Source: an optimization exercise on an open RTL-to-GDS flow (aim: small area, a short achievable clock period and few clock cycles per item). Production flows keep margins and buffers that such runs may drop. RTL that was checked went through simulation tests only; none was proved equivalent to the original. The series may have gaps, and a smaller design here may also do less where the tests do not look. Function not checked in runs 2, 3, 7 and 8: the RTL went through the layout flow alone.

Figure 1. The routed nets (run 1).
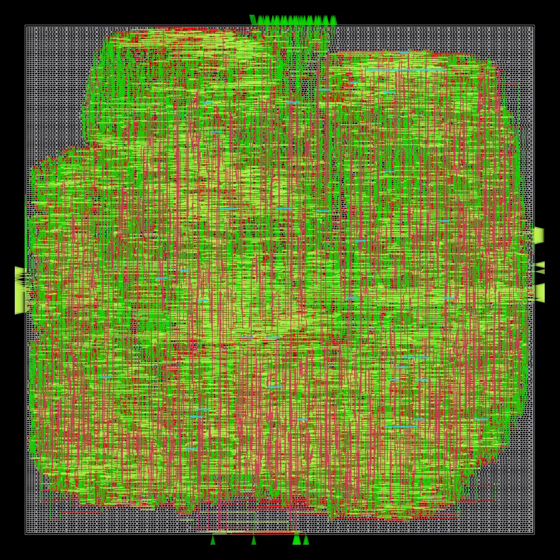
Figure 2. Metal layers overlaid (run 1).
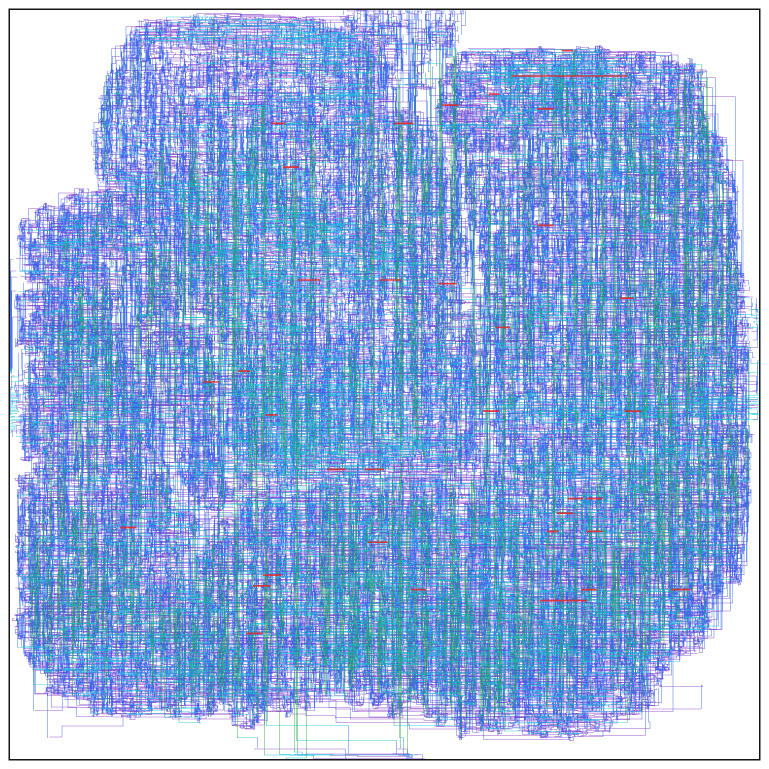
Figure 3. M1 wires (run 1).
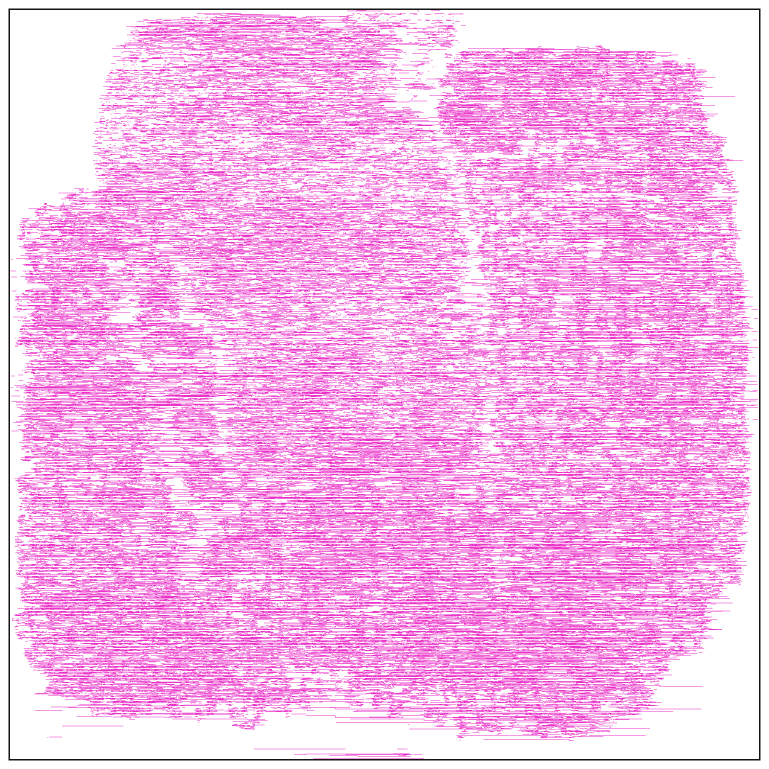
[design/flow/run.sh]
#!/bin/bash
# synth_recipe.tcl (not shown) runs the flow's synth.tcl, then flattens the netlist and writes it again
# the make line also repeats each setting of config.mk as NAME=value (left out here)
make -C /OpenROAD-flow-scripts/flow DESIGN_CONFIG=/design/flow/config.mk WORK_HOME=/design/flow/orfs CLKGATE_MAP_FILE= SYNTH_SCRIPT=/design/flow/synth_recipe.tcl finish
[design/flow/config.mk]
export PLATFORM = sky130hd
export DESIGN_NAME = euler3
export DESIGN_NICKNAME = euler3
export VERILOG_FILES = /design/flow/design.v
export SDC_FILE = /design/flow/constraint.sdc
export NUM_CORES = 8
export LEC_CHECK = 0
export ABC_CLOCK_PERIOD_IN_PS = 200000
export CAP_MARGIN = 20
export CORE_MARGIN = 2
export CORE_UTILIZATION = 40
export SLEW_MARGIN = 20
[design/flow/constraint.sdc]
create_clock -name core_clock -period 250.0 [get_ports {clk}]
set_input_delay 50.0000 -clock core_clock [delete_from_list [all_inputs] [get_ports {clk}]]
set_output_delay 50.0000 -clock core_clock [all_outputs]
set_load 0.01 [all_outputs]
[design/flow/design.v]
module euler3( input logic clk,
	       input logic 	  reset,
	       input logic 	  enable,
	       input logic [63:0] max_value,
	       output logic 	  results_valid,
	       output logic [63:0] results
	       );
   logic 			   results_valid_int;
   logic [63:0] 		   product;
   logic [63:0] 		   roots;
   logic [63:0] 		   y;
   logic [63:0] 		   x;
   assign results_valid = results_valid_int;
   assign results_valid_int = (product == max_value);
   assign results = roots;
   always @(posedge clk) begin
      if (reset == 1 || enable == 0) begin
	 roots <= 0;
	 product <= 1;
	 x <= 2;
	 y <= max_value;
      end else if (enable == 1 && results_valid_int == 0) begin
	 if (y % x == 0) begin
	    roots <= x;
	    product <= product * x;
	    y <= y / x;
	 end else begin
	   x <= x + 1;
	 end
      end else if (enable == 0) begin
      end
   end
endmodule 
==> summary.txt, run 1 <==
Placement
  • GP Congestion: 1.127
  • Placed cell count: 32750
  • Port bufs: 131

Setup path
  • Worst setup path endpoint: y[50]
  • CP top delay family: compound AO/OA/AOI/OAI gates
  • WP data required: 250.29 ns
  • Slowest stage cell, crit path: nor4_1
  • Critical path origin: x[61]
  • Worst Setup Path Type: flip-flop to flip-flop
  • WP data arrival: 241.77 ns
  • Reg2Reg Capture Point: y[50]
  • R2R setup slack: 8.52 ns
  • CP peak stage delay: 1.09 ns
  • Worst r2r src: x[61]
  • Worst Reg-to-Reg Cells: 769
  • WP depth: 933

Worst hold path
  • Start point of the worst min-delay path: roots[14]

Synthesis
  • Count leader, synth: nand2_1
  • Synth cell count leaders: nand2_1 (4081), ha_1 (2393), inv_1 (2268)
  • Top FF cell, synth: dfxtp_1
  • Number of synthesized flops with an enable pin: 64
  • Post-synth cell types: 108
  • Mapped cell area: 0.1933 mm^2
  • Post-synthesis sequential area ratio: 0.02983
  • Largest area contributor in the netlist: fa_1
  • Post-synthesis register bit count: 256

Cells and area
  • Antenna Cells: 40
  • Fraction of area in multi-input gates: 0.8541
  • Clock network share of area: 0.006586
  • Final Util: 0.4255
  • Footprint of the multi-input gates: 0.1751 mm^2
  • NonClk Buf Share: 0.02910
  • Layout clock buffer count: 48
  • P&R area growth vs syn: 6.066%

Timing
  • Relative slew slack: 0.08130
  • # setup viols final: 0
  • Slew Viols, Final: 0
  • RSZ-0062 raised after global routing: false
  • Fin. Hold Viols: 0
  • Peak Freq: 4.141 MHz
  • Period minus WS final: 241.48 ns
  • Total negative setup slack: 0 ns

Clocking
  • Root buffer cell: clkbuf_16
  • Clock sinks: 256
  • Clk slew on worst S/H paths: 0.07 ns
  • CTS tree: done
  • Depth of the CTS H-tree: 2
  • Hold buffer count at cts: 0
  • Postcts setup bufs: 0
  • CTS max path bufs: 3

Routing
  • Drt via density: 6.466
  • # DRC: 0

GRT
  • Global Route Usage Sum: 0.4083
  • GRT Max-Usage Layer: met2
  • GRT met2 Usage: 0.6075

Floorplanning
  • Std-Cell Rows: 255
  • Core Footprint: 0.4818 mm^2
  • Die span in y: 699.1 um
  • Die area: 0.4887 mm^2

Run status
  • Status: finished clean
Testbench counts for the RTL of run 1, summed over its fixed seeds: cycles 1,138,029, items 192.
## Picture notes: Figure 1
max layer used: met5
WL met1: 391000 um
total vias in the final route: 212500
WL per Instance: 31.55 um

## Picture notes: Figure 2
Key: cyan = met3 [wire length 126 mm]; green = met4 [wire length 89.6 mm]; blue = met2 [wire length 429 mm]; red = met5 [wire length 602 um]; purple = met1 [wire length 391 mm]

## Picture notes: Figure 3
The layer carries 391 mm of wire. The longest straight run is 125 um. 29033 nets have wire on it. The layer holds 38% of the routed length. The wires run mostly horizontal.
GRT met1 Usage: 0.5073
routed wire length: 1037000 um

## run 1: cell families (layout without fill, tap and decap cells)
family / after synthesis / after routing / synth area share
and+or+nand+nor: 9840 / 9840 / 0.2324
AOI/OAI and AO/OA: 6995 / 6995 / 0.2321
adders and majority gates: 4225 / 4225 / 0.3447
buffers and inverters: 3500 / 3079 / 0.06816
xor gates and xnor gates: 1791 / 1791 / 0.08116
DFF: 256 / 256 / 0.02983
muxes: 210 / 210 / 0.01165
other: 0 / 40 / 0
## run 1: metal layers
layer  vias up  wire, um
met3      3532    126300
met1    103000    391000
met2     13950    429400
met5         -       601
met4        70     89570
li1      91920         -
## run 1: cells in the final DEF, fill, tap and decap left out, types with 97 or more instances in the layout
master	count
a21o_1	898
xor2_1	630
and3_1	169
nand2b_1	228
a211oi_1	186
nor2_1	2192
dfxtp_1	115
inv_1	2222
a31oi_1	310
clkdlybuf4s50_1	131
mux2i_1	97
nand2_1	4074
o21ai_0	1405
mux2_2	109
xnor2_1	1161
a21oi_1	2016
or3_1	230
nor2b_1	330
or2_2	146
ha_1	2393
o211ai_1	208
nor3_1	487
nand4_1	274
o21a_1	402
and2_1	624
fa_1	1832
o31ai_1	167
buf_4	589
nand3_1	671
o21bai_1	203
--- run 2 (changed files replaced; the others as in run 1) ---
==> design/flow/design.v <==
module e3_fa(input a, input b, input c, output s, output co);
  assign s = a ^ b ^ c;
  assign co = (a & b) | (a & c) | (b & c);
endmodule
module e3_seln(input s1, input s2, input s3, input a, input b, input c, output yn);
  assign yn = ~((s1 & a) | (s2 & b) | (s3 & c));
endmodule
module e3_low(input rn0, input rn1, input dn, input yn0, input yn1, input x1,
              output s1, output s2, output s3, output cinn, output dno, output qn0, output qn1);
  wire un0, un1, wn0, wn1;
  e3_fa f1(.a(rn0), .b(dn), .c(yn0), .s(un0), .co(un1));
  e3_fa f2(.a(un1), .b(rn1), .c(yn1), .s(wn0), .co(wn1));
  wire b = ~wn0 ^ x1;
  assign s1 = ~un0 & b;
  assign s3 = ~un0 & ~b;
  assign s2 = un0 & ~wn0;
  assign cinn = un0 & wn0 & wn1;
  assign dno = wn1 | (wn0 & un0);
  assign qn0 = un0;
  assign qn1 = ~(s2 | s3);
endmodule
module e3_row(input [12:0] rn, input dn, input yn0, input yn1,
              input [12:0] x, input [14:0] x3,
              output [12:0] rno, output dno, output [1:0] qn);
  wire s1, s2, s3;
  wire [14:2] c;
  e3_low lo(.rn0(rn[0]), .rn1(rn[1]), .dn(dn), .yn0(yn0), .yn1(yn1), .x1(x[1]),
            .s1(s1), .s2(s2), .s3(s3), .cinn(c[2]), .dno(dno), .qn0(qn[0]), .qn1(qn[1]));
  wire [14:2] mn;
  genvar j;
  generate for (j = 2; j <= 12; j = j + 1) begin : sl
    e3_seln u(.s1(s1), .s2(s2), .s3(s3), .a(x[j]), .b(x[j-1]), .c(x3[j]), .yn(mn[j]));
  end endgenerate
  assign mn[13] = ~((s2 & x[12]) | (s3 & x3[13]));
  assign mn[14] = ~(s3 & x3[14]);
  generate for (j = 2; j <= 12; j = j + 1) begin : ad
    if (j < 12) begin : f
      e3_fa u(.a(rn[j]), .b(mn[j]), .c(c[j]), .s(rno[j-2]), .co(c[j+1]));
    end else begin : l
      e3_fa u(.a(rn[j]), .b(mn[j]), .c(c[j]), .s(rno[j-2]), .co(c[j+1]));
    end
  end endgenerate
  assign rno[11] = ~(mn[13] ^ c[13]);
  assign c[14] = mn[13] | c[13];
  assign rno[12] = ~(mn[14] ^ c[14]);
endmodule
module e3_chain(input [12:0] x, input [25:0] ycn, input first,
                input [12:0] srn, input sdn,
                output [12:0] orn, output odn,
                output [25:0] qn, output div);
  wire [14:0] x3;
  wire [13:1] k;
  assign x3[0] = x[0];
  assign x3[1] = x[1] ^ x[0];
  assign k[2] = x[1] & x[0];
  genvar i;
  generate for (i = 2; i <= 12; i = i + 1) begin : tx
    e3_fa u(.a(x[i]), .b(x[i-1]), .c(k[i]), .s(x3[i]), .co(k[i+1]));
  end endgenerate
  assign x3[13] = x[12] ^ k[13];
  assign x3[14] = x[12] & k[13];
  wire [12:0] rn [0:13];
  wire        dn [0:13];
  assign rn[0] = first ? ~x : srn;
  assign dn[0] = sdn | first;
  generate for (i = 0; i < 13; i = i + 1) begin : r
    e3_row u(.rn(rn[i]), .dn(dn[i]), .yn0(ycn[2*i]), .yn1(ycn[2*i+1]), .x(x), .x3(x3),
             .rno(rn[i+1]), .dno(dn[i+1]), .qn(qn[2*i+1:2*i]));
  end endgenerate
  assign orn = rn[13];
  assign odn = dn[13];
  assign div = (&(orn[12:1] ^ x[12:1])) & (orn[0] ^ odn);
endmodule
module e3_rom(input [7:0] a, output reg [103:0] d);
  always @(*) begin
    case (a)
      8'd0: d = 104'hb804c02200d005801c00a003;
      8'd1: d = 104'h1d80d405e02b014809403e01d;
      8'd2: d = 104'h3081640a604f024811c08603d;
      8'd3: d = 104'h44820c0fe07103681ac0ce065;
      8'd4: d = 104'h5982b414e0a304e825c12a08b;
      8'd5: d = 104'h71837c1a60c7062830417e0b5;
      8'd6: d = 104'h86841c2020fb07883bc1d20e5;
      8'd7: d = 104'h9c84dc26612508d846422a10f;
      8'd8: d = 104'hb7859c2c215d0ad854429613d;
      8'd9: d = 104'hd1866432218d0c285fc2f6175;
      8'd10: d = 104'he687243821bb0db86c435e1a5;
      8'd11: d = 104'hfe87dc3e61eb0f3877c3a61cf;
      8'd12: d = 104'h11d88e446622d1118874416209;
      8'd13: d = 104'h13489944be25912b8944496241;
      8'd14: d = 104'h14a8a4c51a2871418a044ee26b;
      8'd15: d = 104'h16b8b3c58a2bd1598aac54a2a1;
      8'd16: d = 104'h1828c045f22f51778b9c5c62dd;
      8'd17: d = 104'h19e8cec66e3351958ca463a313;
      8'd18: d = 104'h1b98dc46da35f1ad8d646aa347;
      8'd19: d = 104'h1d98eb47523a11cb8e3c716377;
      8'd20: d = 104'h1f88f947be3d71e88f2c78e3b9;
      8'd21: d = 104'h20d906481e4092038ff47f63f5;
      8'd22: d = 104'h227912488a44321f90b484e425;
      8'd23: d = 104'h249922c90247f234918c8ba455;
      8'd24: d = 104'h266931c9824bd25892a494649d;
      8'd25: d = 104'h284940c9fe4fd27593849aa4cf;
      8'd26: d = 104'h29794a4a4e51b28b9454a2250b;
      8'd27: d = 104'h2c9963cb025772b29574aae551;
      8'd28: d = 104'h2df96ccb5a5ab2d3967cb32595;
      8'd29: d = 104'h2f9979cbb65d52e8973cb965c9;
      8'd30: d = 104'h315988cc3e6173089834c0e5fb;
      8'd31: d = 104'h32a994cc9a6493239904c7a62f;
      8'd32: d = 104'h3509a74d0a68333f99e4cca65b;
      8'd33: d = 104'h36c9b4cd9a6c535d9ae4d5a6a3;
      8'd34: d = 104'h38f9c4ce126fd37d9bdcde26df;
      8'd35: d = 104'h3ab9d54ea274f3a59d14e6e727;
      8'd36: d = 104'h3cf9e74f1a78b3bc9dcceda761;
      8'd37: d = 104'h3ed9f4cf9e7cd3e49f0cf767b5;
      8'd38: d = 104'h410a05501e8053fb9fb4fd67e1;
      8'd39: d = 104'h429a14508283f419a0a504e823;
      8'd40: d = 104'h44fa26d106871434a17d0ba859;
      8'd41: d = 104'h46ea36d1968c345fa2f515a8a5;
      8'd42: d = 104'h48ea41d20a8f947aa3bd1d28e1;
      8'd43: d = 104'h4a6a525286935497a4ad24a923;
      8'd44: d = 104'h4c2a5dd2e296b4afa5652aa94f;
      8'd45: d = 104'h4eca71d35a9a94d1a66d31e989;
      8'd46: d = 104'h50fa84d3fa9f74faa7bd3d69e3;
      8'd47: d = 104'h531a9854aea4951ea8e5462a21;
      8'd48: d = 104'h545aa15502a7f53da9d54dea67;
      8'd49: d = 104'h55eaad5556aa954faa6552ea93;
      8'd50: d = 104'h579abc55daae7572ab6559eac1;
      8'd51: d = 104'h59facb5652b2358dac55622b03;
      8'd52: d = 104'h5c4aded6deb655aead5d6a2b47;
      8'd53: d = 104'h5e5af0d772bb75cdae65726b8d;
      8'd54: d = 104'h605b01d7f6bf55f4af857babcf;
      8'd55: d = 104'h630b17d8b6c41618b0bd84ac11;
      8'd56: d = 104'h64eb255922c89641b1dd8e6c6d;
      8'd57: d = 104'h675b3959c6cc765db2e596acb3;
      8'd58: d = 104'h68fb44da1ed03680b3ed9eecf1;
      8'd59: d = 104'h6b4b555a9ed3f69eb4b5a56d21;
      8'd60: d = 104'h6d5b68db1ad8b6c3b615b02d79;
      8'd61: d = 104'h6edb755ba6dcd6e4b71db7adb7;
      8'd62: d = 104'h70eb85dc12dff6feb7cdbcede5;
      8'd63: d = 104'h72cb95dc96e3b71ab8bdc4ee21;
      8'd64: d = 104'h74aba3dd0ee7d73ab9c5cd6e5d;
      8'd65: d = 104'h76dbb55da2ec375cbaddd62e9b;
      8'd66: d = 104'h792bc5de1af0b783bbe5ddeeed;
      8'd67: d = 104'h7acbd4de9ef4d7a3bd0de62f29;
      8'd68: d = 104'h7d3be8df42f957bfbdadecef5b;
      8'd69: d = 104'h7f4bf65fa6fd17ddbed5f66fad;
      8'd70: d = 104'h812c08603f00f801bff5ff6fef;
      8'd71: d = 104'h83cc1ce0d305181fc0f607302b;
      8'd72: d = 104'h852c28e13b093848c21e10b07b;
      8'd73: d = 104'h879c3c61cf0c9860c2ee1630af;
      8'd74: d = 104'h8a2c4e625b12788ac42e20b0fd;
      8'd75: d = 104'h8c1c6062df1698b1c57e2b3147;
      8'd76: d = 104'h8e2c70e3571a78d2c68633718d;
      8'd77: d = 104'h90ec8363f71f58f7c79e3af1d1;
      8'd78: d = 104'h923c90646f231915c8a644721f;
      8'd79: d = 104'h94bca3e4fb279939c9c64bf253;
      8'd80: d = 104'h968cb365832bf95ccad65672af;
      8'd81: d = 104'h99bccb664f319986cc1e5fb2df;
      8'd82: d = 104'h9b4cd9e6bb3579a7cd2668b343;
      8'd83: d = 104'h9cece4e72338b9c3ce066f736d;
      8'd84: d = 104'h9f5cf7e7b33d59e1ceee75f39f;
      8'd85: d = 104'ha19d0be84341b9ffcfe67e73ed;
      8'd86: d = 104'ha3ad1c68df46ba2cd13688b43b;
      8'd87: d = 104'ha65d2f696f4b1a50d27e93348d;
      8'd88: d = 104'ha8fd45ea2350ba82d39e9c74d5;
      8'd89: d = 104'haa4d50ea8353da9bd4aea53525;
      8'd90: d = 104'hac7d60eaff57dab5d59eacb55f;
      8'd91: d = 104'hae6d716b835bbadad66eb2f591;
      8'd92: d = 104'hb0cd856c2760fb04d81ebef5d7;
      8'd93: d = 104'hb2ad93ec8b63db1cd8cec4b61b;
      8'd94: d = 104'hb54da7ed2f693b3ad9becdb669;
      8'd95: d = 104'hb6ddb66da76cfb61daf6d6b6af;
      8'd96: d = 104'hb87dc26df36f7b76dbaedcb6e1;
      8'd97: d = 104'hbbddddeec775dba0dccee4f723;
      8'd98: d = 104'hbdfdee6f677a5bcfde6ef2b78d;
      8'd99: d = 104'hbffdfd6fe77e9bf0df56f977c9;
      8'd100: d = 104'hc24e10f077837c1ae077027807;
      8'd101: d = 104'hc42e1ff0fb877c38e19f0ab84d;
      8'd102: d = 104'hc60e2e71678adc53e27713788f;
      8'd103: d = 104'hc7ae3af1cb8dfc6ce35f1a38c7;
      8'd104: d = 104'hca8e52728b933c98e46f22b8fd;
      8'd105: d = 104'hcd4e68f333997cc9e6072f395b;
      8'd106: d = 104'hcfee7b73b79cfce3e6d73639ab;
      8'd107: d = 104'hd17e8b7447a21d0be84740ba03;
      8'd108: d = 104'hd3ee9ef4d7a69d28e93747fa35;
      8'd109: d = 104'hd5ceac755baabd53ea4f513a87;
      8'd110: d = 104'hd7febef5e7ae3d6beb5759fac9;
      8'd111: d = 104'hda0ecef66fb31d97ec97647b05;
      8'd112: d = 104'hdbfedcf6d7b65daced5769fb47;
      8'd113: d = 104'hdebef4778bbbfdd3ee77723b83;
      8'd114: d = 104'he15f09f833c13e04efdf7dfbd9;
      8'd115: d = 104'he39f15789fc4be22f0f7867c2d;
      8'd116: d = 104'he5bf2d794bca3e4cf237917c81;
      8'd117: d = 104'he91f487a37d09e7cf3cf9c3cc9;
      8'd118: d = 104'heb1f577aa7d4bea0f4ffa73d35;
      8'd119: d = 104'hecaf627b0fd7debdf5d7ae3d69;
      8'd120: d = 104'heebf717b6fdb3ed3f697b3fd99;
      8'd121: d = 104'hf09f82fc0fe01efcf7d7bc3ddb;
      8'd122: d = 104'hf27f937c93e3df17f8afc4be17;
      8'd123: d = 104'hf5dfab7d43e95f47fa27ce3e6d;
      8'd124: d = 104'hf7bfbbfdc7eddf65fb1fd8bec1;
      8'd125: d = 104'hfa5fd27e73f1bf87fc37e03efd;
      8'd126: d = 104'hfccfe5ff23f85fbdfdd7ecff51;
      8'd127: d = 104'hff3ff87fa7fbbfdafebff4bf9d;
      8'd128: d = 104'hfffffffffffffffffffffe7feb;
      default: d = 104'hffffffffffffffffffffffffff;
    endcase
  end
endmodule
module euler3( input logic clk,
               input logic        reset,
               input logic        enable,
               input logic [63:0] max_value,
               output logic       results_valid,
               output logic [63:0] results
               );
  localparam C = 8;
  reg [63:0] y;
  reg        done;
  reg [1:0]  p;         
  reg        dv;        
  reg [C-1:0] fr;       
  reg        wide;      
  reg [7:0] addr;
  reg [32:0] x0;        
  reg [12:0] x1;
  reg [12:0] x2;
  reg [12:0] x3;
  reg [12:0] x4;
  reg [12:0] x5;
  reg [12:0] x6;
  reg [12:0] x7;
  reg [12:0] srn0; reg sdn0;
  reg [12:0] srn1; reg sdn1;
  reg [12:0] srn2; reg sdn2;
  reg [12:0] srn3; reg sdn3;
  reg [12:0] srn4; reg sdn4;
  reg [12:0] srn5; reg sdn5;
  reg [12:0] srn6; reg sdn6;
  reg [12:0] srn7; reg sdn7;
  reg [32:0] wr;        
  reg [5:0]  wcnt;
  reg        wrun, wp2;
  assign results = y;
  assign results_valid = done;
  wire idle = reset | ~enable;
  wire hi2 = |y[63:52];
  wire hi1 = |y[51:26];
  wire first = (p == 2'd0);
  wire last = hi2 ? (p == 2'd2) : hi1 ? (p == 2'd1) : 1'b1;
  wire [25:0] ycn = ~((p == 2'd0) ? y[25:0] : (p == 2'd1) ? y[51:26] : {14'b0, y[63:52]});
  wire [C-1:0] div;
  wire [12:0] orn0; wire odn0; wire [25:0] qn0;
  e3_chain ch0(.x(x0[12:0]), .ycn(ycn), .first(first), .srn(srn0), .sdn(sdn0),
               .orn(orn0), .odn(odn0), .qn(qn0), .div(div[0]));
  wire [12:0] orn1; wire odn1; wire [25:0] qn1;
  e3_chain ch1(.x(x1), .ycn(ycn), .first(first), .srn(srn1), .sdn(sdn1),
               .orn(orn1), .odn(odn1), .qn(qn1), .div(div[1]));
  wire [12:0] orn2; wire odn2; wire [25:0] qn2;
  e3_chain ch2(.x(x2), .ycn(ycn), .first(first), .srn(srn2), .sdn(sdn2),
               .orn(orn2), .odn(odn2), .qn(qn2), .div(div[2]));
  wire [12:0] orn3; wire odn3; wire [25:0] qn3;
  e3_chain ch3(.x(x3), .ycn(ycn), .first(first), .srn(srn3), .sdn(sdn3),
               .orn(orn3), .odn(odn3), .qn(qn3), .div(div[3]));
  wire [12:0] orn4; wire odn4; wire [25:0] qn4;
  e3_chain ch4(.x(x4), .ycn(ycn), .first(first), .srn(srn4), .sdn(sdn4),
               .orn(orn4), .odn(odn4), .qn(qn4), .div(div[4]));
  wire [12:0] orn5; wire odn5; wire [25:0] qn5;
  e3_chain ch5(.x(x5), .ycn(ycn), .first(first), .srn(srn5), .sdn(sdn5),
               .orn(orn5), .odn(odn5), .qn(qn5), .div(div[5]));
  wire [12:0] orn6; wire odn6; wire [25:0] qn6;
  e3_chain ch6(.x(x6), .ycn(ycn), .first(first), .srn(srn6), .sdn(sdn6),
               .orn(orn6), .odn(odn6), .qn(qn6), .div(div[6]));
  wire [12:0] orn7; wire odn7; wire [25:0] qn7;
  e3_chain ch7(.x(x7), .ycn(ycn), .first(first), .srn(srn7), .sdn(sdn7),
               .orn(orn7), .odn(odn7), .qn(qn7), .div(div[7]));
  wire divany = |div;
  wire [C-1:0] fsel = div & ~(div - 1'b1);    
  wire [C-1:0] usel = dv ? fr : fsel;
  reg  [25:0] qn;              
  always @(*) begin
    qn = 0;
    if (usel[0]) qn = qn | qn0;
    if (usel[1]) qn = qn | qn1;
    if (usel[2]) qn = qn | qn2;
    if (usel[3]) qn = qn | qn3;
    if (usel[4]) qn = qn | qn4;
    if (usel[5]) qn = qn | qn5;
    if (usel[6]) qn = qn | qn6;
    if (usel[7]) qn = qn | qn7;
  end
  wire qone = (qn == 26'd1);
  wire [32:1] z;
  genvar g;
  generate for (g = 1; g <= 32; g = g + 1) begin : zz
    if (g == 32) begin : t assign z[g] = 1'b1; end
    else begin : n assign z[g] = z[g+1] & ~y[2*g+1] & ~y[2*g]; end
  end endgenerate
  wire yevbig = ~y[0] & (|y[63:2]);
  wire stop = (|(x0[32:1] & z)) & ~yevbig;
  wire [103:0] rom;
  e3_rom ur(.a(addr), .d(rom));
  wire wq = wr[0] ^ y[0];
  wire [32:0] wadd = wr[32:1] + (x0[32:1] & {32{wq}}) + {32'b0, wr[0] | y[0]};
  wire wmatch = (wadd == x0);
  wire winb = wp2 ? ~wq : y[0];
  always @(posedge clk) begin
    srn0 <= orn0; sdn0 <= odn0;
    srn1 <= orn1; sdn1 <= odn1;
    srn2 <= orn2; sdn2 <= odn2;
    srn3 <= orn3; sdn3 <= odn3;
    srn4 <= orn4; sdn4 <= odn4;
    srn5 <= orn5; sdn5 <= odn5;
    srn6 <= orn6; sdn6 <= odn6;
    srn7 <= orn7; sdn7 <= odn7;
    if (idle) begin
      y <= max_value;
      done <= 1'b0;
      p <= 2'd0;
      dv <= 1'b0;
      wide <= 1'b0;
      wrun <= 1'b0;
      wp2 <= 1'b0;
      addr <= 8'd1;
      x0 <= 33'd3;
      x1 <= 13'd5;
      x2 <= 13'd7;
      x3 <= 13'd11;
      x4 <= 13'd13;
      x5 <= 13'd17;
      x6 <= 13'd19;
      x7 <= 13'd23;
    end else if (!done) begin
      if (!wide) begin
        if (dv) begin
          case (p)
            2'd0: y[25:0] <= qn;
            2'd1: y[51:26] <= qn;
            default: y[63:52] <= qn[11:0];
          endcase
          if (last) begin dv <= 1'b0; p <= 2'd0; end
          else p <= p + 2'd1;
        end else if (first && stop) begin
          done <= 1'b1;
        end else if (!last) begin
          p <= p + 2'd1;
        end else begin
          p <= 2'd0;
          if (divany && yevbig) begin
            y <= {1'b0, y[63:1]};    
          end else if (divany) begin
            if (first) begin
              if (qone) done <= 1'b1;
              else y[25:0] <= qn;
            end else begin
              dv <= 1'b1;
              fr <= fsel;
            end
          end else begin
            if (addr == 8'd129) begin
              wide <= 1'b1;
              x0 <= 33'd8193;
            end else begin
              addr <= addr + 1'b1;
              x0 <= {20'b0, rom[12:0]};
              x1 <= rom[25:13];
              x2 <= rom[38:26];
              x3 <= rom[51:39];
              x4 <= rom[64:52];
              x5 <= rom[77:65];
              x6 <= rom[90:78];
              x7 <= rom[103:91];
            end
            if (yevbig) y <= {1'b0, y[63:1]};
          end
        end
      end else begin
        if (!wrun) begin
          if (stop) done <= 1'b1;
          else begin
            wrun <= 1'b1;
            wcnt <= 6'd0;
            wr <= x0;
          end
        end else begin
          wr <= wadd;
          y <= {winb, y[63:1]};
          wcnt <= wcnt + 6'd1;
          if (wcnt == 6'd63) begin
            if (!wp2) begin
              if (wmatch) begin wp2 <= 1'b1; wr <= x0; end
              else begin wrun <= 1'b0; x0 <= x0 + 33'd2; end
            end else begin
              wp2 <= 1'b0;
              wrun <= 1'b0;
            end
          end
        end
      end
    end
  end
endmodule
==> design/flow/config.mk <==
export PLATFORM = sky130hd
export DESIGN_NAME = euler3
export DESIGN_NICKNAME = euler3
export VERILOG_FILES = /design/flow/design.v
export SDC_FILE = /design/flow/constraint.sdc
export NUM_CORES = 8
export LEC_CHECK = 0
export ABC_CLOCK_PERIOD_IN_PS = 200000
export CAP_MARGIN = 20
export CORE_MARGIN = 2
export CORE_UTILIZATION = 40
export SLEW_MARGIN = 20
export SYNTH_HIERARCHICAL = 1
export SYNTH_MEMORY_MAX_BITS = 65536
export SYNTH_MINIMUM_KEEP_SIZE = 0
Figure 4. I/O nets highlighted (run 2).
Bar = 100 um.
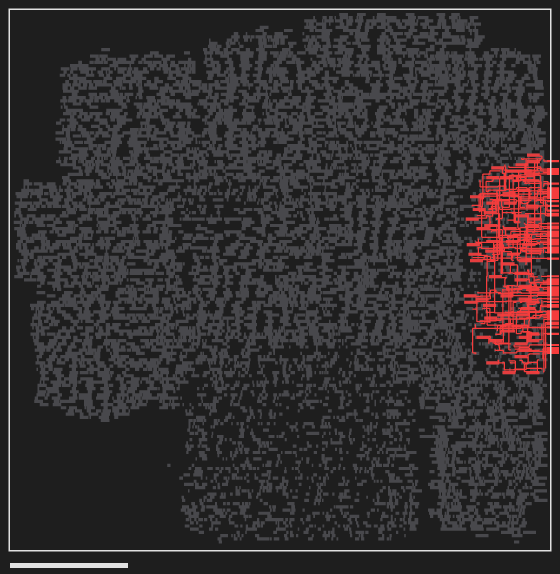
Key: red = `results` [direction output, edge east, end cells 64, buffers 64, wire 4780 um]

Figure 5. Metal layers overlaid (run 2).
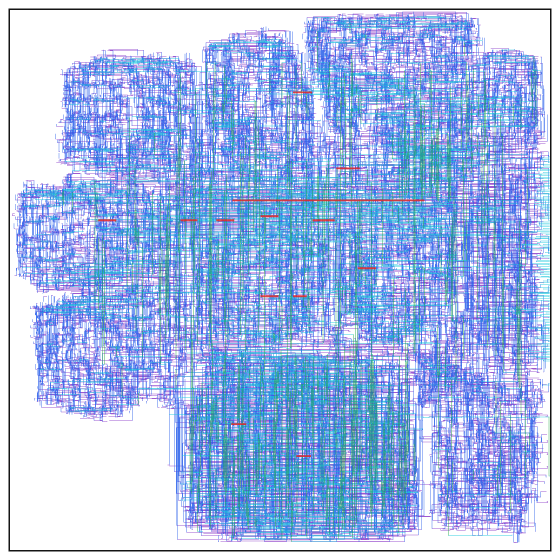
Key: green = met4 [wire length 23.0 mm]; purple = met1 [wire length 142 mm]; cyan = met3 [wire length 55.3 mm]; blue = met2 [wire length 164 mm]; red = met5 [wire length 327 um]
total vias in the final route: 80890
Global Route Usage Sum: 0.3556

==> run 2 against run 1 <==
Net effect:
- synthesized area shrank 57%
- still clean
- sequential share of layout area increased by 6.5 points
==> summary.txt, run 2 <==
Cells and area
  • Sequential share of cell area: 0.09327
  • Most common cell after layout, fill and taps aside: fa_1
  • Filler cells: 19980
  • Clock network share of area: 0.01988 (+0.01329)
  • Fraction of area in multi-input gates: 0.7953 (-0.05881)
  • Largest area class, layout: multi-input combinational cells
  • FF/Latch Area: 0.008389 mm^2
  • Final instance area: 0.08995 mm^2
  • Number of non-clock inverters: 350
  • P&R area growth vs syn: 8.418%
  • Final Util: 0.4353 (+0.009780)
  • Max FFs per register: 64
  • Top reg by flops: y
  • Commonest cells after routing, fill and taps aside: fa_1 (1442), a222oi_1 (1171), nand2_1 (698)
  • Final net count: 9971
  • Antenna Cells: 11 (-73%)
  • Non-clock buffer count in the final layout: 416
  • NonClk Buf Share: 0.03900 (+0.009907)
  • Layout clock buffer count: 66 (+38%)
  • Share of post-route cells with drive strength above 1: 0.1209
  • Count of multi-input gates: 7098
  • Footprint of the multi-input gates: 0.07154 mm^2 (-59%)
  • Non-filler instance count after layout: 11040
  • Largest regs: y x64, wr x33, x0 x33

Floorplanning
  • IO Pins: 132
  • Std-Cell Rows: 167 (-35%)
  • Die W: 459.4 um
  • Die area: 0.2111 mm^2 (-57%)
  • Starting Density: 0.4015
  • Die span in y: 459.4 um (-34%)
  • Core Footprint: 0.2067 mm^2 (-57%)

Clocking
  • Cts repair resizes: 0
  • Depth of the CTS H-tree: 2 (unchanged)
  • Postcts setup bufs: 0 (unchanged)
  • Root buffer cell: clkbuf_16
  • CTS max path bufs: 3 (unchanged)
  • Clk slew on worst S/H paths: 0.07 ns (about the same)
  • Hold buffer count at cts: 0 (unchanged)
  • Worst skew pair latency: 0.72 ns
  • Clock sinks: 362 (+41%)
  • CTS tree: done

Setup path
  • Worst setup path endpoint: x0[8]
  • WP data required: 250.60 ns (+0.31 ns)
  • CP peak stage delay: 0.83 ns (-0.26 ns)
  • Slowest stage cell, crit path: buf_4
  • R2R setup slack: 201.15 ns (+192.63 ns)
  • WP data arrival: 52.82 ns (-188.95 ns)
  • Critical path origin: reset
  • Worst Setup Path Type: input pin to flip-flop
  • Worst Path Max Fanout: 74
  • Worst Reg-to-Reg Cells: 110 (-86%)
  • CP Cell Sequence: clkdlybuf4s50_1, nand2b_4, buf_4, nor2_1, o311a_1, a211o_1
  • Reg2Reg Capture Point: y[16]
  • Worst r2r src: p[0]

Routing
  • # DRC: 0 (unchanged)
  • Drt via density: 7.328 (+13%)
  • WL per Instance: 34.86 um (+10%)
  • Antenna-violating nets left: 0
  • Initial DRC Count: 17580

Timing
  • Clk_skew: 0.05942 ns
  • Period minus WS final: 52.22 ns (-189.26 ns)
  • Minimum hold slack: 0.4940 ns
  • Worst-Margin Slew: 1.387 ns
  • Slew Viols, Final: 0 (unchanged)
  • Relative slew slack: 0.07555 (-0.005751)
  • RSZ-0062 raised after global routing: false
  • Fin. Hold Viols: 0 (unchanged)
  • Peak Freq: 19.15 MHz (+360%)
  • Fin crit share: 0.2089
  • # setup viols final: 0 (unchanged)
  • Total negative setup slack: 0 ns (unchanged)

Synthesis
  • FFs w/ async S/R, synth: 0
  • Number of synthesized flops with an enable pin: 111 (+73%)
  • Synth warn: 9
  • Gate Count Post-Synth: 8237
  • Post-synthesis sequential area ratio: 0.1007 (+0.07091)
  • Count leader, synth: fa_1
  • Synthesized area per cell: 10.07 um^2
  • Post-synth cell types: 116 (+7.4%)
  • Largest area contributor in the netlist: fa_1
  • Top FF cell, synth: dfxtp_1
  • Synth cell count leaders: fa_1 (1442), a222oi_1 (1171), nand2_1 (699)
  • Post-synthesis register bit count: 362 (+41%)
  • Mapped cell area: 0.08297 mm^2 (-57%)

Worst hold path
  • Hold Crit Class: flip-flop to flip-flop

GRT
  • Largest net degree at the start of global routing: 173
  • Number of global-route vias before repair: 79800
  • First-pass GRT wire length: 561800 um
  • Overflow after GRT: 0

Placement
  • Post-DP HPWL: 276000 um
  • Port bufs: 131 (unchanged)
  • GP Congestion: 1.069 (-5.1%)
  • Placed Area: 0.08810 mm^2
  • Dpl ws: 197.13 ns
  • Placed cell count: 10930 (-67%)

Run status
  • Status: finished clean
Figure 6. M1 wires (run 2).
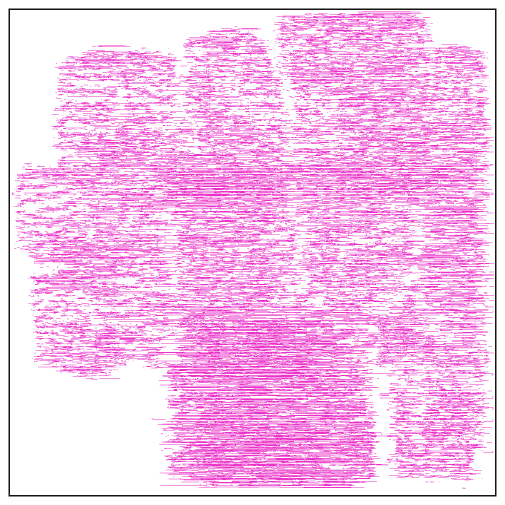
9056 nets have wire on it. The longest straight run is 133 um. The wires run mostly horizontal. The layer carries 142 mm of wire.
routed wire length: 384800 um
GRT met1 Usage: 0.4550

==> run 2: logic make-up (layout without fill, tap and decap cells) <==
logic type,Yosys count,after routing,share of synthesized area
other cells,1,19,0.00004520
buf+inv,784,863,0.04105
simple gates,2161,2161,0.1392
fa+ha+maj,1624,1624,0.3754
xor+xnor,496,496,0.05425
compound gates,2604,2604,0.2618
mux,205,205,0.02746
flops,362,362,0.1007
==> run 2: routing by layer <==
metal	up-vias	track usage	wire length (um)
met5	-	0.005741	326
met2	6320	0.5264	164000
met3	1057	0.1313	55310
met4	26	0.1748	22950
met1	41030	0.4550	142100
li1	32460	-	-
==> run 2: worst min path at each step <==
stage	slack (ns)	startpoint	depth (start not counted)	to
after floorplan	0.46	x1[0]	2	x1[0]
after global placement	0.48	x3[0]	2	x3[0]
after detailed placement	0.49	x3[0]	2	x3[0]
after CTS	0.50	x3[0]	2	x3[0]
after global routing	0.51	x3[0]	2	x3[0]
final	0.49	x3[0]	2	x3[0]
==> run 2: critical path, delay by kind of cell <==
| kind | cells | cell delay, ns |
|---|---|---|
| AOI/OAI and AO/OA | 2 | 0.48 |
| and+or+nand+nor | 2 | 0.92 |
| buffers and inverters | 2 | 1.36 |
==> run 3: a larger rewrite; changed files in full <==
==> design/flow/design.v <==
module e3_fa(input a, input b, input c, output s, output co);
  assign s = a ^ b ^ c;
  assign co = (a & b) | (a & c) | (b & c);
endmodule
module e3_seln(input s1, input s2, input s3, input a, input b, input c, output yn);
  assign yn = ~((s1 & a) | (s2 & b) | (s3 & c));
endmodule
module e3_low(input rn0, input rn1, input dn, input yn0, input yn1, input x1,
              output s1, output s2, output s3, output cinn, output dno, output qn0, output qn1);
  wire un0, un1, wn0, wn1;
  e3_fa f1(.a(rn0), .b(dn), .c(yn0), .s(un0), .co(un1));
  e3_fa f2(.a(un1), .b(rn1), .c(yn1), .s(wn0), .co(wn1));
  wire b = ~wn0 ^ x1;
  assign s1 = ~un0 & b;
  assign s3 = ~un0 & ~b;
  assign s2 = un0 & ~wn0;
  assign cinn = un0 & wn0 & wn1;
  assign dno = wn1 | (wn0 & un0);
  assign qn0 = un0;
  assign qn1 = ~(s2 | s3);
endmodule
module e3_row(input [12:0] rn, input dn, input yn0, input yn1,
              input [12:0] x, input [14:0] x3,
              output [12:0] rno, output dno, output [1:0] qn);
  wire s1, s2, s3;
  wire [14:2] c;
  e3_low lo(.rn0(rn[0]), .rn1(rn[1]), .dn(dn), .yn0(yn0), .yn1(yn1), .x1(x[1]),
            .s1(s1), .s2(s2), .s3(s3), .cinn(c[2]), .dno(dno), .qn0(qn[0]), .qn1(qn[1]));
  wire [14:2] mn;
  genvar j;
  generate for (j = 2; j <= 12; j = j + 1) begin : sl
    e3_seln u(.s1(s1), .s2(s2), .s3(s3), .a(x[j]), .b(x[j-1]), .c(x3[j]), .yn(mn[j]));
  end endgenerate
  assign mn[13] = ~((s2 & x[12]) | (s3 & x3[13]));
  assign mn[14] = ~(s3 & x3[14]);
  generate for (j = 2; j <= 12; j = j + 1) begin : ad
    if (j < 12) begin : f
      e3_fa u(.a(rn[j]), .b(mn[j]), .c(c[j]), .s(rno[j-2]), .co(c[j+1]));
    end else begin : l
      e3_fa u(.a(rn[j]), .b(mn[j]), .c(c[j]), .s(rno[j-2]), .co(c[j+1]));
    end
  end endgenerate
  assign rno[11] = ~(mn[13] ^ c[13]);
  assign c[14] = mn[13] | c[13];
  assign rno[12] = ~(mn[14] ^ c[14]);
endmodule
module e3_chain(input [12:0] x, input [25:0] ycn, input first,
                input [12:0] srn, input sdn,
                output [12:0] orn, output odn,
                output [25:0] qn, output div);
  wire [14:0] x3;
  wire [13:1] k;
  assign x3[0] = x[0];
  assign x3[1] = x[1] ^ x[0];
  assign k[2] = x[1] & x[0];
  genvar i;
  generate for (i = 2; i <= 12; i = i + 1) begin : tx
    e3_fa u(.a(x[i]), .b(x[i-1]), .c(k[i]), .s(x3[i]), .co(k[i+1]));
  end endgenerate
  assign x3[13] = x[12] ^ k[13];
  assign x3[14] = x[12] & k[13];
  wire [12:0] rn [0:13];
  wire        dn [0:13];
  assign rn[0] = first ? ~x : srn;
  assign dn[0] = sdn | first;
  generate for (i = 0; i < 13; i = i + 1) begin : r
    e3_row u(.rn(rn[i]), .dn(dn[i]), .yn0(ycn[2*i]), .yn1(ycn[2*i+1]), .x(x), .x3(x3),
             .rno(rn[i+1]), .dno(dn[i+1]), .qn(qn[2*i+1:2*i]));
  end endgenerate
  assign orn = rn[13];
  assign odn = dn[13];
  assign div = (&(orn[12:1] ^ x[12:1])) & (orn[0] ^ odn);
endmodule
module e3_rom(input [7:0] a, output reg [31:0] g);
  always @(*) begin
    case (a)
      8'd1: g = 32'h22101202;
      8'd2: g = 32'h32120120;
      8'd3: g = 32'h21610101;
      8'd4: g = 32'h22122040;
      8'd5: g = 32'h15501040;
      8'd6: g = 32'h22240210;
      8'd7: g = 32'h1640120;
      8'd8: g = 32'h32104261;
      8'd9: g = 32'h43132122;
      8'd10: g = 32'h13212040;
      8'd11: g = 32'h21313510;
      8'd12: g = 32'h2242805;
      8'd13: g = 32'h12202242;
      8'd14: g = 32'h2210450;
      8'd15: g = 32'h34343215;
      8'd16: g = 32'h13123122;
      8'd17: g = 32'h1040546;
      8'd18: g = 32'h1610164;
      8'd19: g = 32'h21343191;
      8'd20: g = 32'h52322162;
      8'd21: g = 32'h4204021;
      8'd22: g = 32'h21018204;
      8'd23: g = 32'h340a2232;
      8'd24: g = 32'h22153224;
      8'd25: g = 32'h21084520;
      8'd26: g = 32'h20510120;
      8'd27: g = 32'h6483220f;
      8'd28: g = 32'h20132101;
      8'd29: g = 32'h52101045;
      8'd30: g = 32'h13212535;
      8'd31: g = 32'h21021613;
      8'd32: g = 32'hb0129420;
      8'd33: g = 32'h23405401;
      8'd34: g = 32'h45012822;
      8'd35: g = 32'h10126735;
      8'd36: g = 32'h70822540;
      8'd37: g = 32'h101232a0;
      8'd38: g = 32'h24640423;
      8'd39: g = 32'h70540105;
      8'd40: g = 32'hb8340120;
      8'd41: g = 32'h73107321;
      8'd42: g = 32'h5122310;
      8'd43: g = 32'h2621202a;
      8'd44: g = 32'h22521201;
      8'd45: g = 32'hc1235216;
      8'd46: g = 32'ha2021348;
      8'd47: g = 32'h46513705;
      8'd48: g = 32'h10122310;
      8'd49: g = 32'h40420132;
      8'd50: g = 32'h12054613;
      8'd51: g = 32'h12321670;
      8'd52: g = 32'h54322438;
      8'd53: g = 32'h40d02216;
      8'd54: g = 32'h52531613;
      8'd55: g = 32'h1c704921;
      8'd56: g = 32'h13251250;
      8'd57: g = 32'hd5010a3;
      8'd58: g = 32'h15021222;
      8'd59: g = 32'h27070405;
      8'd60: g = 32'ha0101379;
      8'd61: g = 32'h2104253;
      8'd62: g = 32'h64045042;
      8'd63: g = 32'h57223212;
      8'd64: g = 32'h34312610;
      8'd65: g = 32'h16402a22;
      8'd66: g = 32'h40164082;
      8'd67: g = 32'h10218316;
      8'd68: g = 32'h5a91502;
      8'd69: g = 32'h20a20221;
      8'd70: g = 32'h7520527;
      8'd71: g = 32'h4b801621;
      8'd72: g = 32'h24040402;
      8'd73: g = 32'h4e324040;
      8'd74: g = 32'h52842340;
      8'd75: g = 32'h82212805;
      8'd76: g = 32'hb1012640;
      8'd77: g = 32'h82237250;
      8'd78: g = 32'h42202107;
      8'd79: g = 32'h81208552;
      8'd80: g = 32'h502101b3;
      8'd81: g = 32'h26524e61;
      8'd82: g = 32'h42321054;
      8'd83: g = 32'h2122610;
      8'd84: g = 32'h21835704;
      8'd85: g = 32'h62d22205;
      8'd86: g = 32'h1853431;
      8'd87: g = 32'h227025b1;
      8'd88: g = 32'h222e1646;
      8'd89: g = 32'h1250123;
      8'd90: g = 32'h108102a2;
      8'd91: g = 32'h122c1205;
      8'd92: g = 32'h1207f43;
      8'd93: g = 32'h43126401;
      8'd94: g = 32'h31e20192;
      8'd95: g = 32'h21523224;
      8'd96: g = 32'h70402120;
      8'd97: g = 32'h92d65192;
      8'd98: g = 32'h26212381;
      8'd99: g = 32'h4354042;
      8'd100: g = 32'h310b4534;
      8'd101: g = 32'h2248312;
      8'd102: g = 32'h22240542;
      8'd103: g = 32'h22202423;
      8'd104: g = 32'h180a2b34;
      8'd105: g = 32'h40183e43;
      8'd106: g = 32'h85381202;
      8'd107: g = 32'h40425027;
      8'd108: g = 32'h70b16420;
      8'd109: g = 32'h10194040;
      8'd110: g = 32'h37502273;
      8'd111: g = 32'h12040e21;
      8'd112: g = 32'h32512322;
      8'd113: g = 32'h52b45615;
      8'd114: g = 32'h62483a02;
      8'd115: g = 32'h21234201;
      8'd116: g = 32'h7045046e;
      8'd117: g = 32'h28728b80;
      8'd118: g = 32'h43402180;
      8'd119: g = 32'h4021322;
      8'd120: g = 32'h61502215;
      8'd121: g = 32'h12319218;
      8'd122: g = 32'h15612613;
      8'd123: g = 32'h5522b1e0;
      8'd124: g = 32'h52810126;
      8'd125: g = 32'h7e505123;
      8'd126: g = 32'h25426a20;
      8'd127: g = 32'h6b224310;
      8'd128: g = 32'h10015312;
      default: g = 32'h0;
    endcase
  end
endmodule
module e3_gadd(input [12:0] prev, input [3:0] g, output [12:0] nxt);
  wire [4:0] k;
  assign k[0] = 1'b1;
  genvar i;
  generate for (i = 0; i < 4; i = i + 1) begin : f
    e3_fa u(.a(prev[i+1]), .b(g[i]), .c(k[i]), .s(nxt[i+1]), .co(k[i+1]));
  end endgenerate
  wire [12:5] h;
  assign h[5] = k[4];
  generate for (i = 5; i < 12; i = i + 1) begin : hh
    assign h[i+1] = h[i] & prev[i];
  end endgenerate
  assign nxt[12:5] = prev[12:5] ^ h[12:5];
  assign nxt[0] = prev[0];
endmodule
module euler3( input logic clk,
               input logic        reset,
               input logic        enable,
               input logic [63:0] max_value,
               output logic       results_valid,
               output logic [63:0] results
               );
  localparam C = 8;
  reg [63:0] y;
  reg        done;
  reg [1:0]  p;         
  reg        dv;        
  reg [C-1:0] fr;       
  reg        wide;      
  reg [7:0] addr;
  reg [12:0] x0;        
  reg [12:0] x1;        
  reg [12:0] x2;        
  reg [12:0] x3;        
  reg [12:0] x4;        
  reg [12:0] x5;        
  reg [12:0] x6;        
  reg [12:0] x7;        
  wire [32:0] xw = {x2[6:0], x1, x0};    
  reg [12:0] srn0; reg sdn0;
  reg [12:0] srn1; reg sdn1;
  reg [12:0] srn2; reg sdn2;
  reg [12:0] srn3; reg sdn3;
  reg [12:0] srn4; reg sdn4;
  reg [12:0] srn5; reg sdn5;
  reg [12:0] srn6; reg sdn6;
  reg [12:0] srn7; reg sdn7;
  wire [32:0] wr = {srn2[6:0], srn1, srn0};   
  reg        wrun, wp2, winc;
  assign results = y;
  assign results_valid = done;
  wire idle = reset | ~enable;
  wire hi2 = |y[63:52];
  wire hi1 = |y[51:26];
  wire first = (p == 2'd0);
  wire last = hi2 ? (p == 2'd2) : hi1 ? (p == 2'd1) : 1'b1;
  wire [25:0] ycn = ~((p == 2'd0) ? y[25:0] : (p == 2'd1) ? y[51:26] : {14'b0, y[63:52]});
  wire [C-1:0] div;
  wire [12:0] orn0; wire odn0; wire [25:0] qn0;
  e3_chain ch0(.x(x0), .ycn(ycn), .first(first), .srn(srn0), .sdn(sdn0),
               .orn(orn0), .odn(odn0), .qn(qn0), .div(div[0]));
  wire [12:0] orn1; wire odn1; wire [25:0] qn1;
  e3_chain ch1(.x(x1), .ycn(ycn), .first(first), .srn(srn1), .sdn(sdn1),
               .orn(orn1), .odn(odn1), .qn(qn1), .div(div[1]));
  wire [12:0] orn2; wire odn2; wire [25:0] qn2;
  e3_chain ch2(.x(x2), .ycn(ycn), .first(first), .srn(srn2), .sdn(sdn2),
               .orn(orn2), .odn(odn2), .qn(qn2), .div(div[2]));
  wire [12:0] orn3; wire odn3; wire [25:0] qn3;
  e3_chain ch3(.x(x3), .ycn(ycn), .first(first), .srn(srn3), .sdn(sdn3),
               .orn(orn3), .odn(odn3), .qn(qn3), .div(div[3]));
  wire [12:0] orn4; wire odn4; wire [25:0] qn4;
  e3_chain ch4(.x(x4), .ycn(ycn), .first(first), .srn(srn4), .sdn(sdn4),
               .orn(orn4), .odn(odn4), .qn(qn4), .div(div[4]));
  wire [12:0] orn5; wire odn5; wire [25:0] qn5;
  e3_chain ch5(.x(x5), .ycn(ycn), .first(first), .srn(srn5), .sdn(sdn5),
               .orn(orn5), .odn(odn5), .qn(qn5), .div(div[5]));
  wire [12:0] orn6; wire odn6; wire [25:0] qn6;
  e3_chain ch6(.x(x6), .ycn(ycn), .first(first), .srn(srn6), .sdn(sdn6),
               .orn(orn6), .odn(odn6), .qn(qn6), .div(div[6]));
  wire [12:0] orn7; wire odn7; wire [25:0] qn7;
  e3_chain ch7(.x(x7), .ycn(ycn), .first(first), .srn(srn7), .sdn(sdn7),
               .orn(orn7), .odn(odn7), .qn(qn7), .div(div[7]));
  wire divany = |div;
  wire [C-1:0] fsel = div & ~(div - 1'b1);    
  wire [C-1:0] usel = dv ? fr : fsel;
  reg  [25:0] qn;              
  always @(*) begin
    qn = 0;
    if (usel[0]) qn = qn | qn0;
    if (usel[1]) qn = qn | qn1;
    if (usel[2]) qn = qn | qn2;
    if (usel[3]) qn = qn | qn3;
    if (usel[4]) qn = qn | qn4;
    if (usel[5]) qn = qn | qn5;
    if (usel[6]) qn = qn | qn6;
    if (usel[7]) qn = qn | qn7;
  end
  wire qone = (qn == 26'd1);
  wire [32:1] z;
  genvar g;
  generate for (g = 1; g <= 32; g = g + 1) begin : zz
    if (g == 32) begin : t assign z[g] = 1'b1; end
    else begin : n assign z[g] = z[g+1] & ~y[2*g+1] & ~y[2*g]; end
  end endgenerate
  wire yevbig = ~y[0] & (|y[63:2]);
  wire stop = ((|(x0[12:1] & z[12:1])) | (wide & (|({x2[6:0], x1} & z[32:13])))) & ~yevbig;
  wire [31:0] rg;
  e3_rom ur(.a(addr), .g(rg));
  wire [12:0] nx [0:7];
  e3_gadd ga0(.prev(x7), .g(rg[3:0]), .nxt(nx[0]));
  e3_gadd ga1(.prev(nx[0]), .g(rg[7:4]), .nxt(nx[1]));
  e3_gadd ga2(.prev(nx[1]), .g(rg[11:8]), .nxt(nx[2]));
  e3_gadd ga3(.prev(nx[2]), .g(rg[15:12]), .nxt(nx[3]));
  e3_gadd ga4(.prev(nx[3]), .g(rg[19:16]), .nxt(nx[4]));
  e3_gadd ga5(.prev(nx[4]), .g(rg[23:20]), .nxt(nx[5]));
  e3_gadd ga6(.prev(nx[5]), .g(rg[27:24]), .nxt(nx[6]));
  e3_gadd ga7(.prev(nx[6]), .g(rg[31:28]), .nxt(nx[7]));
  wire wq = wr[0] ^ y[0];
  wire [31:0] wa = wr[32:1] & {32{~winc}};
  wire [31:0] wb = xw[32:1] & {32{wq | winc}};
  wire [32:0] wk;
  wire [32:0] wadd;
  assign wk[0] = winc | wr[0] | y[0];
  genvar h;
  generate for (h = 0; h < 32; h = h + 1) begin : wa_
    e3_fa u(.a(wa[h]), .b(wb[h]), .c(wk[h]), .s(wadd[h]), .co(wk[h+1]));
  end endgenerate
  assign wadd[32] = wk[32];
  wire wmatch = (wadd == xw);
  wire winb = wp2 ? ~wq : y[0];
  always @(posedge clk) begin
    if (!wide) srn0 <= orn0;
    sdn0 <= odn0;
    if (!wide) srn1 <= orn1;
    sdn1 <= odn1;
    if (!wide) srn2 <= orn2;
    sdn2 <= odn2;
    srn3 <= orn3;
    sdn3 <= odn3;
    srn4 <= orn4;
    sdn4 <= odn4;
    srn5 <= orn5;
    sdn5 <= odn5;
    srn6 <= orn6;
    sdn6 <= odn6;
    srn7 <= orn7;
    sdn7 <= odn7;
    if (idle) begin
      y <= max_value;
      done <= 1'b0;
      p <= 2'd0;
      dv <= 1'b0;
      wide <= 1'b0;
      wrun <= 1'b0;
      wp2 <= 1'b0;
      winc <= 1'b0;
      addr <= 8'd1;
      x0 <= 13'd3;
      x1 <= 13'd5;
      x2 <= 13'd7;
      x3 <= 13'd11;
      x4 <= 13'd13;
      x5 <= 13'd17;
      x6 <= 13'd19;
      x7 <= 13'd23;
    end else if (!done) begin
      if (!wide) begin
        if (dv) begin
          case (p)
            2'd0: y[25:0] <= qn;
            2'd1: y[51:26] <= qn;
            default: y[63:52] <= qn[11:0];
          endcase
          if (last) begin dv <= 1'b0; p <= 2'd0; end
          else p <= p + 2'd1;
        end else if (first && stop) begin
          done <= 1'b1;
        end else if (!last) begin
          p <= p + 2'd1;
        end else begin
          p <= 2'd0;
          if (divany && yevbig) begin
            y <= {1'b0, y[63:1]};    
          end else if (divany) begin
            if (first) begin
              if (qone) done <= 1'b1;
              else y[25:0] <= qn;
            end else begin
              dv <= 1'b1;
              fr <= fsel;
            end
          end else begin
            if (addr == 8'd129) begin
              wide <= 1'b1;
              {x2[6:0], x1, x0} <= 33'd8193;
            end else begin
              addr <= addr + 1'b1;
              x0 <= nx[0];
              x1 <= nx[1];
              x2 <= nx[2];
              x3 <= nx[3];
              x4 <= nx[4];
              x5 <= nx[5];
              x6 <= nx[6];
              x7 <= nx[7];
            end
            if (yevbig) y <= {1'b0, y[63:1]};
          end
        end
      end else begin
        if (winc) begin
          winc <= 1'b0;
          {x2[6:0], x1, x0} <= {wadd[31:0], 1'b1};
        end else if (!wrun) begin
          if (stop) done <= 1'b1;
          else begin
            wrun <= 1'b1;
            addr <= 0;
            {srn2[6:0], srn1, srn0} <= xw;
          end
        end else begin
          {srn2[6:0], srn1, srn0} <= wadd;
          y <= {winb, y[63:1]};
          addr <= addr + 1'b1;
          if (addr[5:0] == 6'd63) begin
            if (!wp2) begin
              if (wmatch) begin wp2 <= 1'b1; {srn2[6:0], srn1, srn0} <= xw; end
              else begin wrun <= 1'b0; winc <= 1'b1; end
            end else begin
              wp2 <= 1'b0;
              wrun <= 1'b0;
            end
          end
        end
      end
    end
  end
endmodule
==> design/flow/config.mk <==
export PLATFORM = sky130hd
export DESIGN_NAME = euler3
export DESIGN_NICKNAME = euler3
export VERILOG_FILES = /design/flow/design.v
export SDC_FILE = /design/flow/constraint.sdc
export NUM_CORES = 8
export LEC_CHECK = 0
export ABC_CLOCK_PERIOD_IN_PS = 200000
export CAP_MARGIN = 20
export CORE_MARGIN = 2
export CORE_UTILIZATION = 40
export PLACE_DENSITY = 0.45
export SLEW_MARGIN = 20
export SYNTH_HIERARCHICAL = 1
export SYNTH_MEMORY_MAX_BITS = 65536
export SYNTH_MINIMUM_KEEP_SIZE = 0
Figure 7. Metal layers overlaid (run 3).
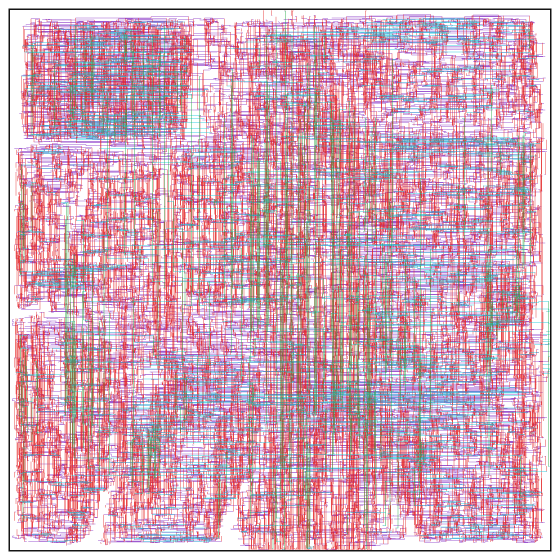
Key: red = met2 [wire length 158 mm]; purple = met1 [wire length 141 mm]; green = met4 [wire length 21.4 mm]; cyan = met3 [wire length 37.0 mm]

Figure 8. I/O nets highlighted (run 3).
Bar = 100 um.
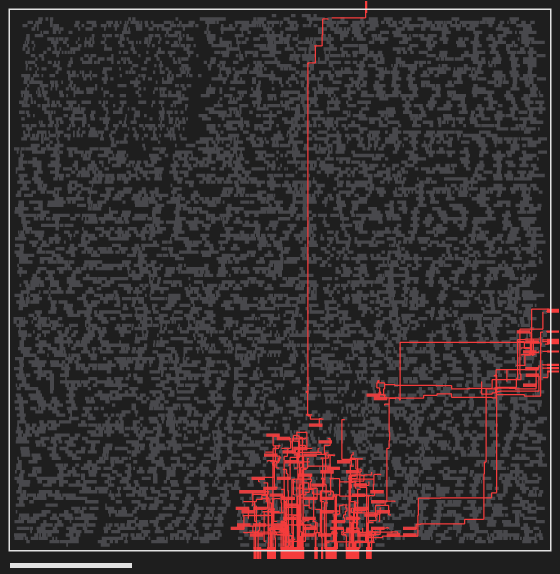
Key: red = `results` [direction output, edge 53 south, 10 east, 1 north, end cells 64, buffers 65, wire 6240 um]

==> run 3 against run 2 <==
Net effect:
- non-clock buffer count rose by 10
- routed wire length fell by 7.0%
- critical path type unchanged
- critical endpoint is now srn2[1]
- final cell count down 11%
- sequential cell count fell by 58
- critical path depth is the same
- die area shrank 7.8%
- hold slack got worse by 0.0028 ns
- synthesized area down 7.8%
- sequential share of layout area decreased by 1.1 points
- clock-buffer cell count down 15
- utilization grew 0.74 points
==> summary.txt, run 3 <==
Run status
  • Status: finished clean

Setup path
  • CP top delay family: compound AO/OA/AOI/OAI gates
  • Worst Path Max Fanout: 22 (-70%)
  • Worst Setup Path Type: input pin to flip-flop
  • WP data required: 250.61 ns (about the same)
  • Slowest stage cell, crit path: nor3_2
  • WP data arrival: 53.30 ns (+0.48 ns)
  • Buf/Inv on CP: 1 (-1)
  • R2R setup slack: 202.10 ns (+0.95 ns)
  • CP Cell Sequence: clkdlybuf4s50_1, nand2b_4, nor3_2, o21a_1, o21a_1, a221o_1
  • WP depth: 6 (unchanged)
  • Worst r2r src: p[1]
  • Reg2Reg Capture Point: y[21]

Synthesis
  • Count leader, synth: fa_1
  • Gate Count Post-Synth: 7074 (-14%)
  • Largest family of logic cells by synthesized area: adder cells
  • Post-synthesis register bit count: 304 (-16%)
  • FFs w/ async S/R, synth: 0 (unchanged)
  • Adder-cell share of the synthesized area: 0.4257 (+0.05030)
  • Synth cell count leaders: fa_1 (1504), a222oi_1 (1171), nand2_1 (454)
  • Number of synthesized flops with an enable pin: 78 (-30%)
  • Post-synth cell types: 104 (-10%)
  • Largest area contributor in the netlist: fa_1
  • Compound-Gate Fraction of Synth Area: 0.2464 (-0.01544)
  • XOR/XNOR share of the synthesized area: 0.05359 (-0.0006541)
  • Top FF cell, synth: dfxtp_1
  • Mux cell area share after synthesis: 0.02757 (+0.0001109)
  • Mapped cell area: 0.07646 mm^2 (-7.8%)

Cells and area
  • Fraction of area in multi-input gates: 0.8030 (+0.007675)
  • FF/Latch Area: 0.006893 mm^2 (-18%)
  • NonClk Buf Share: 0.04261 (+0.003606)
  • Largest area class, layout: multi-input combinational cells
  • Final Util: 0.4427 (+0.007397)
  • Filler cells: 18300 (-8.4%)
  • Number of non-clock inverters: 330 (-5.7%)
  • Top reg by flops: y
  • Footprint of the multi-input gates: 0.06753 mm^2 (-5.6%)
  • P&R area growth vs syn: 9.990%
  • Max FFs per register: 64 (unchanged)
  • Antenna Cells: 13 (+2)
  • Share of post-route cells with drive strength above 1: 0.1320 (+0.01117)
  • Layout clock buffer count: 51 (-23%)
  • Count of multi-input gates: 6185 (-13%)

Timing
  • Relative slew slack: 0.1614 (+0.08580)
  • Clk_skew: 0.08137 ns (+0.02195 ns)
  • Minimum hold slack: 0.4912 ns (-0.002801 ns)
  • Fin crit share: 0.2108 (+0.001900)
  • Worst-Margin Slew: 1.246 ns (-0.1402 ns)
  • RSZ-0062 raised after global routing: false
  • Period minus WS final: 52.69 ns (+0.4750 ns)
  • Total negative setup slack: 0 ns (unchanged)
  • Fin. Hold Viols: 0 (unchanged)
  • Peak Freq: 18.98 MHz (-0.90%)

Floorplanning
  • Std-Cell Rows: 160 (-4.2%)
  • Die W: 441.2 um (-4.0%)
  • Die span in y: 441.2 um (-4.0%)

Clocking
  • CTS tree: done
  • Hold buffer count at cts: 0 (unchanged)
  • CTS max path bufs: 3 (unchanged)
  • Worst skew pair latency: 0.73 ns (about the same)
  • Root buffer cell: clkbuf_16
  • Clk slew on worst S/H paths: 0.07 ns (about the same)
  • Cts repair resizes: 0 (unchanged)
  • Postcts setup bufs: 0 (unchanged)

GRT
  • First-pass GRT wire length: 515800 um (-8.2%)
  • Overflow after GRT: 0 (unchanged)
  • Largest net degree at the start of global routing: 172 (-0.58%)

Placement
  • GP Congestion: 0.9912 (-7.3%)
  • Post-DP HPWL: 265800 um (-3.7%)
  • Port bufs: 131 (unchanged)

Routing
  • Total vias in the final route: 70170 (-13%)
  • Drt via density: 7.120 (-2.8%)

Worst hold path
  • Start point of the worst min-delay path: x5[1]
  • Hold depth: 2 (unchanged)
Figure 9. M1 wires (run 3).
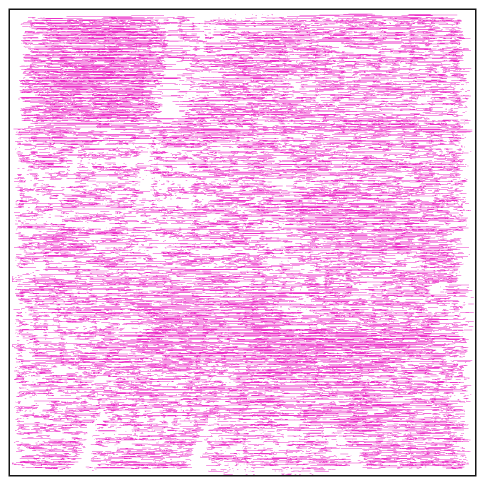
8141 nets have wire on it. The layer holds 39% of the routed length.

## run 3: changes by cell type after synthesis, sizes merged, moves of 53 or more
cell   delta
nand2   -249
a21oi   -153
buf     -139
o21ai   -121
nor2    -110
fa       +62
nor3     -55
a31oi    -53
## run 3: routing by layer
metal	wire length, um	track usage	vias up	part of all wire
li1	-	-	28530	-
met1	140800	0.4819	36500	0.39
met2	158500	0.5521	4513	0.44
met3	37020	0.08171	622	0.10
met4	21390	0.1889	0	0.060
met5	0	0	-	0
## run 3: worst max path at each step
stage,end,startpoint,slack [ns]
floorplan,y[26],reset,197.65
finish,srn2[1],reset,197.31
global route,srn2[0],reset,197.16
global placement,srn1[8],reset,196.67
detailed placement,srn0[10],reset,196.63
CTS,srn0[10],reset,197.33
## run 3: through the flow
step | area [um^2] | cells | worst slack [ns]
floorplan | 76460 | 7074 | 197.65
global placement | 82330 | 9752 | 196.67
detailed placement | 82330 | 9753 | 196.63
CTS | 84010 | 9839 | 197.33
global route | 84080 | 9849 | 197.16
finish | 84100 | 9855 | 197.31
==> run 4, diff against run 3 <==
--- a/design/flow/design.v
+++ b/design/flow/design.v
@@ -258,5 +258,5 @@
   assign results = y;
   assign results_valid = done;
-  wire idle = reset | ~enable;
+  reg idle;
   wire hi2 = |y[63:52];
   wire hi1 = |y[51:26];
@@ -337,5 +337,13 @@
   wire wmatch = (wadd == xw);
   wire winb = wp2 ? ~wq : y[0];
+  wire stop_adv = ~yevbig & (|(nx[0][12:1] & z[12:1]));
+  wire [12:1] zq;
+  generate for (g = 1; g <= 12; g = g + 1) begin : zqq
+    if (g == 12) begin : t assign zq[g] = ~qn[25] & ~qn[24]; end
+    else begin : n assign zq[g] = zq[g+1] & ~qn[2*g+1] & ~qn[2*g]; end
+  end endgenerate
+  wire stop_div = |(x0[12:1] & zq);
   always @(posedge clk) begin
+    idle <= reset | ~enable;
     if (!wide) srn0 <= orn0;
     sdn0 <= odn0;
@@ -393,5 +401,8 @@
             if (first) begin
               if (qone) done <= 1'b1;
-              else y[25:0] <= qn;
+              else begin
+                y[25:0] <= qn;
+                if (stop_div) done <= 1'b1;
+              end
             end else begin
               dv <= 1'b1;
@@ -412,4 +423,5 @@
               x6 <= nx[6];
               x7 <= nx[7];
+              if (stop_adv) done <= 1'b1;
             end
             if (yevbig) y <= {1'b0, y[63:1]};
==> run 4 against run 3 <==
Net effect:
- global-route usage grew 1.2 points
- register-to-register slack worse by 0.47 ns
- worst setup slack gained 0.50 ns
- routed wire length rose by 3.3%
- utilization grew 0.058 points
- highest routed layer is now met5
- synthesized area about the same
- clock-buffer cell count rose by 18
- non-clock buffer count grew 18
- still clean
- final cell count up 0.51%
- final area up 0.13%
- clock skew shrank 0.0056 ns
- die area about the same
==> summary.txt, run 4 <==
Synthesis
  • FFs w/ async S/R, synth: 0 (unchanged)
  • Count leader, synth: fa_1
  • Top-area cell type share of the netlist area: 0.3940
  • Number of synthesized flops with an enable pin: 78 (unchanged)
  • Top FF cell, synth: dfxtp_1
  • Gate Count Post-Synth: 7093 (+0.27%)
  • Post-synthesis register bit count: 305 (+0.33%)
  • Post-synth cell types: 96 (-7.7%)
  • Synth cell count leaders: fa_1 (1504), a222oi_1 (1186), nand2_1 (460)
  • Top post-synthesis cells by area: fa_1 (39%), a222oi_1 (16%), dfxtp_1 (5.9%), xor2_1 (3.6%), ha_1 (3.2%)
  • Largest area contributor in the netlist: fa_1
  • Synthesized area per cell: 10.77 um^2
  • Post-synthesis sequential area ratio: 0.09011
  • Mapped cell area: 0.07642 mm^2 (about the same)
  • Synth warn: 9

Timing
  • Peak Freq: 19.16 MHz (+0.97%)
  • Worst setup margin: 197.81 ns (+0.5040 ns)
  • Fin. Hold Viols: 0 (unchanged)
  • Relative slew slack: 0.1340 (-0.02734)
  • Fin crit share: 0.2088 (-0.002016)
  • Period minus WS final: 52.19 ns (-0.5040 ns)
  • RSZ-0062 raised after global routing: false
  • Clk_skew: 0.07576 ns (-0.005603 ns)
  • Total negative setup slack: 0 ns (unchanged)
  • Slew Viols, Final: 0
  • Worst-Margin Slew: 1.290 ns (+0.04384 ns)
  • Minimum hold slack: 0.4782 ns (-0.01301 ns)

Setup path
  • Worst Setup Path Type: flip-flop to output port
  • Buf/Inv on CP: 1 (unchanged)
  • R2R setup slack: 201.63 ns (-0.47 ns)
  • Reg2Reg Capture Point: y[14]
  • Critical path origin: y[51]
  • Worst Reg-to-Reg Cells: 110
  • Slowest stage cell, crit path: edfxtp_1
  • Worst Setup Start Kind: flip-flop
  • Endpoint class of the critical path: output port
  • Worst Path Max Fanout: 5 (-77%)
  • CP Cell Sequence: clkdlybuf4s50_1
  • WP depth: 1 (-5)
  • CP peak stage delay: 0.79 ns
  • Worst setup path endpoint: results[51]
  • Worst r2r src: p[0]
  • WP data arrival: 2.19 ns (-51.11 ns)
  • WP data required: 200.00 ns (-50.61 ns)
  • CP top delay family: flip-flops

Routing
  • Antenna-violating nets left: 0
  • # DRC: 0
  • Max layer used: met5
  • Routed wire length: 369300 um
  • Drt via density: 7.191 (+1.0%)
  • Initial DRC Count: 14270

Cells and area
  • Final instance area: 0.08421 mm^2 (+0.13%)
  • Commonest cells after routing, fill and taps aside: fa_1 (1504), a222oi_1 (1186), nand2_1 (460)
  • Non-filler instance count after layout: 9905 (+0.51%)
  • Share of post-route cells with drive strength above 1: 0.1340 (+0.002005)
  • P&R area growth vs syn: 10.19%
  • Filler cells: 18320 (+0.071%)
  • Max FFs per register: 64 (unchanged)
  • Top reg by flops: y
  • Final net count: 9101
  • Final Util: 0.4432 (+0.0005790)
  • Most common cell after layout, fill and taps aside: fa_1

GRT
  • Largest net degree at the start of global routing: 96 (-44%)
  • First-pass GRT wire length: 528600 um (+2.5%)
  • GRT met1 Usage: 0.4619 (-0.02000)
  • Overflow after GRT: 0 (unchanged)
  • GRT met2 Usage: 0.6005 (+0.04834)
  • Met3 usage: 0.07031 (-0.01139)
  • GRT Max-Usage Layer: met2
  • Initial antenna violation count: 18

Placement
  • GP Congestion: 1.006 (+1.5%)
  • Placed cell count: 9791 (+0.39%)
  • Port bufs: 131 (unchanged)
  • Dpl ws: 198.54 ns (+1.906 ns)
  • Placed Area: 0.08240 mm^2 (about the same)
  • Post-DP HPWL: 273000 um (+2.7%)

Clocking
  • Hold buffer count at cts: 0 (unchanged)
  • CTS tree: done
  • Cts repair resizes: 0 (unchanged)
  • Clk slew on worst S/H paths: 0.06 ns (about the same)
  • Worst skew pair latency: 0.74 ns (about the same)
  • Root buffer cell: clkbuf_16
  • CTS max path bufs: 3 (unchanged)
  • Postcts setup bufs: 0 (unchanged)

Run
  • Max-cap violations: 0

Worst hold path
  • Hold depth: 2 (unchanged)
  • Hold Path End: p[0]
  • Hold Crit Class: flip-flop to flip-flop
  • Start point of the worst min-delay path: p[0]

Floorplanning
  • Die span in y: 441.1 um (about the same)
  • Die W: 441.1 um (about the same)
  • Starting Density: 0.4023
  • Core Footprint: 0.1900 mm^2
  • IO Pins: 132
  • Std-Cell Rows: 160 (unchanged)

Run status
  • Status: finished clean
Testbench counts for the RTL of run 4, summed over its fixed seeds: cycles 22,952, items 192.
run 4: layout make-up:
cell class	instances	area, um^2	area share
Sequential cell	305	6917	0.08214
Clock buffer	69	1476	0.01753
Inverter	336	1261	0.01498
Clock inverter	27	266.5	0.003165
Tap cell	2511	3142	0.03731
Multi-Input combinational cell	6197	67440	0.8009
Antenna cell	16	40.04	0.0004755
Timing Repair Buffer	444	3666	0.04353
run 4: cells by family (layout without fill, tap and decap cells):
logic type / count (synthesis) / in the layout / synth area share
buf+inv: 591 / 876 / 0.03191
flops: 305 / 305 / 0.09011
fa+ha+maj: 1699 / 1699 / 0.4259
mux: 192 / 192 / 0.02642
xor+xnor: 461 / 461 / 0.05362
simple gates: 1663 / 1663 / 0.1230
compound gates: 2174 / 2174 / 0.2486
other cells: 8 / 24 / 0.0003929
run 4: per-module statistics from Yosys (local to each module, per instance):
module | flops+latches | times used | area (um^2)
e3_chain | 0 | 8 | 372.9
e3_seln | 0 | 1144 | 10.01
e3_gadd | 0 | 8 | 107.6
e3_low | 0 | 104 | 63.81
e3_rom | 0 | 1 | 4895
euler3 | 305 | 1 | 15190
e3_row | 0 | 104 | 41.29
e3_fa | 0 | 1504 | 20.02
Figure 10. Metal layers overlaid (run 4).
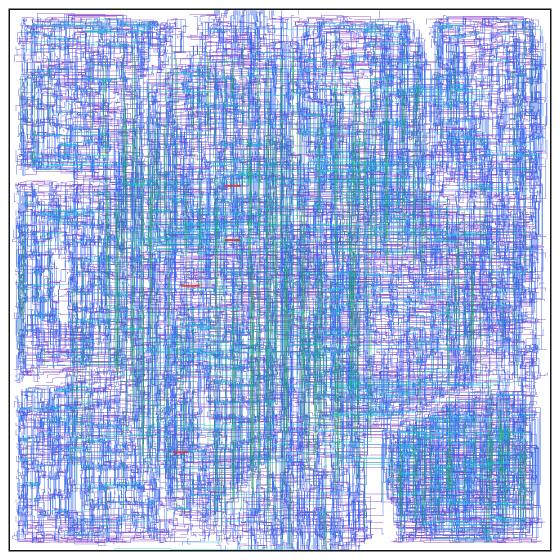
Key: green = met4 [wire length 28.1 mm]; blue = met2 [wire length 172 mm]; cyan = met3 [wire length 34.9 mm]; red = met5 [wire length 46.9 um]; purple = met1 [wire length 135 mm]
Global Route Usage Sum: 0.3740
WL per Instance: 37.29 um
total vias in the final route: 71230

Figure 11. The routed nets (run 4).
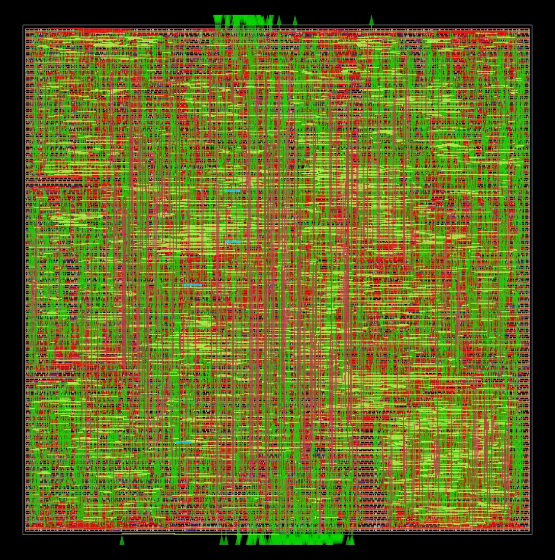
met2 WL post-DR: 171700 um
WL met1: 134500 um
met3 wire length: 34930 um

Figure 12. M1 wires (run 4).
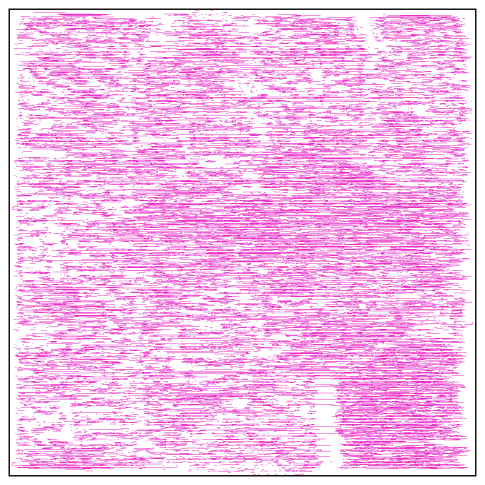
The layer holds 36% of the routed length. The longest straight run is 126 um. 8171 nets have wire on it. The layer carries 135 mm of wire. The wires run mostly horizontal.

==> run 5, diff against run 4 <==
--- a/design/flow/design.v
+++ b/design/flow/design.v
@@ -235,4 +235,5 @@
   reg        dv;        
   reg [C-1:0] fr;       
+  reg [1:0]  rl;        
   reg        wide;      
   reg [7:0] addr;
@@ -325,6 +326,6 @@
   e3_gadd ga7(.prev(nx[6]), .g(rg[31:28]), .nxt(nx[7]));
   wire wq = wr[0] ^ y[0];
-  wire [31:0] wa = wr[32:1] & {32{~winc}};
-  wire [31:0] wb = xw[32:1] & {32{wq | winc}};
+  wire [31:0] wa = wr[32:1];
+  wire [31:0] wb = xw[32:1] & {32{wq & ~winc}};
   wire [32:0] wk;
   wire [32:0] wadd;
@@ -388,5 +389,5 @@
             default: y[63:52] <= qn[11:0];
           endcase
-          if (last) begin dv <= 1'b0; p <= 2'd0; end
+          if (p == rl) begin dv <= 1'b0; p <= 2'd0; end
           else p <= p + 2'd1;
         end else if (first && stop) begin
@@ -406,6 +407,11 @@
               end
             end else begin
+              case (p)
+                2'd1: y[51:26] <= qn;
+                default: y[63:52] <= qn[11:0];
+              endcase
               dv <= 1'b1;
               fr <= fsel;
+              rl <= p - 2'd1;
             end
           end else begin
@@ -445,5 +451,6 @@
           if (addr[5:0] == 6'd63) begin
             if (!wp2) begin
-              if (wmatch) begin wp2 <= 1'b1; {srn2[6:0], srn1, srn0} <= xw; end
+              {srn2[6:0], srn1, srn0} <= xw;
+              if (wmatch) wp2 <= 1'b1;
               else begin wrun <= 1'b0; winc <= 1'b1; end
             end else begin
--- a/design/flow/config.mk
+++ b/design/flow/config.mk
@@ -7,9 +7,9 @@
 export LEC_CHECK = 0
 export ABC_CLOCK_PERIOD_IN_PS = 200000
-export CAP_MARGIN = 20
+export CAP_MARGIN = 0
 export CORE_MARGIN = 2
-export CORE_UTILIZATION = 40
-export PLACE_DENSITY = 0.45
-export SLEW_MARGIN = 20
+export CORE_UTILIZATION = 55
+export PLACE_DENSITY = 0.6
+export SLEW_MARGIN = 0
 export SYNTH_HIERARCHICAL = 1
 export SYNTH_MEMORY_MAX_BITS = 65536
Figure 13. M1 wires (run 5).
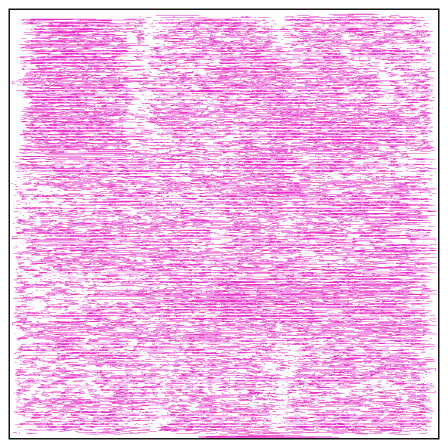
The layer holds 35% of the routed length. The wires run mostly horizontal.
GRT met1 Usage: 0.6049
routed wire length: 332400 um
total vias in the final route: 73360

Figure 14. Metal layers overlaid (run 5).
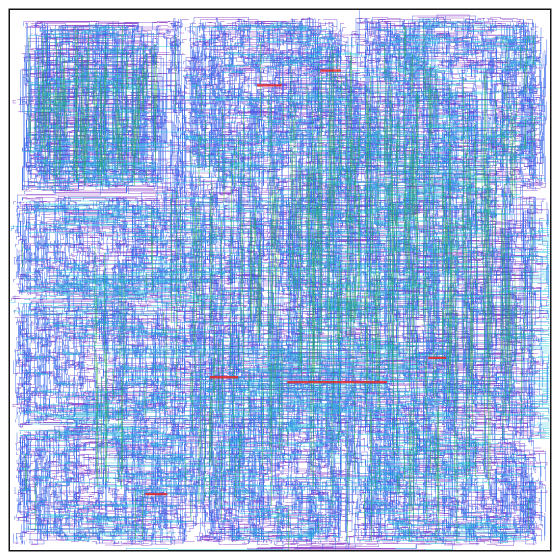
Key: green = met4 [wire length 24.0 mm]; cyan = met3 [wire length 55.5 mm]; blue = met2 [wire length 135 mm]; purple = met1 [wire length 118 mm]; red = met5 [wire length 140 um]

==> run 5 against run 4 <==
Net effect:
- the layout now fails its checks (slew limit)
- hold slack improved by 0.031 ns
- synthesized cell count rose by 0.99%
- critical endpoint is now results_valid
- largest cell class unchanged
==> summary.txt, run 5 <==
Placement
  • Placed Area: 0.08100 mm^2 (-1.7%)
  • Placed cell count: 9059 (-7.5%)
  • GP Congestion: 1.031 (+2.5%)
  • Dpl ws: 198.66 ns (+0.1190 ns)
  • Post-DP HPWL: 240600 um (-12%)

Floorplanning
  • Die area: 0.1424 mm^2
  • Std-Cell Rows: 136 (-15%)
  • Core Footprint: 0.1378 mm^2 (-27%)
  • Die span in y: 377.3 um (-14%)
  • Die W: 377.3 um (-14%)
  • Starting Density: 0.5561 (+0.1538)

Routing
  • WL per Instance: 36.32 um (-2.6%)
  • DRT Pass-1 Iters: 17
  • WL met1: 117600 um (-13%)
  • Initial DRC Count: 18100 (+27%)
  • Met2 WL post-DR: 135200 um (-21%)
  • # DRC: 0 (unchanged)
  • Drt via density: 8.017 (+11%)
  • Met3 wire length: 55480 um (+59%)
  • Max layer used: met5
  • Antenna-violating nets left: 0 (unchanged)

Setup path
  • Critical path origin: done
  • CP Cell Sequence: clkdlybuf4s50_1
  • Endpoint class of the critical path: output port
  • Worst Setup Path Type: flip-flop to output port
  • Worst setup path endpoint: results_valid
  • WP data arrival: 2.08 ns (-0.11 ns)
  • Reg2Reg Capture Point: y[16]
  • WP data required: 200.00 ns (about the same)
  • CP peak stage delay: 0.89 ns (+0.10 ns)
  • Worst Reg-to-Reg Cells: 109 (-0.91%)
  • Worst Setup Start Kind: flip-flop
  • Buf/Inv on CP: 1 (unchanged)
  • WP depth: 1 (unchanged)
  • Slowest stage cell, crit path: clkdlybuf4s50_1
  • Worst r2r src: p[0]
  • CP top delay family: buffers and inverters
  • R2R setup slack: 201.80 ns (+0.17 ns)
  • Worst Path Max Fanout: 7 (+2)

Timing
  • Peak Freq: 19.20 MHz (+0.22%)
  • Slew Viols, Final: 1 (+1)
  • Minimum hold slack: 0.5087 ns (+0.03056 ns)
  • Clk_skew: 0.03597 ns (-0.03980 ns)
  • RSZ-0062 raised after global routing: false
  • Worst setup margin: 197.93 ns (+0.1150 ns)
  • # setup viols final: 0
  • Relative slew slack: -0.1705 (-0.3045)
  • Worst-Margin Slew: 1.756 ns (+0.4654 ns)
  • Period minus WS final: 52.07 ns (-0.1150 ns)
  • Fin crit share: 0.2083 (-0.0004600)
  • Fin. Hold Viols: 0 (unchanged)
  • Total negative setup slack: 0 ns (unchanged)

Clocking
  • Hold buffer count at cts: 0 (unchanged)
  • Clk slew on worst S/H paths: 0.06 ns (about the same)
  • Clock buffer count from CTS: 43
  • CTS max path bufs: 3 (unchanged)
  • Clock sinks: 307
  • Cts repair resizes: 0 (unchanged)
  • Worst skew pair latency: 0.66 ns (-0.08 ns)
  • Postcts setup bufs: 0 (unchanged)
  • Depth of the CTS H-tree: 2
  • CTS tree: done
  • Root buffer cell: clkbuf_16

GRT
  • Overflow after GRT: 0 (unchanged)
  • GRT Max-Usage Layer: met2
  • Met3 usage: 0.1786 (+0.1083)
  • GRT met2 Usage: 0.6450 (+0.04459)
  • Largest net degree at the start of global routing: 97 (+1.0%)
  • First-pass GRT wire length: 487600 um (-7.8%)
  • Number of global-route vias before repair: 71200
  • Global Route Usage Sum: 0.4616 (+0.08755)
  • Initial antenna violation count: 14 (-4)

Cells and area
  • Final Util: 0.5982 (+0.1550)
  • Top reg by flops: y
  • Final instance area: 0.08245 mm^2 (-2.1%)
  • Share of post-route cells with drive strength above 1: 0.1144 (-0.01967)
  • Filler cells: 11920 (-35%)
  • Commonest cells after routing, fill and taps aside: fa_1 (1504), a222oi_1 (1187), nand2_1 (460)
  • Final net count: 9083 (-0.20%)
  • Non-filler instance count after layout: 9151 (-7.6%)
  • P&R area growth vs syn: 7.583%
  • Max FFs per register: 64 (unchanged)
  • Most common cell after layout, fill and taps aside: fa_1

Synthesis
  • Top-area cell type share of the netlist area: 0.3928 (-0.001132)
  • Post-synthesis sequential area ratio: 0.09064 (+0.0005247)
  • Adder-cell share of the synthesized area: 0.4258 (about the same)
  • Synth cell count leaders: fa_1 (1504), a222oi_1 (1187), nand2_1 (460)
  • Number of synthesized flops with an enable pin: 80 (+2.6%)
  • Count leader, synth: fa_1
  • XOR/XNOR share of the synthesized area: 0.05369 (+0.00007449)
  • Compound-Gate Fraction of Synth Area: 0.2509 (+0.002273)
  • Gate Count Post-Synth: 7163 (+0.99%)
  • Largest family of logic cells by synthesized area: adder cells
  • Top post-synthesis cells by area: fa_1 (39%), a222oi_1 (16%), dfxtp_1 (5.9%), xor2_1 (3.8%), ha_1 (3.3%)
  • Largest area contributor in the netlist: fa_1
  • FFs w/ async S/R, synth: 0 (unchanged)
  • Synth warn: 9 (unchanged)
  • Post-synth cell types: 97 (+1.0%)
  • Post-Synth Simple-Gate Area: 0.1218 (-0.001186)
  • Post-synthesis register bit count: 307 (+0.66%)
  • Mapped cell area: 0.07664 mm^2 (+0.29%)
  • Synthesized area per cell: 10.70 um^2 (-0.69%)
  • Mux cell area share after synthesis: 0.02323 (-0.003194)
  • Top FF cell, synth: dfxtp_1

Run
  • Max-cap violations: 0 (unchanged)

Worst hold path
  • Start point of the worst min-delay path: x4[0]
  • Hold Crit Class: flip-flop to flip-flop
  • Hold Path End: x4[0]
  • Hold depth: 2 (unchanged)

Run status
  • Status: failed layout checks
  • Violated checks: slew limit
Testbench counts for the RTL of run 5, summed over its fixed seeds: cycles 22,634, items 192.
Figure 15. I/O nets highlighted (run 5).
Bar = 100 um.
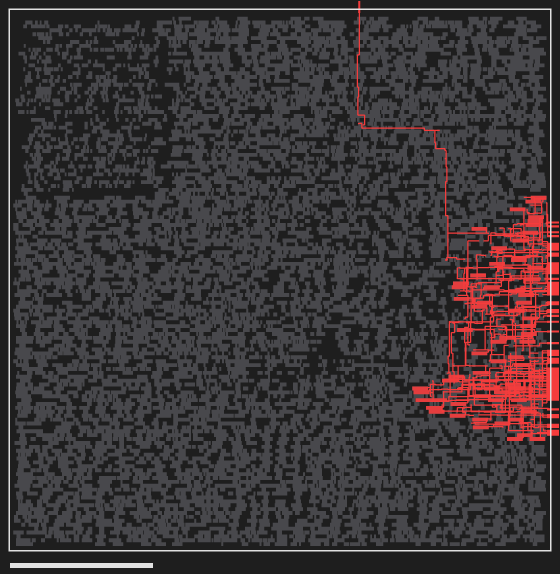
Key: red = `results` [direction output, edge 63 east, 1 north, end cells 64, buffers 65, wire 5280 um]
port bufs: 131
IO Pins: 132

run 5: cell families (layout without fill, tap and decap cells):
group | after synthesis | count (layout)
flip-flops | 307 | 307
XOR/XNOR | 463 | 463
AND/OR/NAND/NOR | 1663 | 1663
multiplexers | 171 | 171
AO/OA/AOI/OAI | 2214 | 2214
buffers and inverters | 631 | 812
other | 8 | 21
adder cells (fa/ha/maj) | 1706 | 1706
run 5: cell type report:
type                    count  area (um^2)  area share
diodes                     13        32.53   0.0003945
multi-input cells        6225        67300      0.8162
clock buffers              57         1200     0.01455
well taps                1794         2245     0.02722
clock inverters            22        220.2    0.002671
inverters                 360         1351     0.01639
flip-flops and latches    307         6977     0.08461
repair buffers            373         3128     0.03794
run 5: Yosys stat by module, one instance, submodules excluded:
module    area [um^2]  times used  cells  flip-flops and latches
e3_row          41.29         104      6                       0
euler3          15550           1   1814                     307
e3_low          63.81         104      8                       0
e3_gadd         107.6           8     10                       0
e3_chain        372.9           8     49                       0
e3_rom           4760           1    773                       0
e3_fa           20.02        1504      1                       0
e3_seln         10.01        1144      1                       0
Figure 16. The routed nets (run 5).
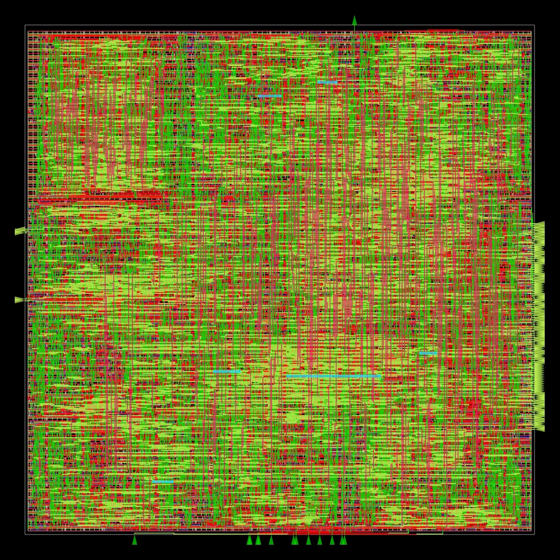

==> run 6, diff against run 5 <==
==> design/flow/flow/run.sh (new file) <==
#!/bin/bash
# The standard layout (standard.sh, unchanged synthesis and steps), with one
# difference: the port buffers that buffer_ports inserts are sky130_fd_sc_hd__buf_2
# cells instead of the delay buffers it picks by default.
set -euo pipefail
export BUFFER_PORTS_ARGS="-buffer_cell sky130_fd_sc_hd__buf_2"
bash standard.sh > standard.log 2>&1
==> design/flow/standard.sh (new file) <==
#!/bin/bash
# synth_recipe.tcl (not shown) runs the flow's synth.tcl, then flattens the netlist and writes it again
# the make line also repeats each setting of config.mk as NAME=value (left out here)
make -C /OpenROAD-flow-scripts/flow DESIGN_CONFIG=/design/flow/config.mk WORK_HOME=/design/flow/orfs CLKGATE_MAP_FILE= SYNTH_SCRIPT=/design/flow/synth_recipe.tcl "${@:-finish}"
--- a/design/flow/config.mk
+++ b/design/flow/config.mk
@@ -7,9 +7,12 @@
 export LEC_CHECK = 0
 export ABC_CLOCK_PERIOD_IN_PS = 200000
-export CAP_MARGIN = 0
+export CAP_MARGIN = 10
 export CORE_MARGIN = 2
-export CORE_UTILIZATION = 55
-export PLACE_DENSITY = 0.6
-export SLEW_MARGIN = 0
+export CORE_UTILIZATION = 40
+export CTS_BUF_LIST = sky130_fd_sc_hd__clkbuf_16
+export CTS_CLUSTER_DIAMETER = 80
+export CTS_CLUSTER_SIZE = 20
+export PLACE_DENSITY = 0.45
+export SLEW_MARGIN = 10
 export SYNTH_HIERARCHICAL = 1
 export SYNTH_MEMORY_MAX_BITS = 65536
removed: design/flow/run.sh
Figure 17. The routed nets (run 6).
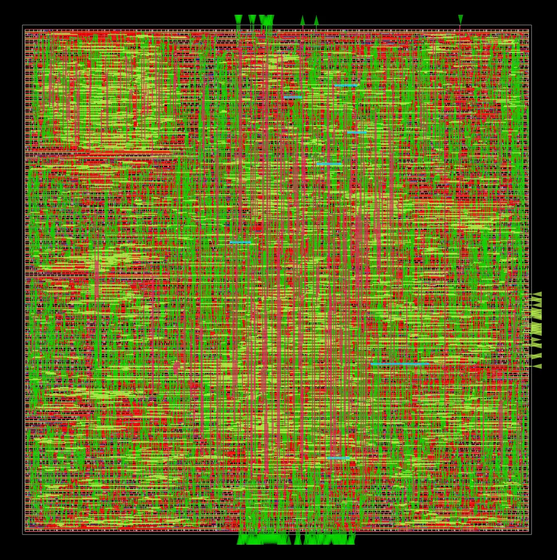
met2 WL post-DR: 165800 um
routed wire length: 375000 um
WL met1: 145000 um

Figure 18. I/O nets highlighted (run 6).
Bar = 100 um.
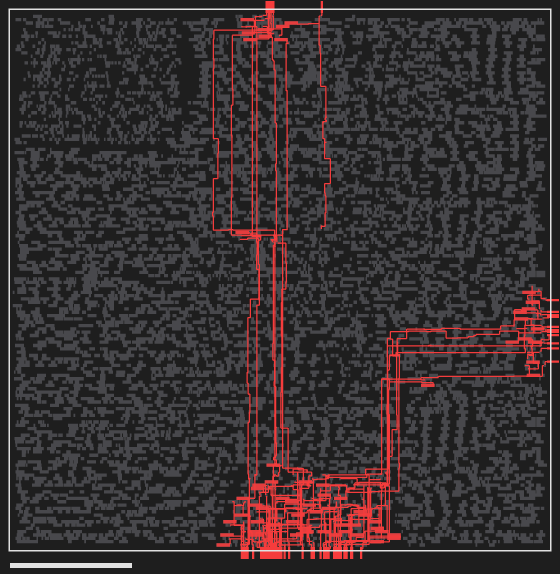
Key: red = `results` [direction output, edge 46 south, 11 east, 7 north, end cells 64, buffers 66, wire 8380 um]

Figure 19. M1 wires (run 6).
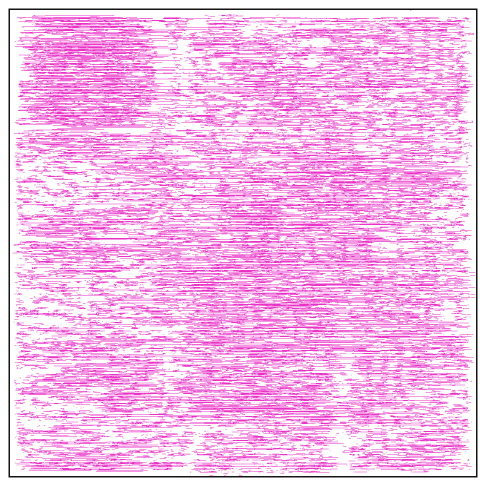
8240 nets have wire on it. The longest straight run is 142 um.

==> run 6 against run 5 <==
Net effect:
- now clean on timing, DRC and antenna
- synthesized area is the same
- non-clock buffer count grew 58
- global-route usage shrank 8.7 points
- maximum frequency grew 0.81%
- sequential share of layout area shrank 0.076 points
- final area grew 0.98%
- final cell count grew 8.4%
- via count shrank 1.7%
- synthesized cell count is the same
==> summary.txt, run 6 <==
Clocking
  • Cts repair resizes: 0 (unchanged)
  • CTS tree: done
  • Hold buffer count at cts: 0 (unchanged)
  • Depth of the CTS H-tree: 2 (unchanged)
  • Worst skew pair latency: 0.66 ns (about the same)
  • CTS max path bufs: 3 (unchanged)
  • Clock sinks: 307 (unchanged)
  • Clock buffer count from CTS: 39 (-9.3%)
  • Root buffer cell: clkbuf_16

Synthesis
  • Gate Count Post-Synth: 7163 (unchanged)
  • Synth warn: 9 (unchanged)
  • Top post-synthesis cells by area: fa_1 (39%), a222oi_1 (16%), dfxtp_1 (5.9%), xor2_1 (3.8%), ha_1 (3.3%)
  • Count leader, synth: fa_1
  • Top FF cell, synth: dfxtp_1
  • Post-synthesis sequential area ratio: 0.09064 (unchanged)
  • Mapped cell area: 0.07664 mm^2 (unchanged)
  • Post-synthesis register bit count: 307 (unchanged)
  • Number of synthesized flops with an enable pin: 80 (unchanged)
  • Top-area cell type share of the netlist area: 0.3928 (unchanged)
  • FFs w/ async S/R, synth: 0 (unchanged)
  • Largest area contributor in the netlist: fa_1
  • Synth cell count leaders: fa_1 (1504), a222oi_1 (1187), nand2_1 (460)
  • Synthesized area per cell: 10.70 um^2 (unchanged)
  • Post-synth cell types: 97 (unchanged)

Cells and area
  • Clock network share of area: 0.01639 (-0.0008289)
  • Non-clock buffer count in the final layout: 431 (+16%)
  • Number of non-clock inverters: 360 (unchanged)
  • Share of post-route cells with drive strength above 1: 0.1398 (+0.02546)
  • Largest area class, layout: multi-input combinational cells
  • Antenna Cells: 18 (+5)
  • Footprint of the multi-input gates: 0.06747 mm^2 (+0.25%)
  • Seq_cells: 307 (unchanged)
  • NonClk Buf Share: 0.03492 (-0.003014)
  • Final net count: 9137 (+0.59%)
  • Non-filler instance count after layout: 9923 (+8.4%)
  • Most common cell after layout, fill and taps aside: fa_1
  • P&R area growth vs syn: 8.641%
  • Commonest cells after routing, fill and taps aside: fa_1 (1504), a222oi_1 (1187), nand2_1 (460)
  • Filler cells: 18570 (+56%)
  • Max FFs per register: 64 (unchanged)
  • Layout clock buffer count: 42 (-26%)
  • Sequential share of cell area: 0.08385 (-0.0007638)
  • Top reg by flops: y
  • Fraction of area in multi-input gates: 0.8103 (-0.005890)
  • Count of multi-input gates: 6225 (unchanged)
  • Final Util: 0.4378 (-0.1604)
  • FF/Latch Area: 0.006982 mm^2 (about the same)

GRT
  • Initial antenna violation count: 26 (+12)
  • First-pass GRT wire length: 536500 um (+10%)
  • Largest net degree at the start of global routing: 86 (-11%)
  • Number of global-route vias before repair: 70870 (-0.47%)
  • Overflow after GRT: 0 (unchanged)
  • Global Route Usage Sum: 0.3745 (-0.08711)

Placement
  • Placed cell count: 9834 (+8.6%)
  • Post-DP HPWL: 277100 um (+15%)
  • Port bufs: 131 (unchanged)
  • Placed Area: 0.08185 mm^2 (+1.0%)
  • GP Congestion: 1.027 (-0.37%)
  • Dpl ws: 199.04 ns (+0.3860 ns)

Routing
  • Drt via density: 7.269 (-9.3%)
  • Total vias in the final route: 72130 (-1.7%)
  • Initial DRC Count: 15250 (-16%)
  • WL per Instance: 37.79 um (+4.1%)
  • # DRC: 0 (unchanged)
  • DRT Pass-1 Iters: 15 (-2)
  • Antenna-violating nets left: 0 (unchanged)

Setup path
  • Worst Setup Start Kind: flip-flop
  • Buf/Inv on CP: 1 (unchanged)
  • Worst Path Max Fanout: 5 (-2)
  • Slowest stage cell, crit path: edfxtp_1
  • WP data arrival: 1.65 ns (-0.43 ns)
  • CP Cell Sequence: buf_2
  • CP peak stage delay: 0.77 ns (-0.12 ns)
  • Worst Setup Path Type: flip-flop to output port
  • CP top delay family: flip-flops
  • WP data required: 200.00 ns (about the same)

Floorplanning
  • Die span in y: 441.7 um (+17%)
  • Core Footprint: 0.1902 mm^2 (+38%)
  • IO Pins: 132 (unchanged)
  • Std-Cell Rows: 160 (+18%)
  • Die area: 0.1951 mm^2 (+37%)
  • Starting Density: 0.4030 (-0.1531)
  • Die W: 441.7 um (+17%)
  • # Taps: 2511 (+40%)

Timing
  • Worst-Margin Slew: 1.339 ns (-0.4170 ns)
  • Minimum hold slack: 0.4602 ns (-0.04848 ns)
  • RSZ-0062 raised after global routing: false
  • Slew Viols, Final: 0 (-1)
  • Fin crit share: 0.2066 (-0.001684)
  • # setup viols final: 0 (unchanged)
  • Clk_skew: 0.04351 ns (+0.007543 ns)
  • Peak Freq: 19.36 MHz (+0.81%)
  • Total negative setup slack: 0 ns (unchanged)
  • Period minus WS final: 51.65 ns (-0.4210 ns)
  • Relative slew slack: 0.1075 (+0.2780)
  • Worst setup margin: 198.35 ns (+0.4210 ns)
  • Fin. Hold Viols: 0 (unchanged)

Run status
  • Status: finished clean

Run
  • Max-cap violations: 0 (unchanged)

Worst hold path
  • Hold Crit Class: flip-flop to flip-flop
==> run 6: cell counts after synthesis <==
No cell type changed its count.
==> run 6: per-layer routing <==
layer / wire length [um] / vias up / global-route usage
li1: - / 28920 / -
met1: 145000 / 37550 / 0.5009
met2: 165800 / 4878 / 0.5711
met3: 41120 / 762 / 0.07944
met4: 22900 / 14 / 0.1941
met5: 148 / - / 0
==> run 6: kinds of logic (layout without fill, tap and decap cells) <==
group / count (synthesis) / after routing / share of synthesized area
AOI/OAI and AO/OA: 2214 / 2214 / 0.2509
xor gates and xnor gates: 463 / 463 / 0.05369
DFF: 307 / 307 / 0.09064
other: 8 / 26 / 0.0003918
adders and majority gates: 1706 / 1706 / 0.4258
muxes: 171 / 171 / 0.02323
buffers and inverters: 631 / 862 / 0.03350
and+or+nand+nor: 1663 / 1663 / 0.1218
==> run 6: final timing paths <==
path,start,endpoint,slack [ns],cells after the start
max,y[17],results[17],198.35,1
min,x3[12],x3[12],0.46,2
max reg2reg,p[0],y[12],201.42,109
min reg2reg,x3[12],x3[12],0.46,2
==> run 7, diff against run 6 <==
--- a/design/flow/design.v
+++ b/design/flow/design.v
@@ -6,4 +6,10 @@
   assign yn = ~((s1 & a) | (s2 & b) | (s3 & c));
 endmodule
+module e3_xnor2(input a, input b, output y);
+  assign y = ~(a ^ b);
+endmodule
+module e3_p14(input mn13, input cn13, input mn14, output y);
+  assign y = ~(mn14 ^ (mn13 | cn13));
+endmodule
 module e3_low(input rn0, input rn1, input dn, input yn0, input yn1, input x1,
               output s1, output s2, output s3, output cinn, output dno, output qn0, output qn1);
@@ -24,5 +30,5 @@
               output [12:0] rno, output dno, output [1:0] qn);
   wire s1, s2, s3;
-  wire [14:2] c;
+  wire [13:2] c;
   e3_low lo(.rn0(rn[0]), .rn1(rn[1]), .dn(dn), .yn0(yn0), .yn1(yn1), .x1(x[1]),
             .s1(s1), .s2(s2), .s3(s3), .cinn(c[2]), .dno(dno), .qn0(qn[0]), .qn1(qn[1]));
@@ -41,7 +47,6 @@
     end
   end endgenerate
-  assign rno[11] = ~(mn[13] ^ c[13]);
-  assign c[14] = mn[13] | c[13];
-  assign rno[12] = ~(mn[14] ^ c[14]);
+  e3_xnor2 p13(.a(mn[13]), .b(c[13]), .y(rno[11]));
+  e3_p14 p14(.mn13(mn[13]), .cn13(c[13]), .mn14(mn[14]), .y(rno[12]));
 endmodule
 module e3_chain(input [12:0] x, input [25:0] ycn, input first,
Figure 20. I/O nets highlighted (run 7).
Bar = 100 um.
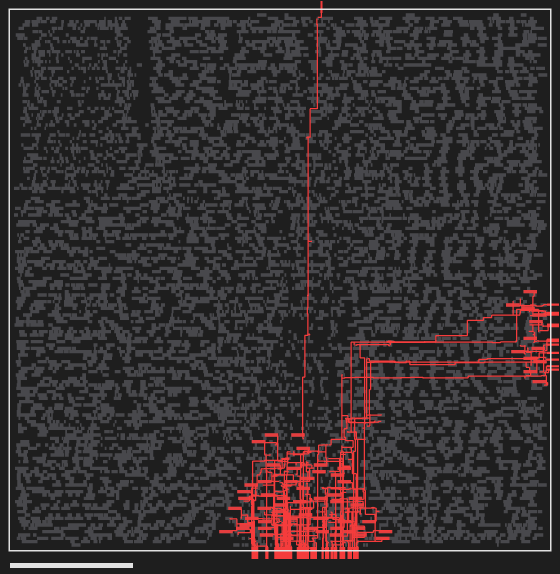
Key: red = `results` [direction output, edge 51 south, 12 east, 1 north, end cells 64, buffers 65, wire 6330 um]

Figure 21. The routed nets (run 7).
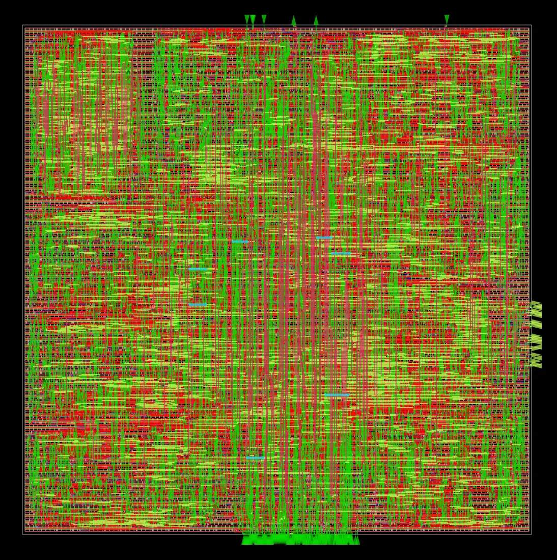
routed wire length: 370600 um
WL met1: 149600 um
WL per Instance: 37.66 um
Global Route Usage Sum: 0.3759

Figure 22. Metal layers overlaid (run 7).
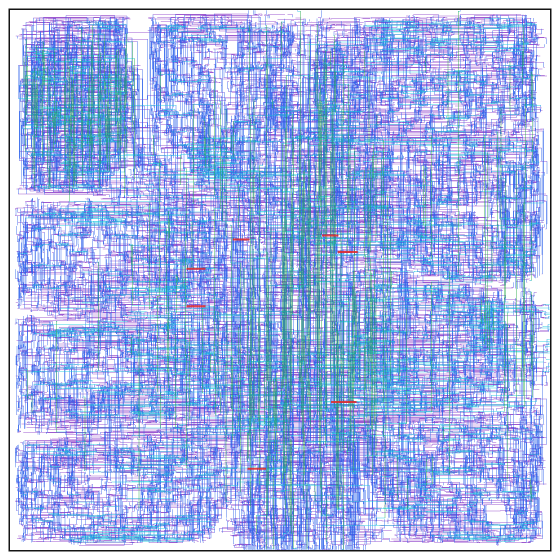
Key: blue = met2 [wire length 157 mm]; green = met4 [wire length 23.8 mm]; purple = met1 [wire length 150 mm]; cyan = met3 [wire length 39.7 mm]; red = met5 [wire length 99.4 um]
total vias in the final route: 71810

==> run 7 against run 6 <==
Net effect:
- still clean on timing, DRC and antenna
- utilization up 0.061 points
- final cell count down 0.81%
- die area down 0.50%
- maximum frequency down 0.37%
- routed wire length down 1.2%
- synthesized area down 0.51%
- final area about the same
- first-iteration DRC count up 0.86%
- largest cell class unchanged
==> summary.txt, run 7 <==
Timing
  • Worst-Margin Slew: 1.316 ns (-0.02255 ns)
  • Minimum hold slack: 0.4690 ns (+0.008772 ns)
  • Fin crit share: 0.2074 (+0.0007760)
  • # setup viols final: 0 (unchanged)
  • Worst setup margin: 198.15 ns (-0.1940 ns)
  • Peak Freq: 19.29 MHz (-0.37%)
  • Relative slew slack: 0.1162 (+0.008727)
  • RSZ-0062 raised after global routing: false
  • Total negative setup slack: 0 ns (unchanged)
  • Period minus WS final: 51.85 ns (+0.1940 ns)
  • Clk_skew: 0.08487 ns (+0.04137 ns)
  • Fin. Hold Viols: 0 (unchanged)
  • Slew Viols, Final: 0 (unchanged)

Synthesis
  • Top FF cell, synth: dfxtp_1
  • Post-synth cell types: 98 (+1.0%)
  • Number of synthesized flops with an enable pin: 80 (unchanged)
  • Top post-synthesis cells by area: fa_1 (39%), a222oi_1 (16%), dfxtp_1 (6.0%), xor2_1 (3.8%), edfxtp_1 (3.2%)
  • FFs w/ async S/R, synth: 0 (unchanged)
  • Count leader, synth: fa_1
  • Synth warn: 9 (unchanged)
  • Post-synthesis register bit count: 307 (unchanged)
  • Largest area contributor in the netlist: fa_1
  • Synthesized area per cell: 10.80 um^2 (+0.96%)
  • Post-synthesis sequential area ratio: 0.09110 (+0.0004640)
  • Mapped cell area: 0.07625 mm^2 (-0.51%)
  • Gate Count Post-Synth: 7059 (-1.5%)
  • Synth cell count leaders: fa_1 (1504), a222oi_1 (1187), nor2_1 (534)
  • Top-area cell type share of the netlist area: 0.3949 (+0.002011)

Cells and area
  • Share of post-route cells with drive strength above 1: 0.1588 (+0.01894)
  • Final Util: 0.4384 (+0.0006140)
  • Commonest cells after routing, fill and taps aside: fa_1 (1504), a222oi_1 (1187), nor2_1 (532)
  • Non-filler instance count after layout: 9843 (-0.81%)
  • Footprint of the multi-input gates: 0.06787 mm^2 (+0.58%)
  • Final instance area: 0.08321 mm^2
  • Top reg by flops: y
  • Most common cell after layout, fill and taps aside: fa_1
  • Final net count: 8945 (-2.1%)
  • P&R area growth vs syn: 9.120%
  • Max FFs per register: 64 (unchanged)
  • FF/Latch Area: 0.006987 mm^2 (about the same)
  • Filler cells: 18360 (-1.1%)

Setup path
  • CP Cell Sequence: buf_2
  • CP top delay family: flip-flops
  • Slowest stage cell, crit path: edfxtp_1
  • Endpoint class of the critical path: output port
  • Worst Path Max Fanout: 7 (+2)
  • Worst Setup Start Kind: flip-flop
  • WP data required: 200.00 ns (about the same)
  • Worst Setup Path Type: flip-flop to output port
  • Buf/Inv on CP: 1 (unchanged)
  • CP peak stage delay: 0.88 ns (+0.11 ns)
  • WP data arrival: 1.85 ns (+0.20 ns)

Clocking
  • CTS max path bufs: 3 (unchanged)
  • Clk slew on worst S/H paths: 0.08 ns
  • Root buffer cell: clkbuf_16
  • Clock sinks: 307 (unchanged)
  • Postcts setup bufs: 0
  • Hold buffer count at cts: 0 (unchanged)
  • Depth of the CTS H-tree: 2 (unchanged)
  • Clock buffer count from CTS: 44 (+13%)
  • CTS tree: done
  • Worst skew pair latency: 0.72 ns (+0.06 ns)
  • Cts repair resizes: 0 (unchanged)

Placement
  • Placed Area: 0.08155 mm^2 (-0.37%)
  • Port bufs: 131 (unchanged)
  • Dpl ws: 198.92 ns (-0.1190 ns)
  • Post-DP HPWL: 275200 um (-0.69%)
  • Placed cell count: 9740 (-0.96%)
  • GP Congestion: 1.035 (+0.79%)

Routing
  • Initial DRC Count: 15380 (+0.86%)
  • Drt via density: 7.296 (+0.38%)
  • # DRC: 0 (unchanged)
  • DRT Pass-1 Iters: 13 (-2)
  • Antenna-violating nets left: 0 (unchanged)

Floorplanning
  • Core Footprint: 0.1898 mm^2 (-0.21%)
  • Die W: 440.6 um (-0.25%)
  • Die area: 0.1941 mm^2 (-0.50%)
  • Die span in y: 440.6 um (-0.25%)
  • Starting Density: 0.4018 (-0.001207)
  • IO Pins: 132 (unchanged)
  • Std-Cell Rows: 160 (unchanged)

Run
  • Max-cap violations: 0 (unchanged)

GRT
  • Number of global-route vias before repair: 70470 (-0.56%)
  • First-pass GRT wire length: 532600 um (-0.73%)
  • Overflow after GRT: 0 (unchanged)
  • Initial antenna violation count: 32 (+23%)
  • Largest net degree at the start of global routing: 168 (+95%)

Run status
  • Status: finished clean

Worst hold path
  • Hold Crit Class: flip-flop to flip-flop
run 7: cell count changes after synthesis, sizes merged:
cell / delta
a22o: -104
a22oi: +104
ha: -104
inv: -208
nor2: +104
xnor2: +104
run 7: cell type report:
type	count	area share
diodes	20	0.0006015
repair buffers	442	0.03609
clock buffers	44	0.01323
clock inverters	38	0.005865
flip-flops and latches	307	0.08397
inverters	152	0.006857
well taps	2511	0.03776
multi-input cells	6329	0.8156
run 7: per-layer routing:
metal	up-vias	routed length, um	GRT usage
met4	14	23810	0.2057
li1	28740	-	-
met3	772	39680	0.07408
met2	5003	157500	0.5452
met5	-	99	0
met1	37290	149600	0.5254
run 7: path summary, 6_finish.rpt:
path	startpoint	to	slack [ns]	cells past startpoint
max	y[0]	results[0]	198.15	1
min	x5[9]	x5[9]	0.47	2
max reg2reg	p[0]	y[24]	200.37	108
min reg2reg	x5[9]	x5[9]	0.47	2
run 7: logic make-up (layout without fill, tap and decap cells):
family	after synthesis	after routing	share of synthesized area
flops	307	307	0.09110
compound gates	2214	2214	0.2573
mux	171	171	0.02335
buf+inv	423	676	0.02343
fa+ha+maj	1602	1602	0.4109
simple gates	1767	1767	0.1276
xor+xnor	567	567	0.06591
other cells	8	28	0.0003938
==> run 8, diff against run 7 <==
--- a/design/flow/config.mk
+++ b/design/flow/config.mk
@@ -13,4 +13,5 @@
 export CTS_CLUSTER_DIAMETER = 80
 export CTS_CLUSTER_SIZE = 20
+export GPL_TIMING_DRIVEN = 0
 export PLACE_DENSITY = 0.45
 export SLEW_MARGIN = 10
==> run 8 against run 7 <==
Net effect:
- die area stayed put
- first-iteration DRC count is 3.9% lower
- sequential cell count unchanged
- hold slack better by 0.0082 ns
- routed wire length is 3.3% higher
- via count grew 0.64%
- largest cell class unchanged
==> summary.txt, run 8 <==
Run status
  • Status: finished clean

Clocking
  • Depth of the CTS H-tree: 1 (-1)
  • Cts repair resizes: 0 (unchanged)
  • Worst skew pair latency: 0.74 ns (+0.02 ns)
  • Clock buffer count from CTS: 30 (-32%)
  • Root buffer cell: clkbuf_16
  • CTS tree: done
  • CTS max path bufs: 3 (unchanged)
  • Postcts setup bufs: 0 (unchanged)
  • Hold buffer count at cts: 0 (unchanged)
  • Clock sinks: 307 (unchanged)
  • Clk slew on worst S/H paths: 0.08 ns (about the same)

GRT
  • Number of global-route vias before repair: 71190 (+1.0%)
  • GRT met2 Usage: 0.5819 (+0.03673)
  • Overflow after GRT: 0 (unchanged)
  • GRT met1 Usage: 0.5108 (-0.01465)
  • First-pass GRT wire length: 542400 um (+1.8%)
  • GRT Max-Usage Layer: met2
  • Largest net degree at the start of global routing: 51 (-70%)
  • Met3 usage: 0.08971 (+0.01563)
  • Initial antenna violation count: 19 (-41%)

Timing
  • # setup viols final: 0 (unchanged)
  • Total negative setup slack: 0 ns (unchanged)
  • RSZ-0062 raised after global routing: false
  • Worst-Margin Slew: 1.492 ns (+0.1756 ns)
  • Fin crit share: 0.2076 (+0.0002240)
  • Slew Viols, Final: 0 (unchanged)
  • Fin. Hold Viols: 0 (unchanged)
  • Relative slew slack: 0.005463 (-0.1108)
  • Worst setup margin: 198.10 ns (-0.05600 ns)
  • Clk_skew: 0.08678 ns (+0.001908 ns)
  • Minimum hold slack: 0.4772 ns (+0.008159 ns)
  • Peak Freq: 19.27 MHz (-0.11%)
  • Period minus WS final: 51.90 ns (+0.05600 ns)

Synthesis
  • Count leader, synth: fa_1
  • Synth warn: 9 (unchanged)
  • Post-synthesis register bit count: 307 (unchanged)
  • Top-area cell type share of the netlist area: 0.3949 (unchanged)
  • Mapped cell area: 0.07625 mm^2 (unchanged)
  • Largest area contributor in the netlist: fa_1
  • Top post-synthesis cells by area: fa_1 (39%), a222oi_1 (16%), dfxtp_1 (6.0%), xor2_1 (3.8%), edfxtp_1 (3.2%)
  • Synthesized area per cell: 10.80 um^2 (unchanged)
  • Post-synthesis sequential area ratio: 0.09110 (unchanged)
  • Gate Count Post-Synth: 7059 (unchanged)
  • Synth cell count leaders: fa_1 (1504), a222oi_1 (1187), nor2_1 (534)
  • FFs w/ async S/R, synth: 0 (unchanged)
  • Post-synth cell types: 98 (unchanged)
  • Top FF cell, synth: dfxtp_1
  • Number of synthesized flops with an enable pin: 80 (unchanged)

Placement
  • Placed Area: 0.08220 mm^2 (+0.79%)
  • GP Congestion: 1.064 (+2.7%)
  • Port bufs: 131 (unchanged)
  • Post-DP HPWL: 290200 um (+5.4%)
  • Dpl ws: 198.85 ns (-0.07100 ns)
  • Placed cell count: 9784 (+0.45%)

Routing
  • Initial DRC Count: 14790 (-3.9%)
  • Met2 WL post-DR: 168000 um (+6.6%)
  • DRT Pass-1 Iters: 14 (+1)
  • Met3 wire length: 41330 um (+4.1%)
  • Antenna-violating nets left: 0 (unchanged)
  • WL per Instance: 38.86 um (+3.2%)
  • Max layer used: met5
  • Drt via density: 7.337 (+0.57%)
  • # DRC: 0 (unchanged)
  • Routed wire length: 382700 um (+3.3%)

Floorplanning
  • Core Footprint: 0.1898 mm^2 (unchanged)
  • # Taps: 2511 (unchanged)
  • Die W: 440.6 um (unchanged)
  • IO Pins: 132 (unchanged)
  • Die span in y: 440.6 um (unchanged)
  • Die area: 0.1941 mm^2 (unchanged)
  • Std-Cell Rows: 160 (unchanged)
  • Starting Density: 0.4018 (unchanged)

Setup path
  • CP top delay family: flip-flops
  • Buf/Inv on CP: 1 (unchanged)
  • WP data arrival: 1.90 ns (+0.05 ns)
  • Worst Path Max Fanout: 7 (unchanged)
  • Worst Setup Path Type: flip-flop to output port
  • Slowest stage cell, crit path: edfxtp_1
  • CP Cell Sequence: buf_2
  • Worst Setup Start Kind: flip-flop
  • WP data required: 200.00 ns (about the same)
  • Endpoint class of the critical path: output port
  • CP peak stage delay: 0.91 ns (+0.03 ns)

Cells and area
  • Commonest cells after routing, fill and taps aside: fa_1 (1504), a222oi_1 (1187), nor2_1 (532)
  • P&R area growth vs syn: 9.237%
  • NonClk Buf Share: 0.04308 (+0.006991)
  • Seq_cells: 307 (unchanged)
  • Filler cells: 18410 (+0.32%)
  • Top reg by flops: y
  • Final net count: 8978 (+0.37%)
  • Final instance area: 0.08329 mm^2 (+0.11%)
  • Largest area class, layout: multi-input combinational cells
  • Final Util: 0.4389 (+0.0004680)
  • Most common cell after layout, fill and taps aside: fa_1
  • FF/Latch Area: 0.007078 mm^2 (+1.3%)
  • Sequential share of cell area: 0.08498 (+0.001007)
  • Antenna Cells: 6 (-70%)
  • Number of non-clock inverters: 152 (unchanged)
  • Non-clock buffer count in the final layout: 489 (+11%)
  • Count of multi-input gates: 6329 (unchanged)
  • Clock network share of area: 0.01248 (-0.006615)
  • Footprint of the multi-input gates: 0.06786 mm^2 (about the same)
  • Non-filler instance count after layout: 9850 (+0.071%)
  • Fraction of area in multi-input gates: 0.8147 (-0.0009152)
  • Share of post-route cells with drive strength above 1: 0.1470 (-0.01177)
  • Max FFs per register: 64 (unchanged)
  • Layout clock buffer count: 30 (-32%)

Worst hold path
  • Hold Crit Class: flip-flop to flip-flop

Run
  • Max-cap violations: 0 (unchanged)
[run 8: path summary, 6_finish.rpt]
kind	from	to	slack, ns	depth (start not counted)
setup / recovery	y[0]	results[0]	198.10	1
hold / removal	x5[12]	x5[12]	0.48	2
setup reg to reg	p[0]	y[2]	200.42	109
hold reg to reg	x5[12]	x5[12]	0.48	2
[run 8: cells by family (layout without fill, tap and decap cells)]
logic type	Yosys count	in the layout	synth area share
AO/OA/AOI/OAI	2214	2214	0.2573
AND/OR/NAND/NOR	1767	1767	0.1276
adder cells (fa/ha/maj)	1602	1602	0.4109
XOR/XNOR	567	567	0.06591
buffers and inverters	423	697	0.02343
flip-flops	307	307	0.09110
multiplexers	171	171	0.02335
other	8	14	0.0003938
Figure 23. I/O nets highlighted (run 8).
Bar = 100 um.
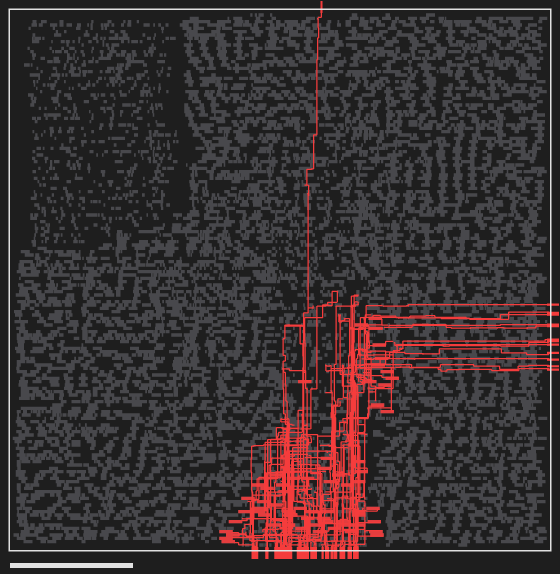
Key: red = `results` [direction output, edge 51 south, 12 east, 1 north, end cells 64, buffers 64, wire 11900 um]

Figure 24. Metal layers overlaid (run 8).
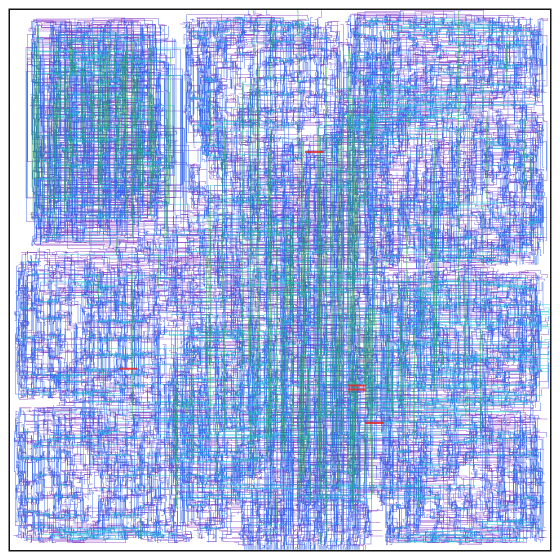
Key: blue = met2 [wire length 168 mm]; green = met4 [wire length 25.3 mm]; red = met5 [wire length 67.6 um]; purple = met1 [wire length 148 mm]; cyan = met3 [wire length 41.3 mm]

Figure 25. The routed nets (run 8).
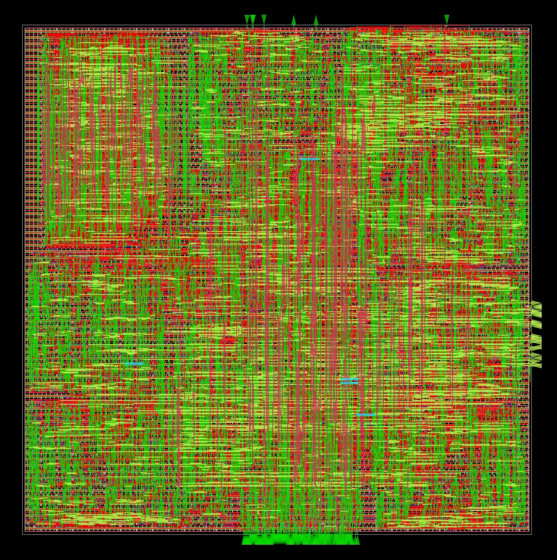
WL met1: 148100 um
Global Route Usage Sum: 0.3855
total vias in the final route: 72270

==> afterwards: timing with drivers on the ports <==
Ports are ideal in the flow. The routed layouts listed here were re-timed in OpenROAD. Step 1 sets driving cells, clkbuf_16 on the clock port and buf_2 on the other inputs (assumed; they add their load-dependent delay and slew). Step 2 moves the port delays by t, midway between the first and last clock arrival at a register: inputs arrive t later, outputs are due t later. That takes back most of the time a late clock gives input paths. a / b / c = no drivers / after step 1 / after step 2; a / b = the first two.
run	t (ns)	setup WS [ns]	latest minus earliest clock arrival (ns)
run 1	0.784	8.521 / 8.521 / 8.521	0.054 / 0.054
run 2	0.780	197.781 / 197.840 / 197.061	0.059 / 0.059
run 3	0.772	197.306 / 197.363 / 196.591	0.081 / 0.081
run 4	0.780	197.810 / 197.729 / 198.350	0.076 / 0.075
run 5	0.720	197.925 / 197.846 / 198.565	0.036 / 0.036
run 6	0.726	198.346 / 198.261 / 198.986	0.044 / 0.043
run 7	0.760	198.152 / 198.066 / 198.826	0.084 / 0.085
run 8	0.792	198.096 / 198.000 / 198.792	0.087 / 0.087
The setup slack of run 2, which loses most, moves by +0.059 ns with the drivers and by -0.720 ns with both steps.
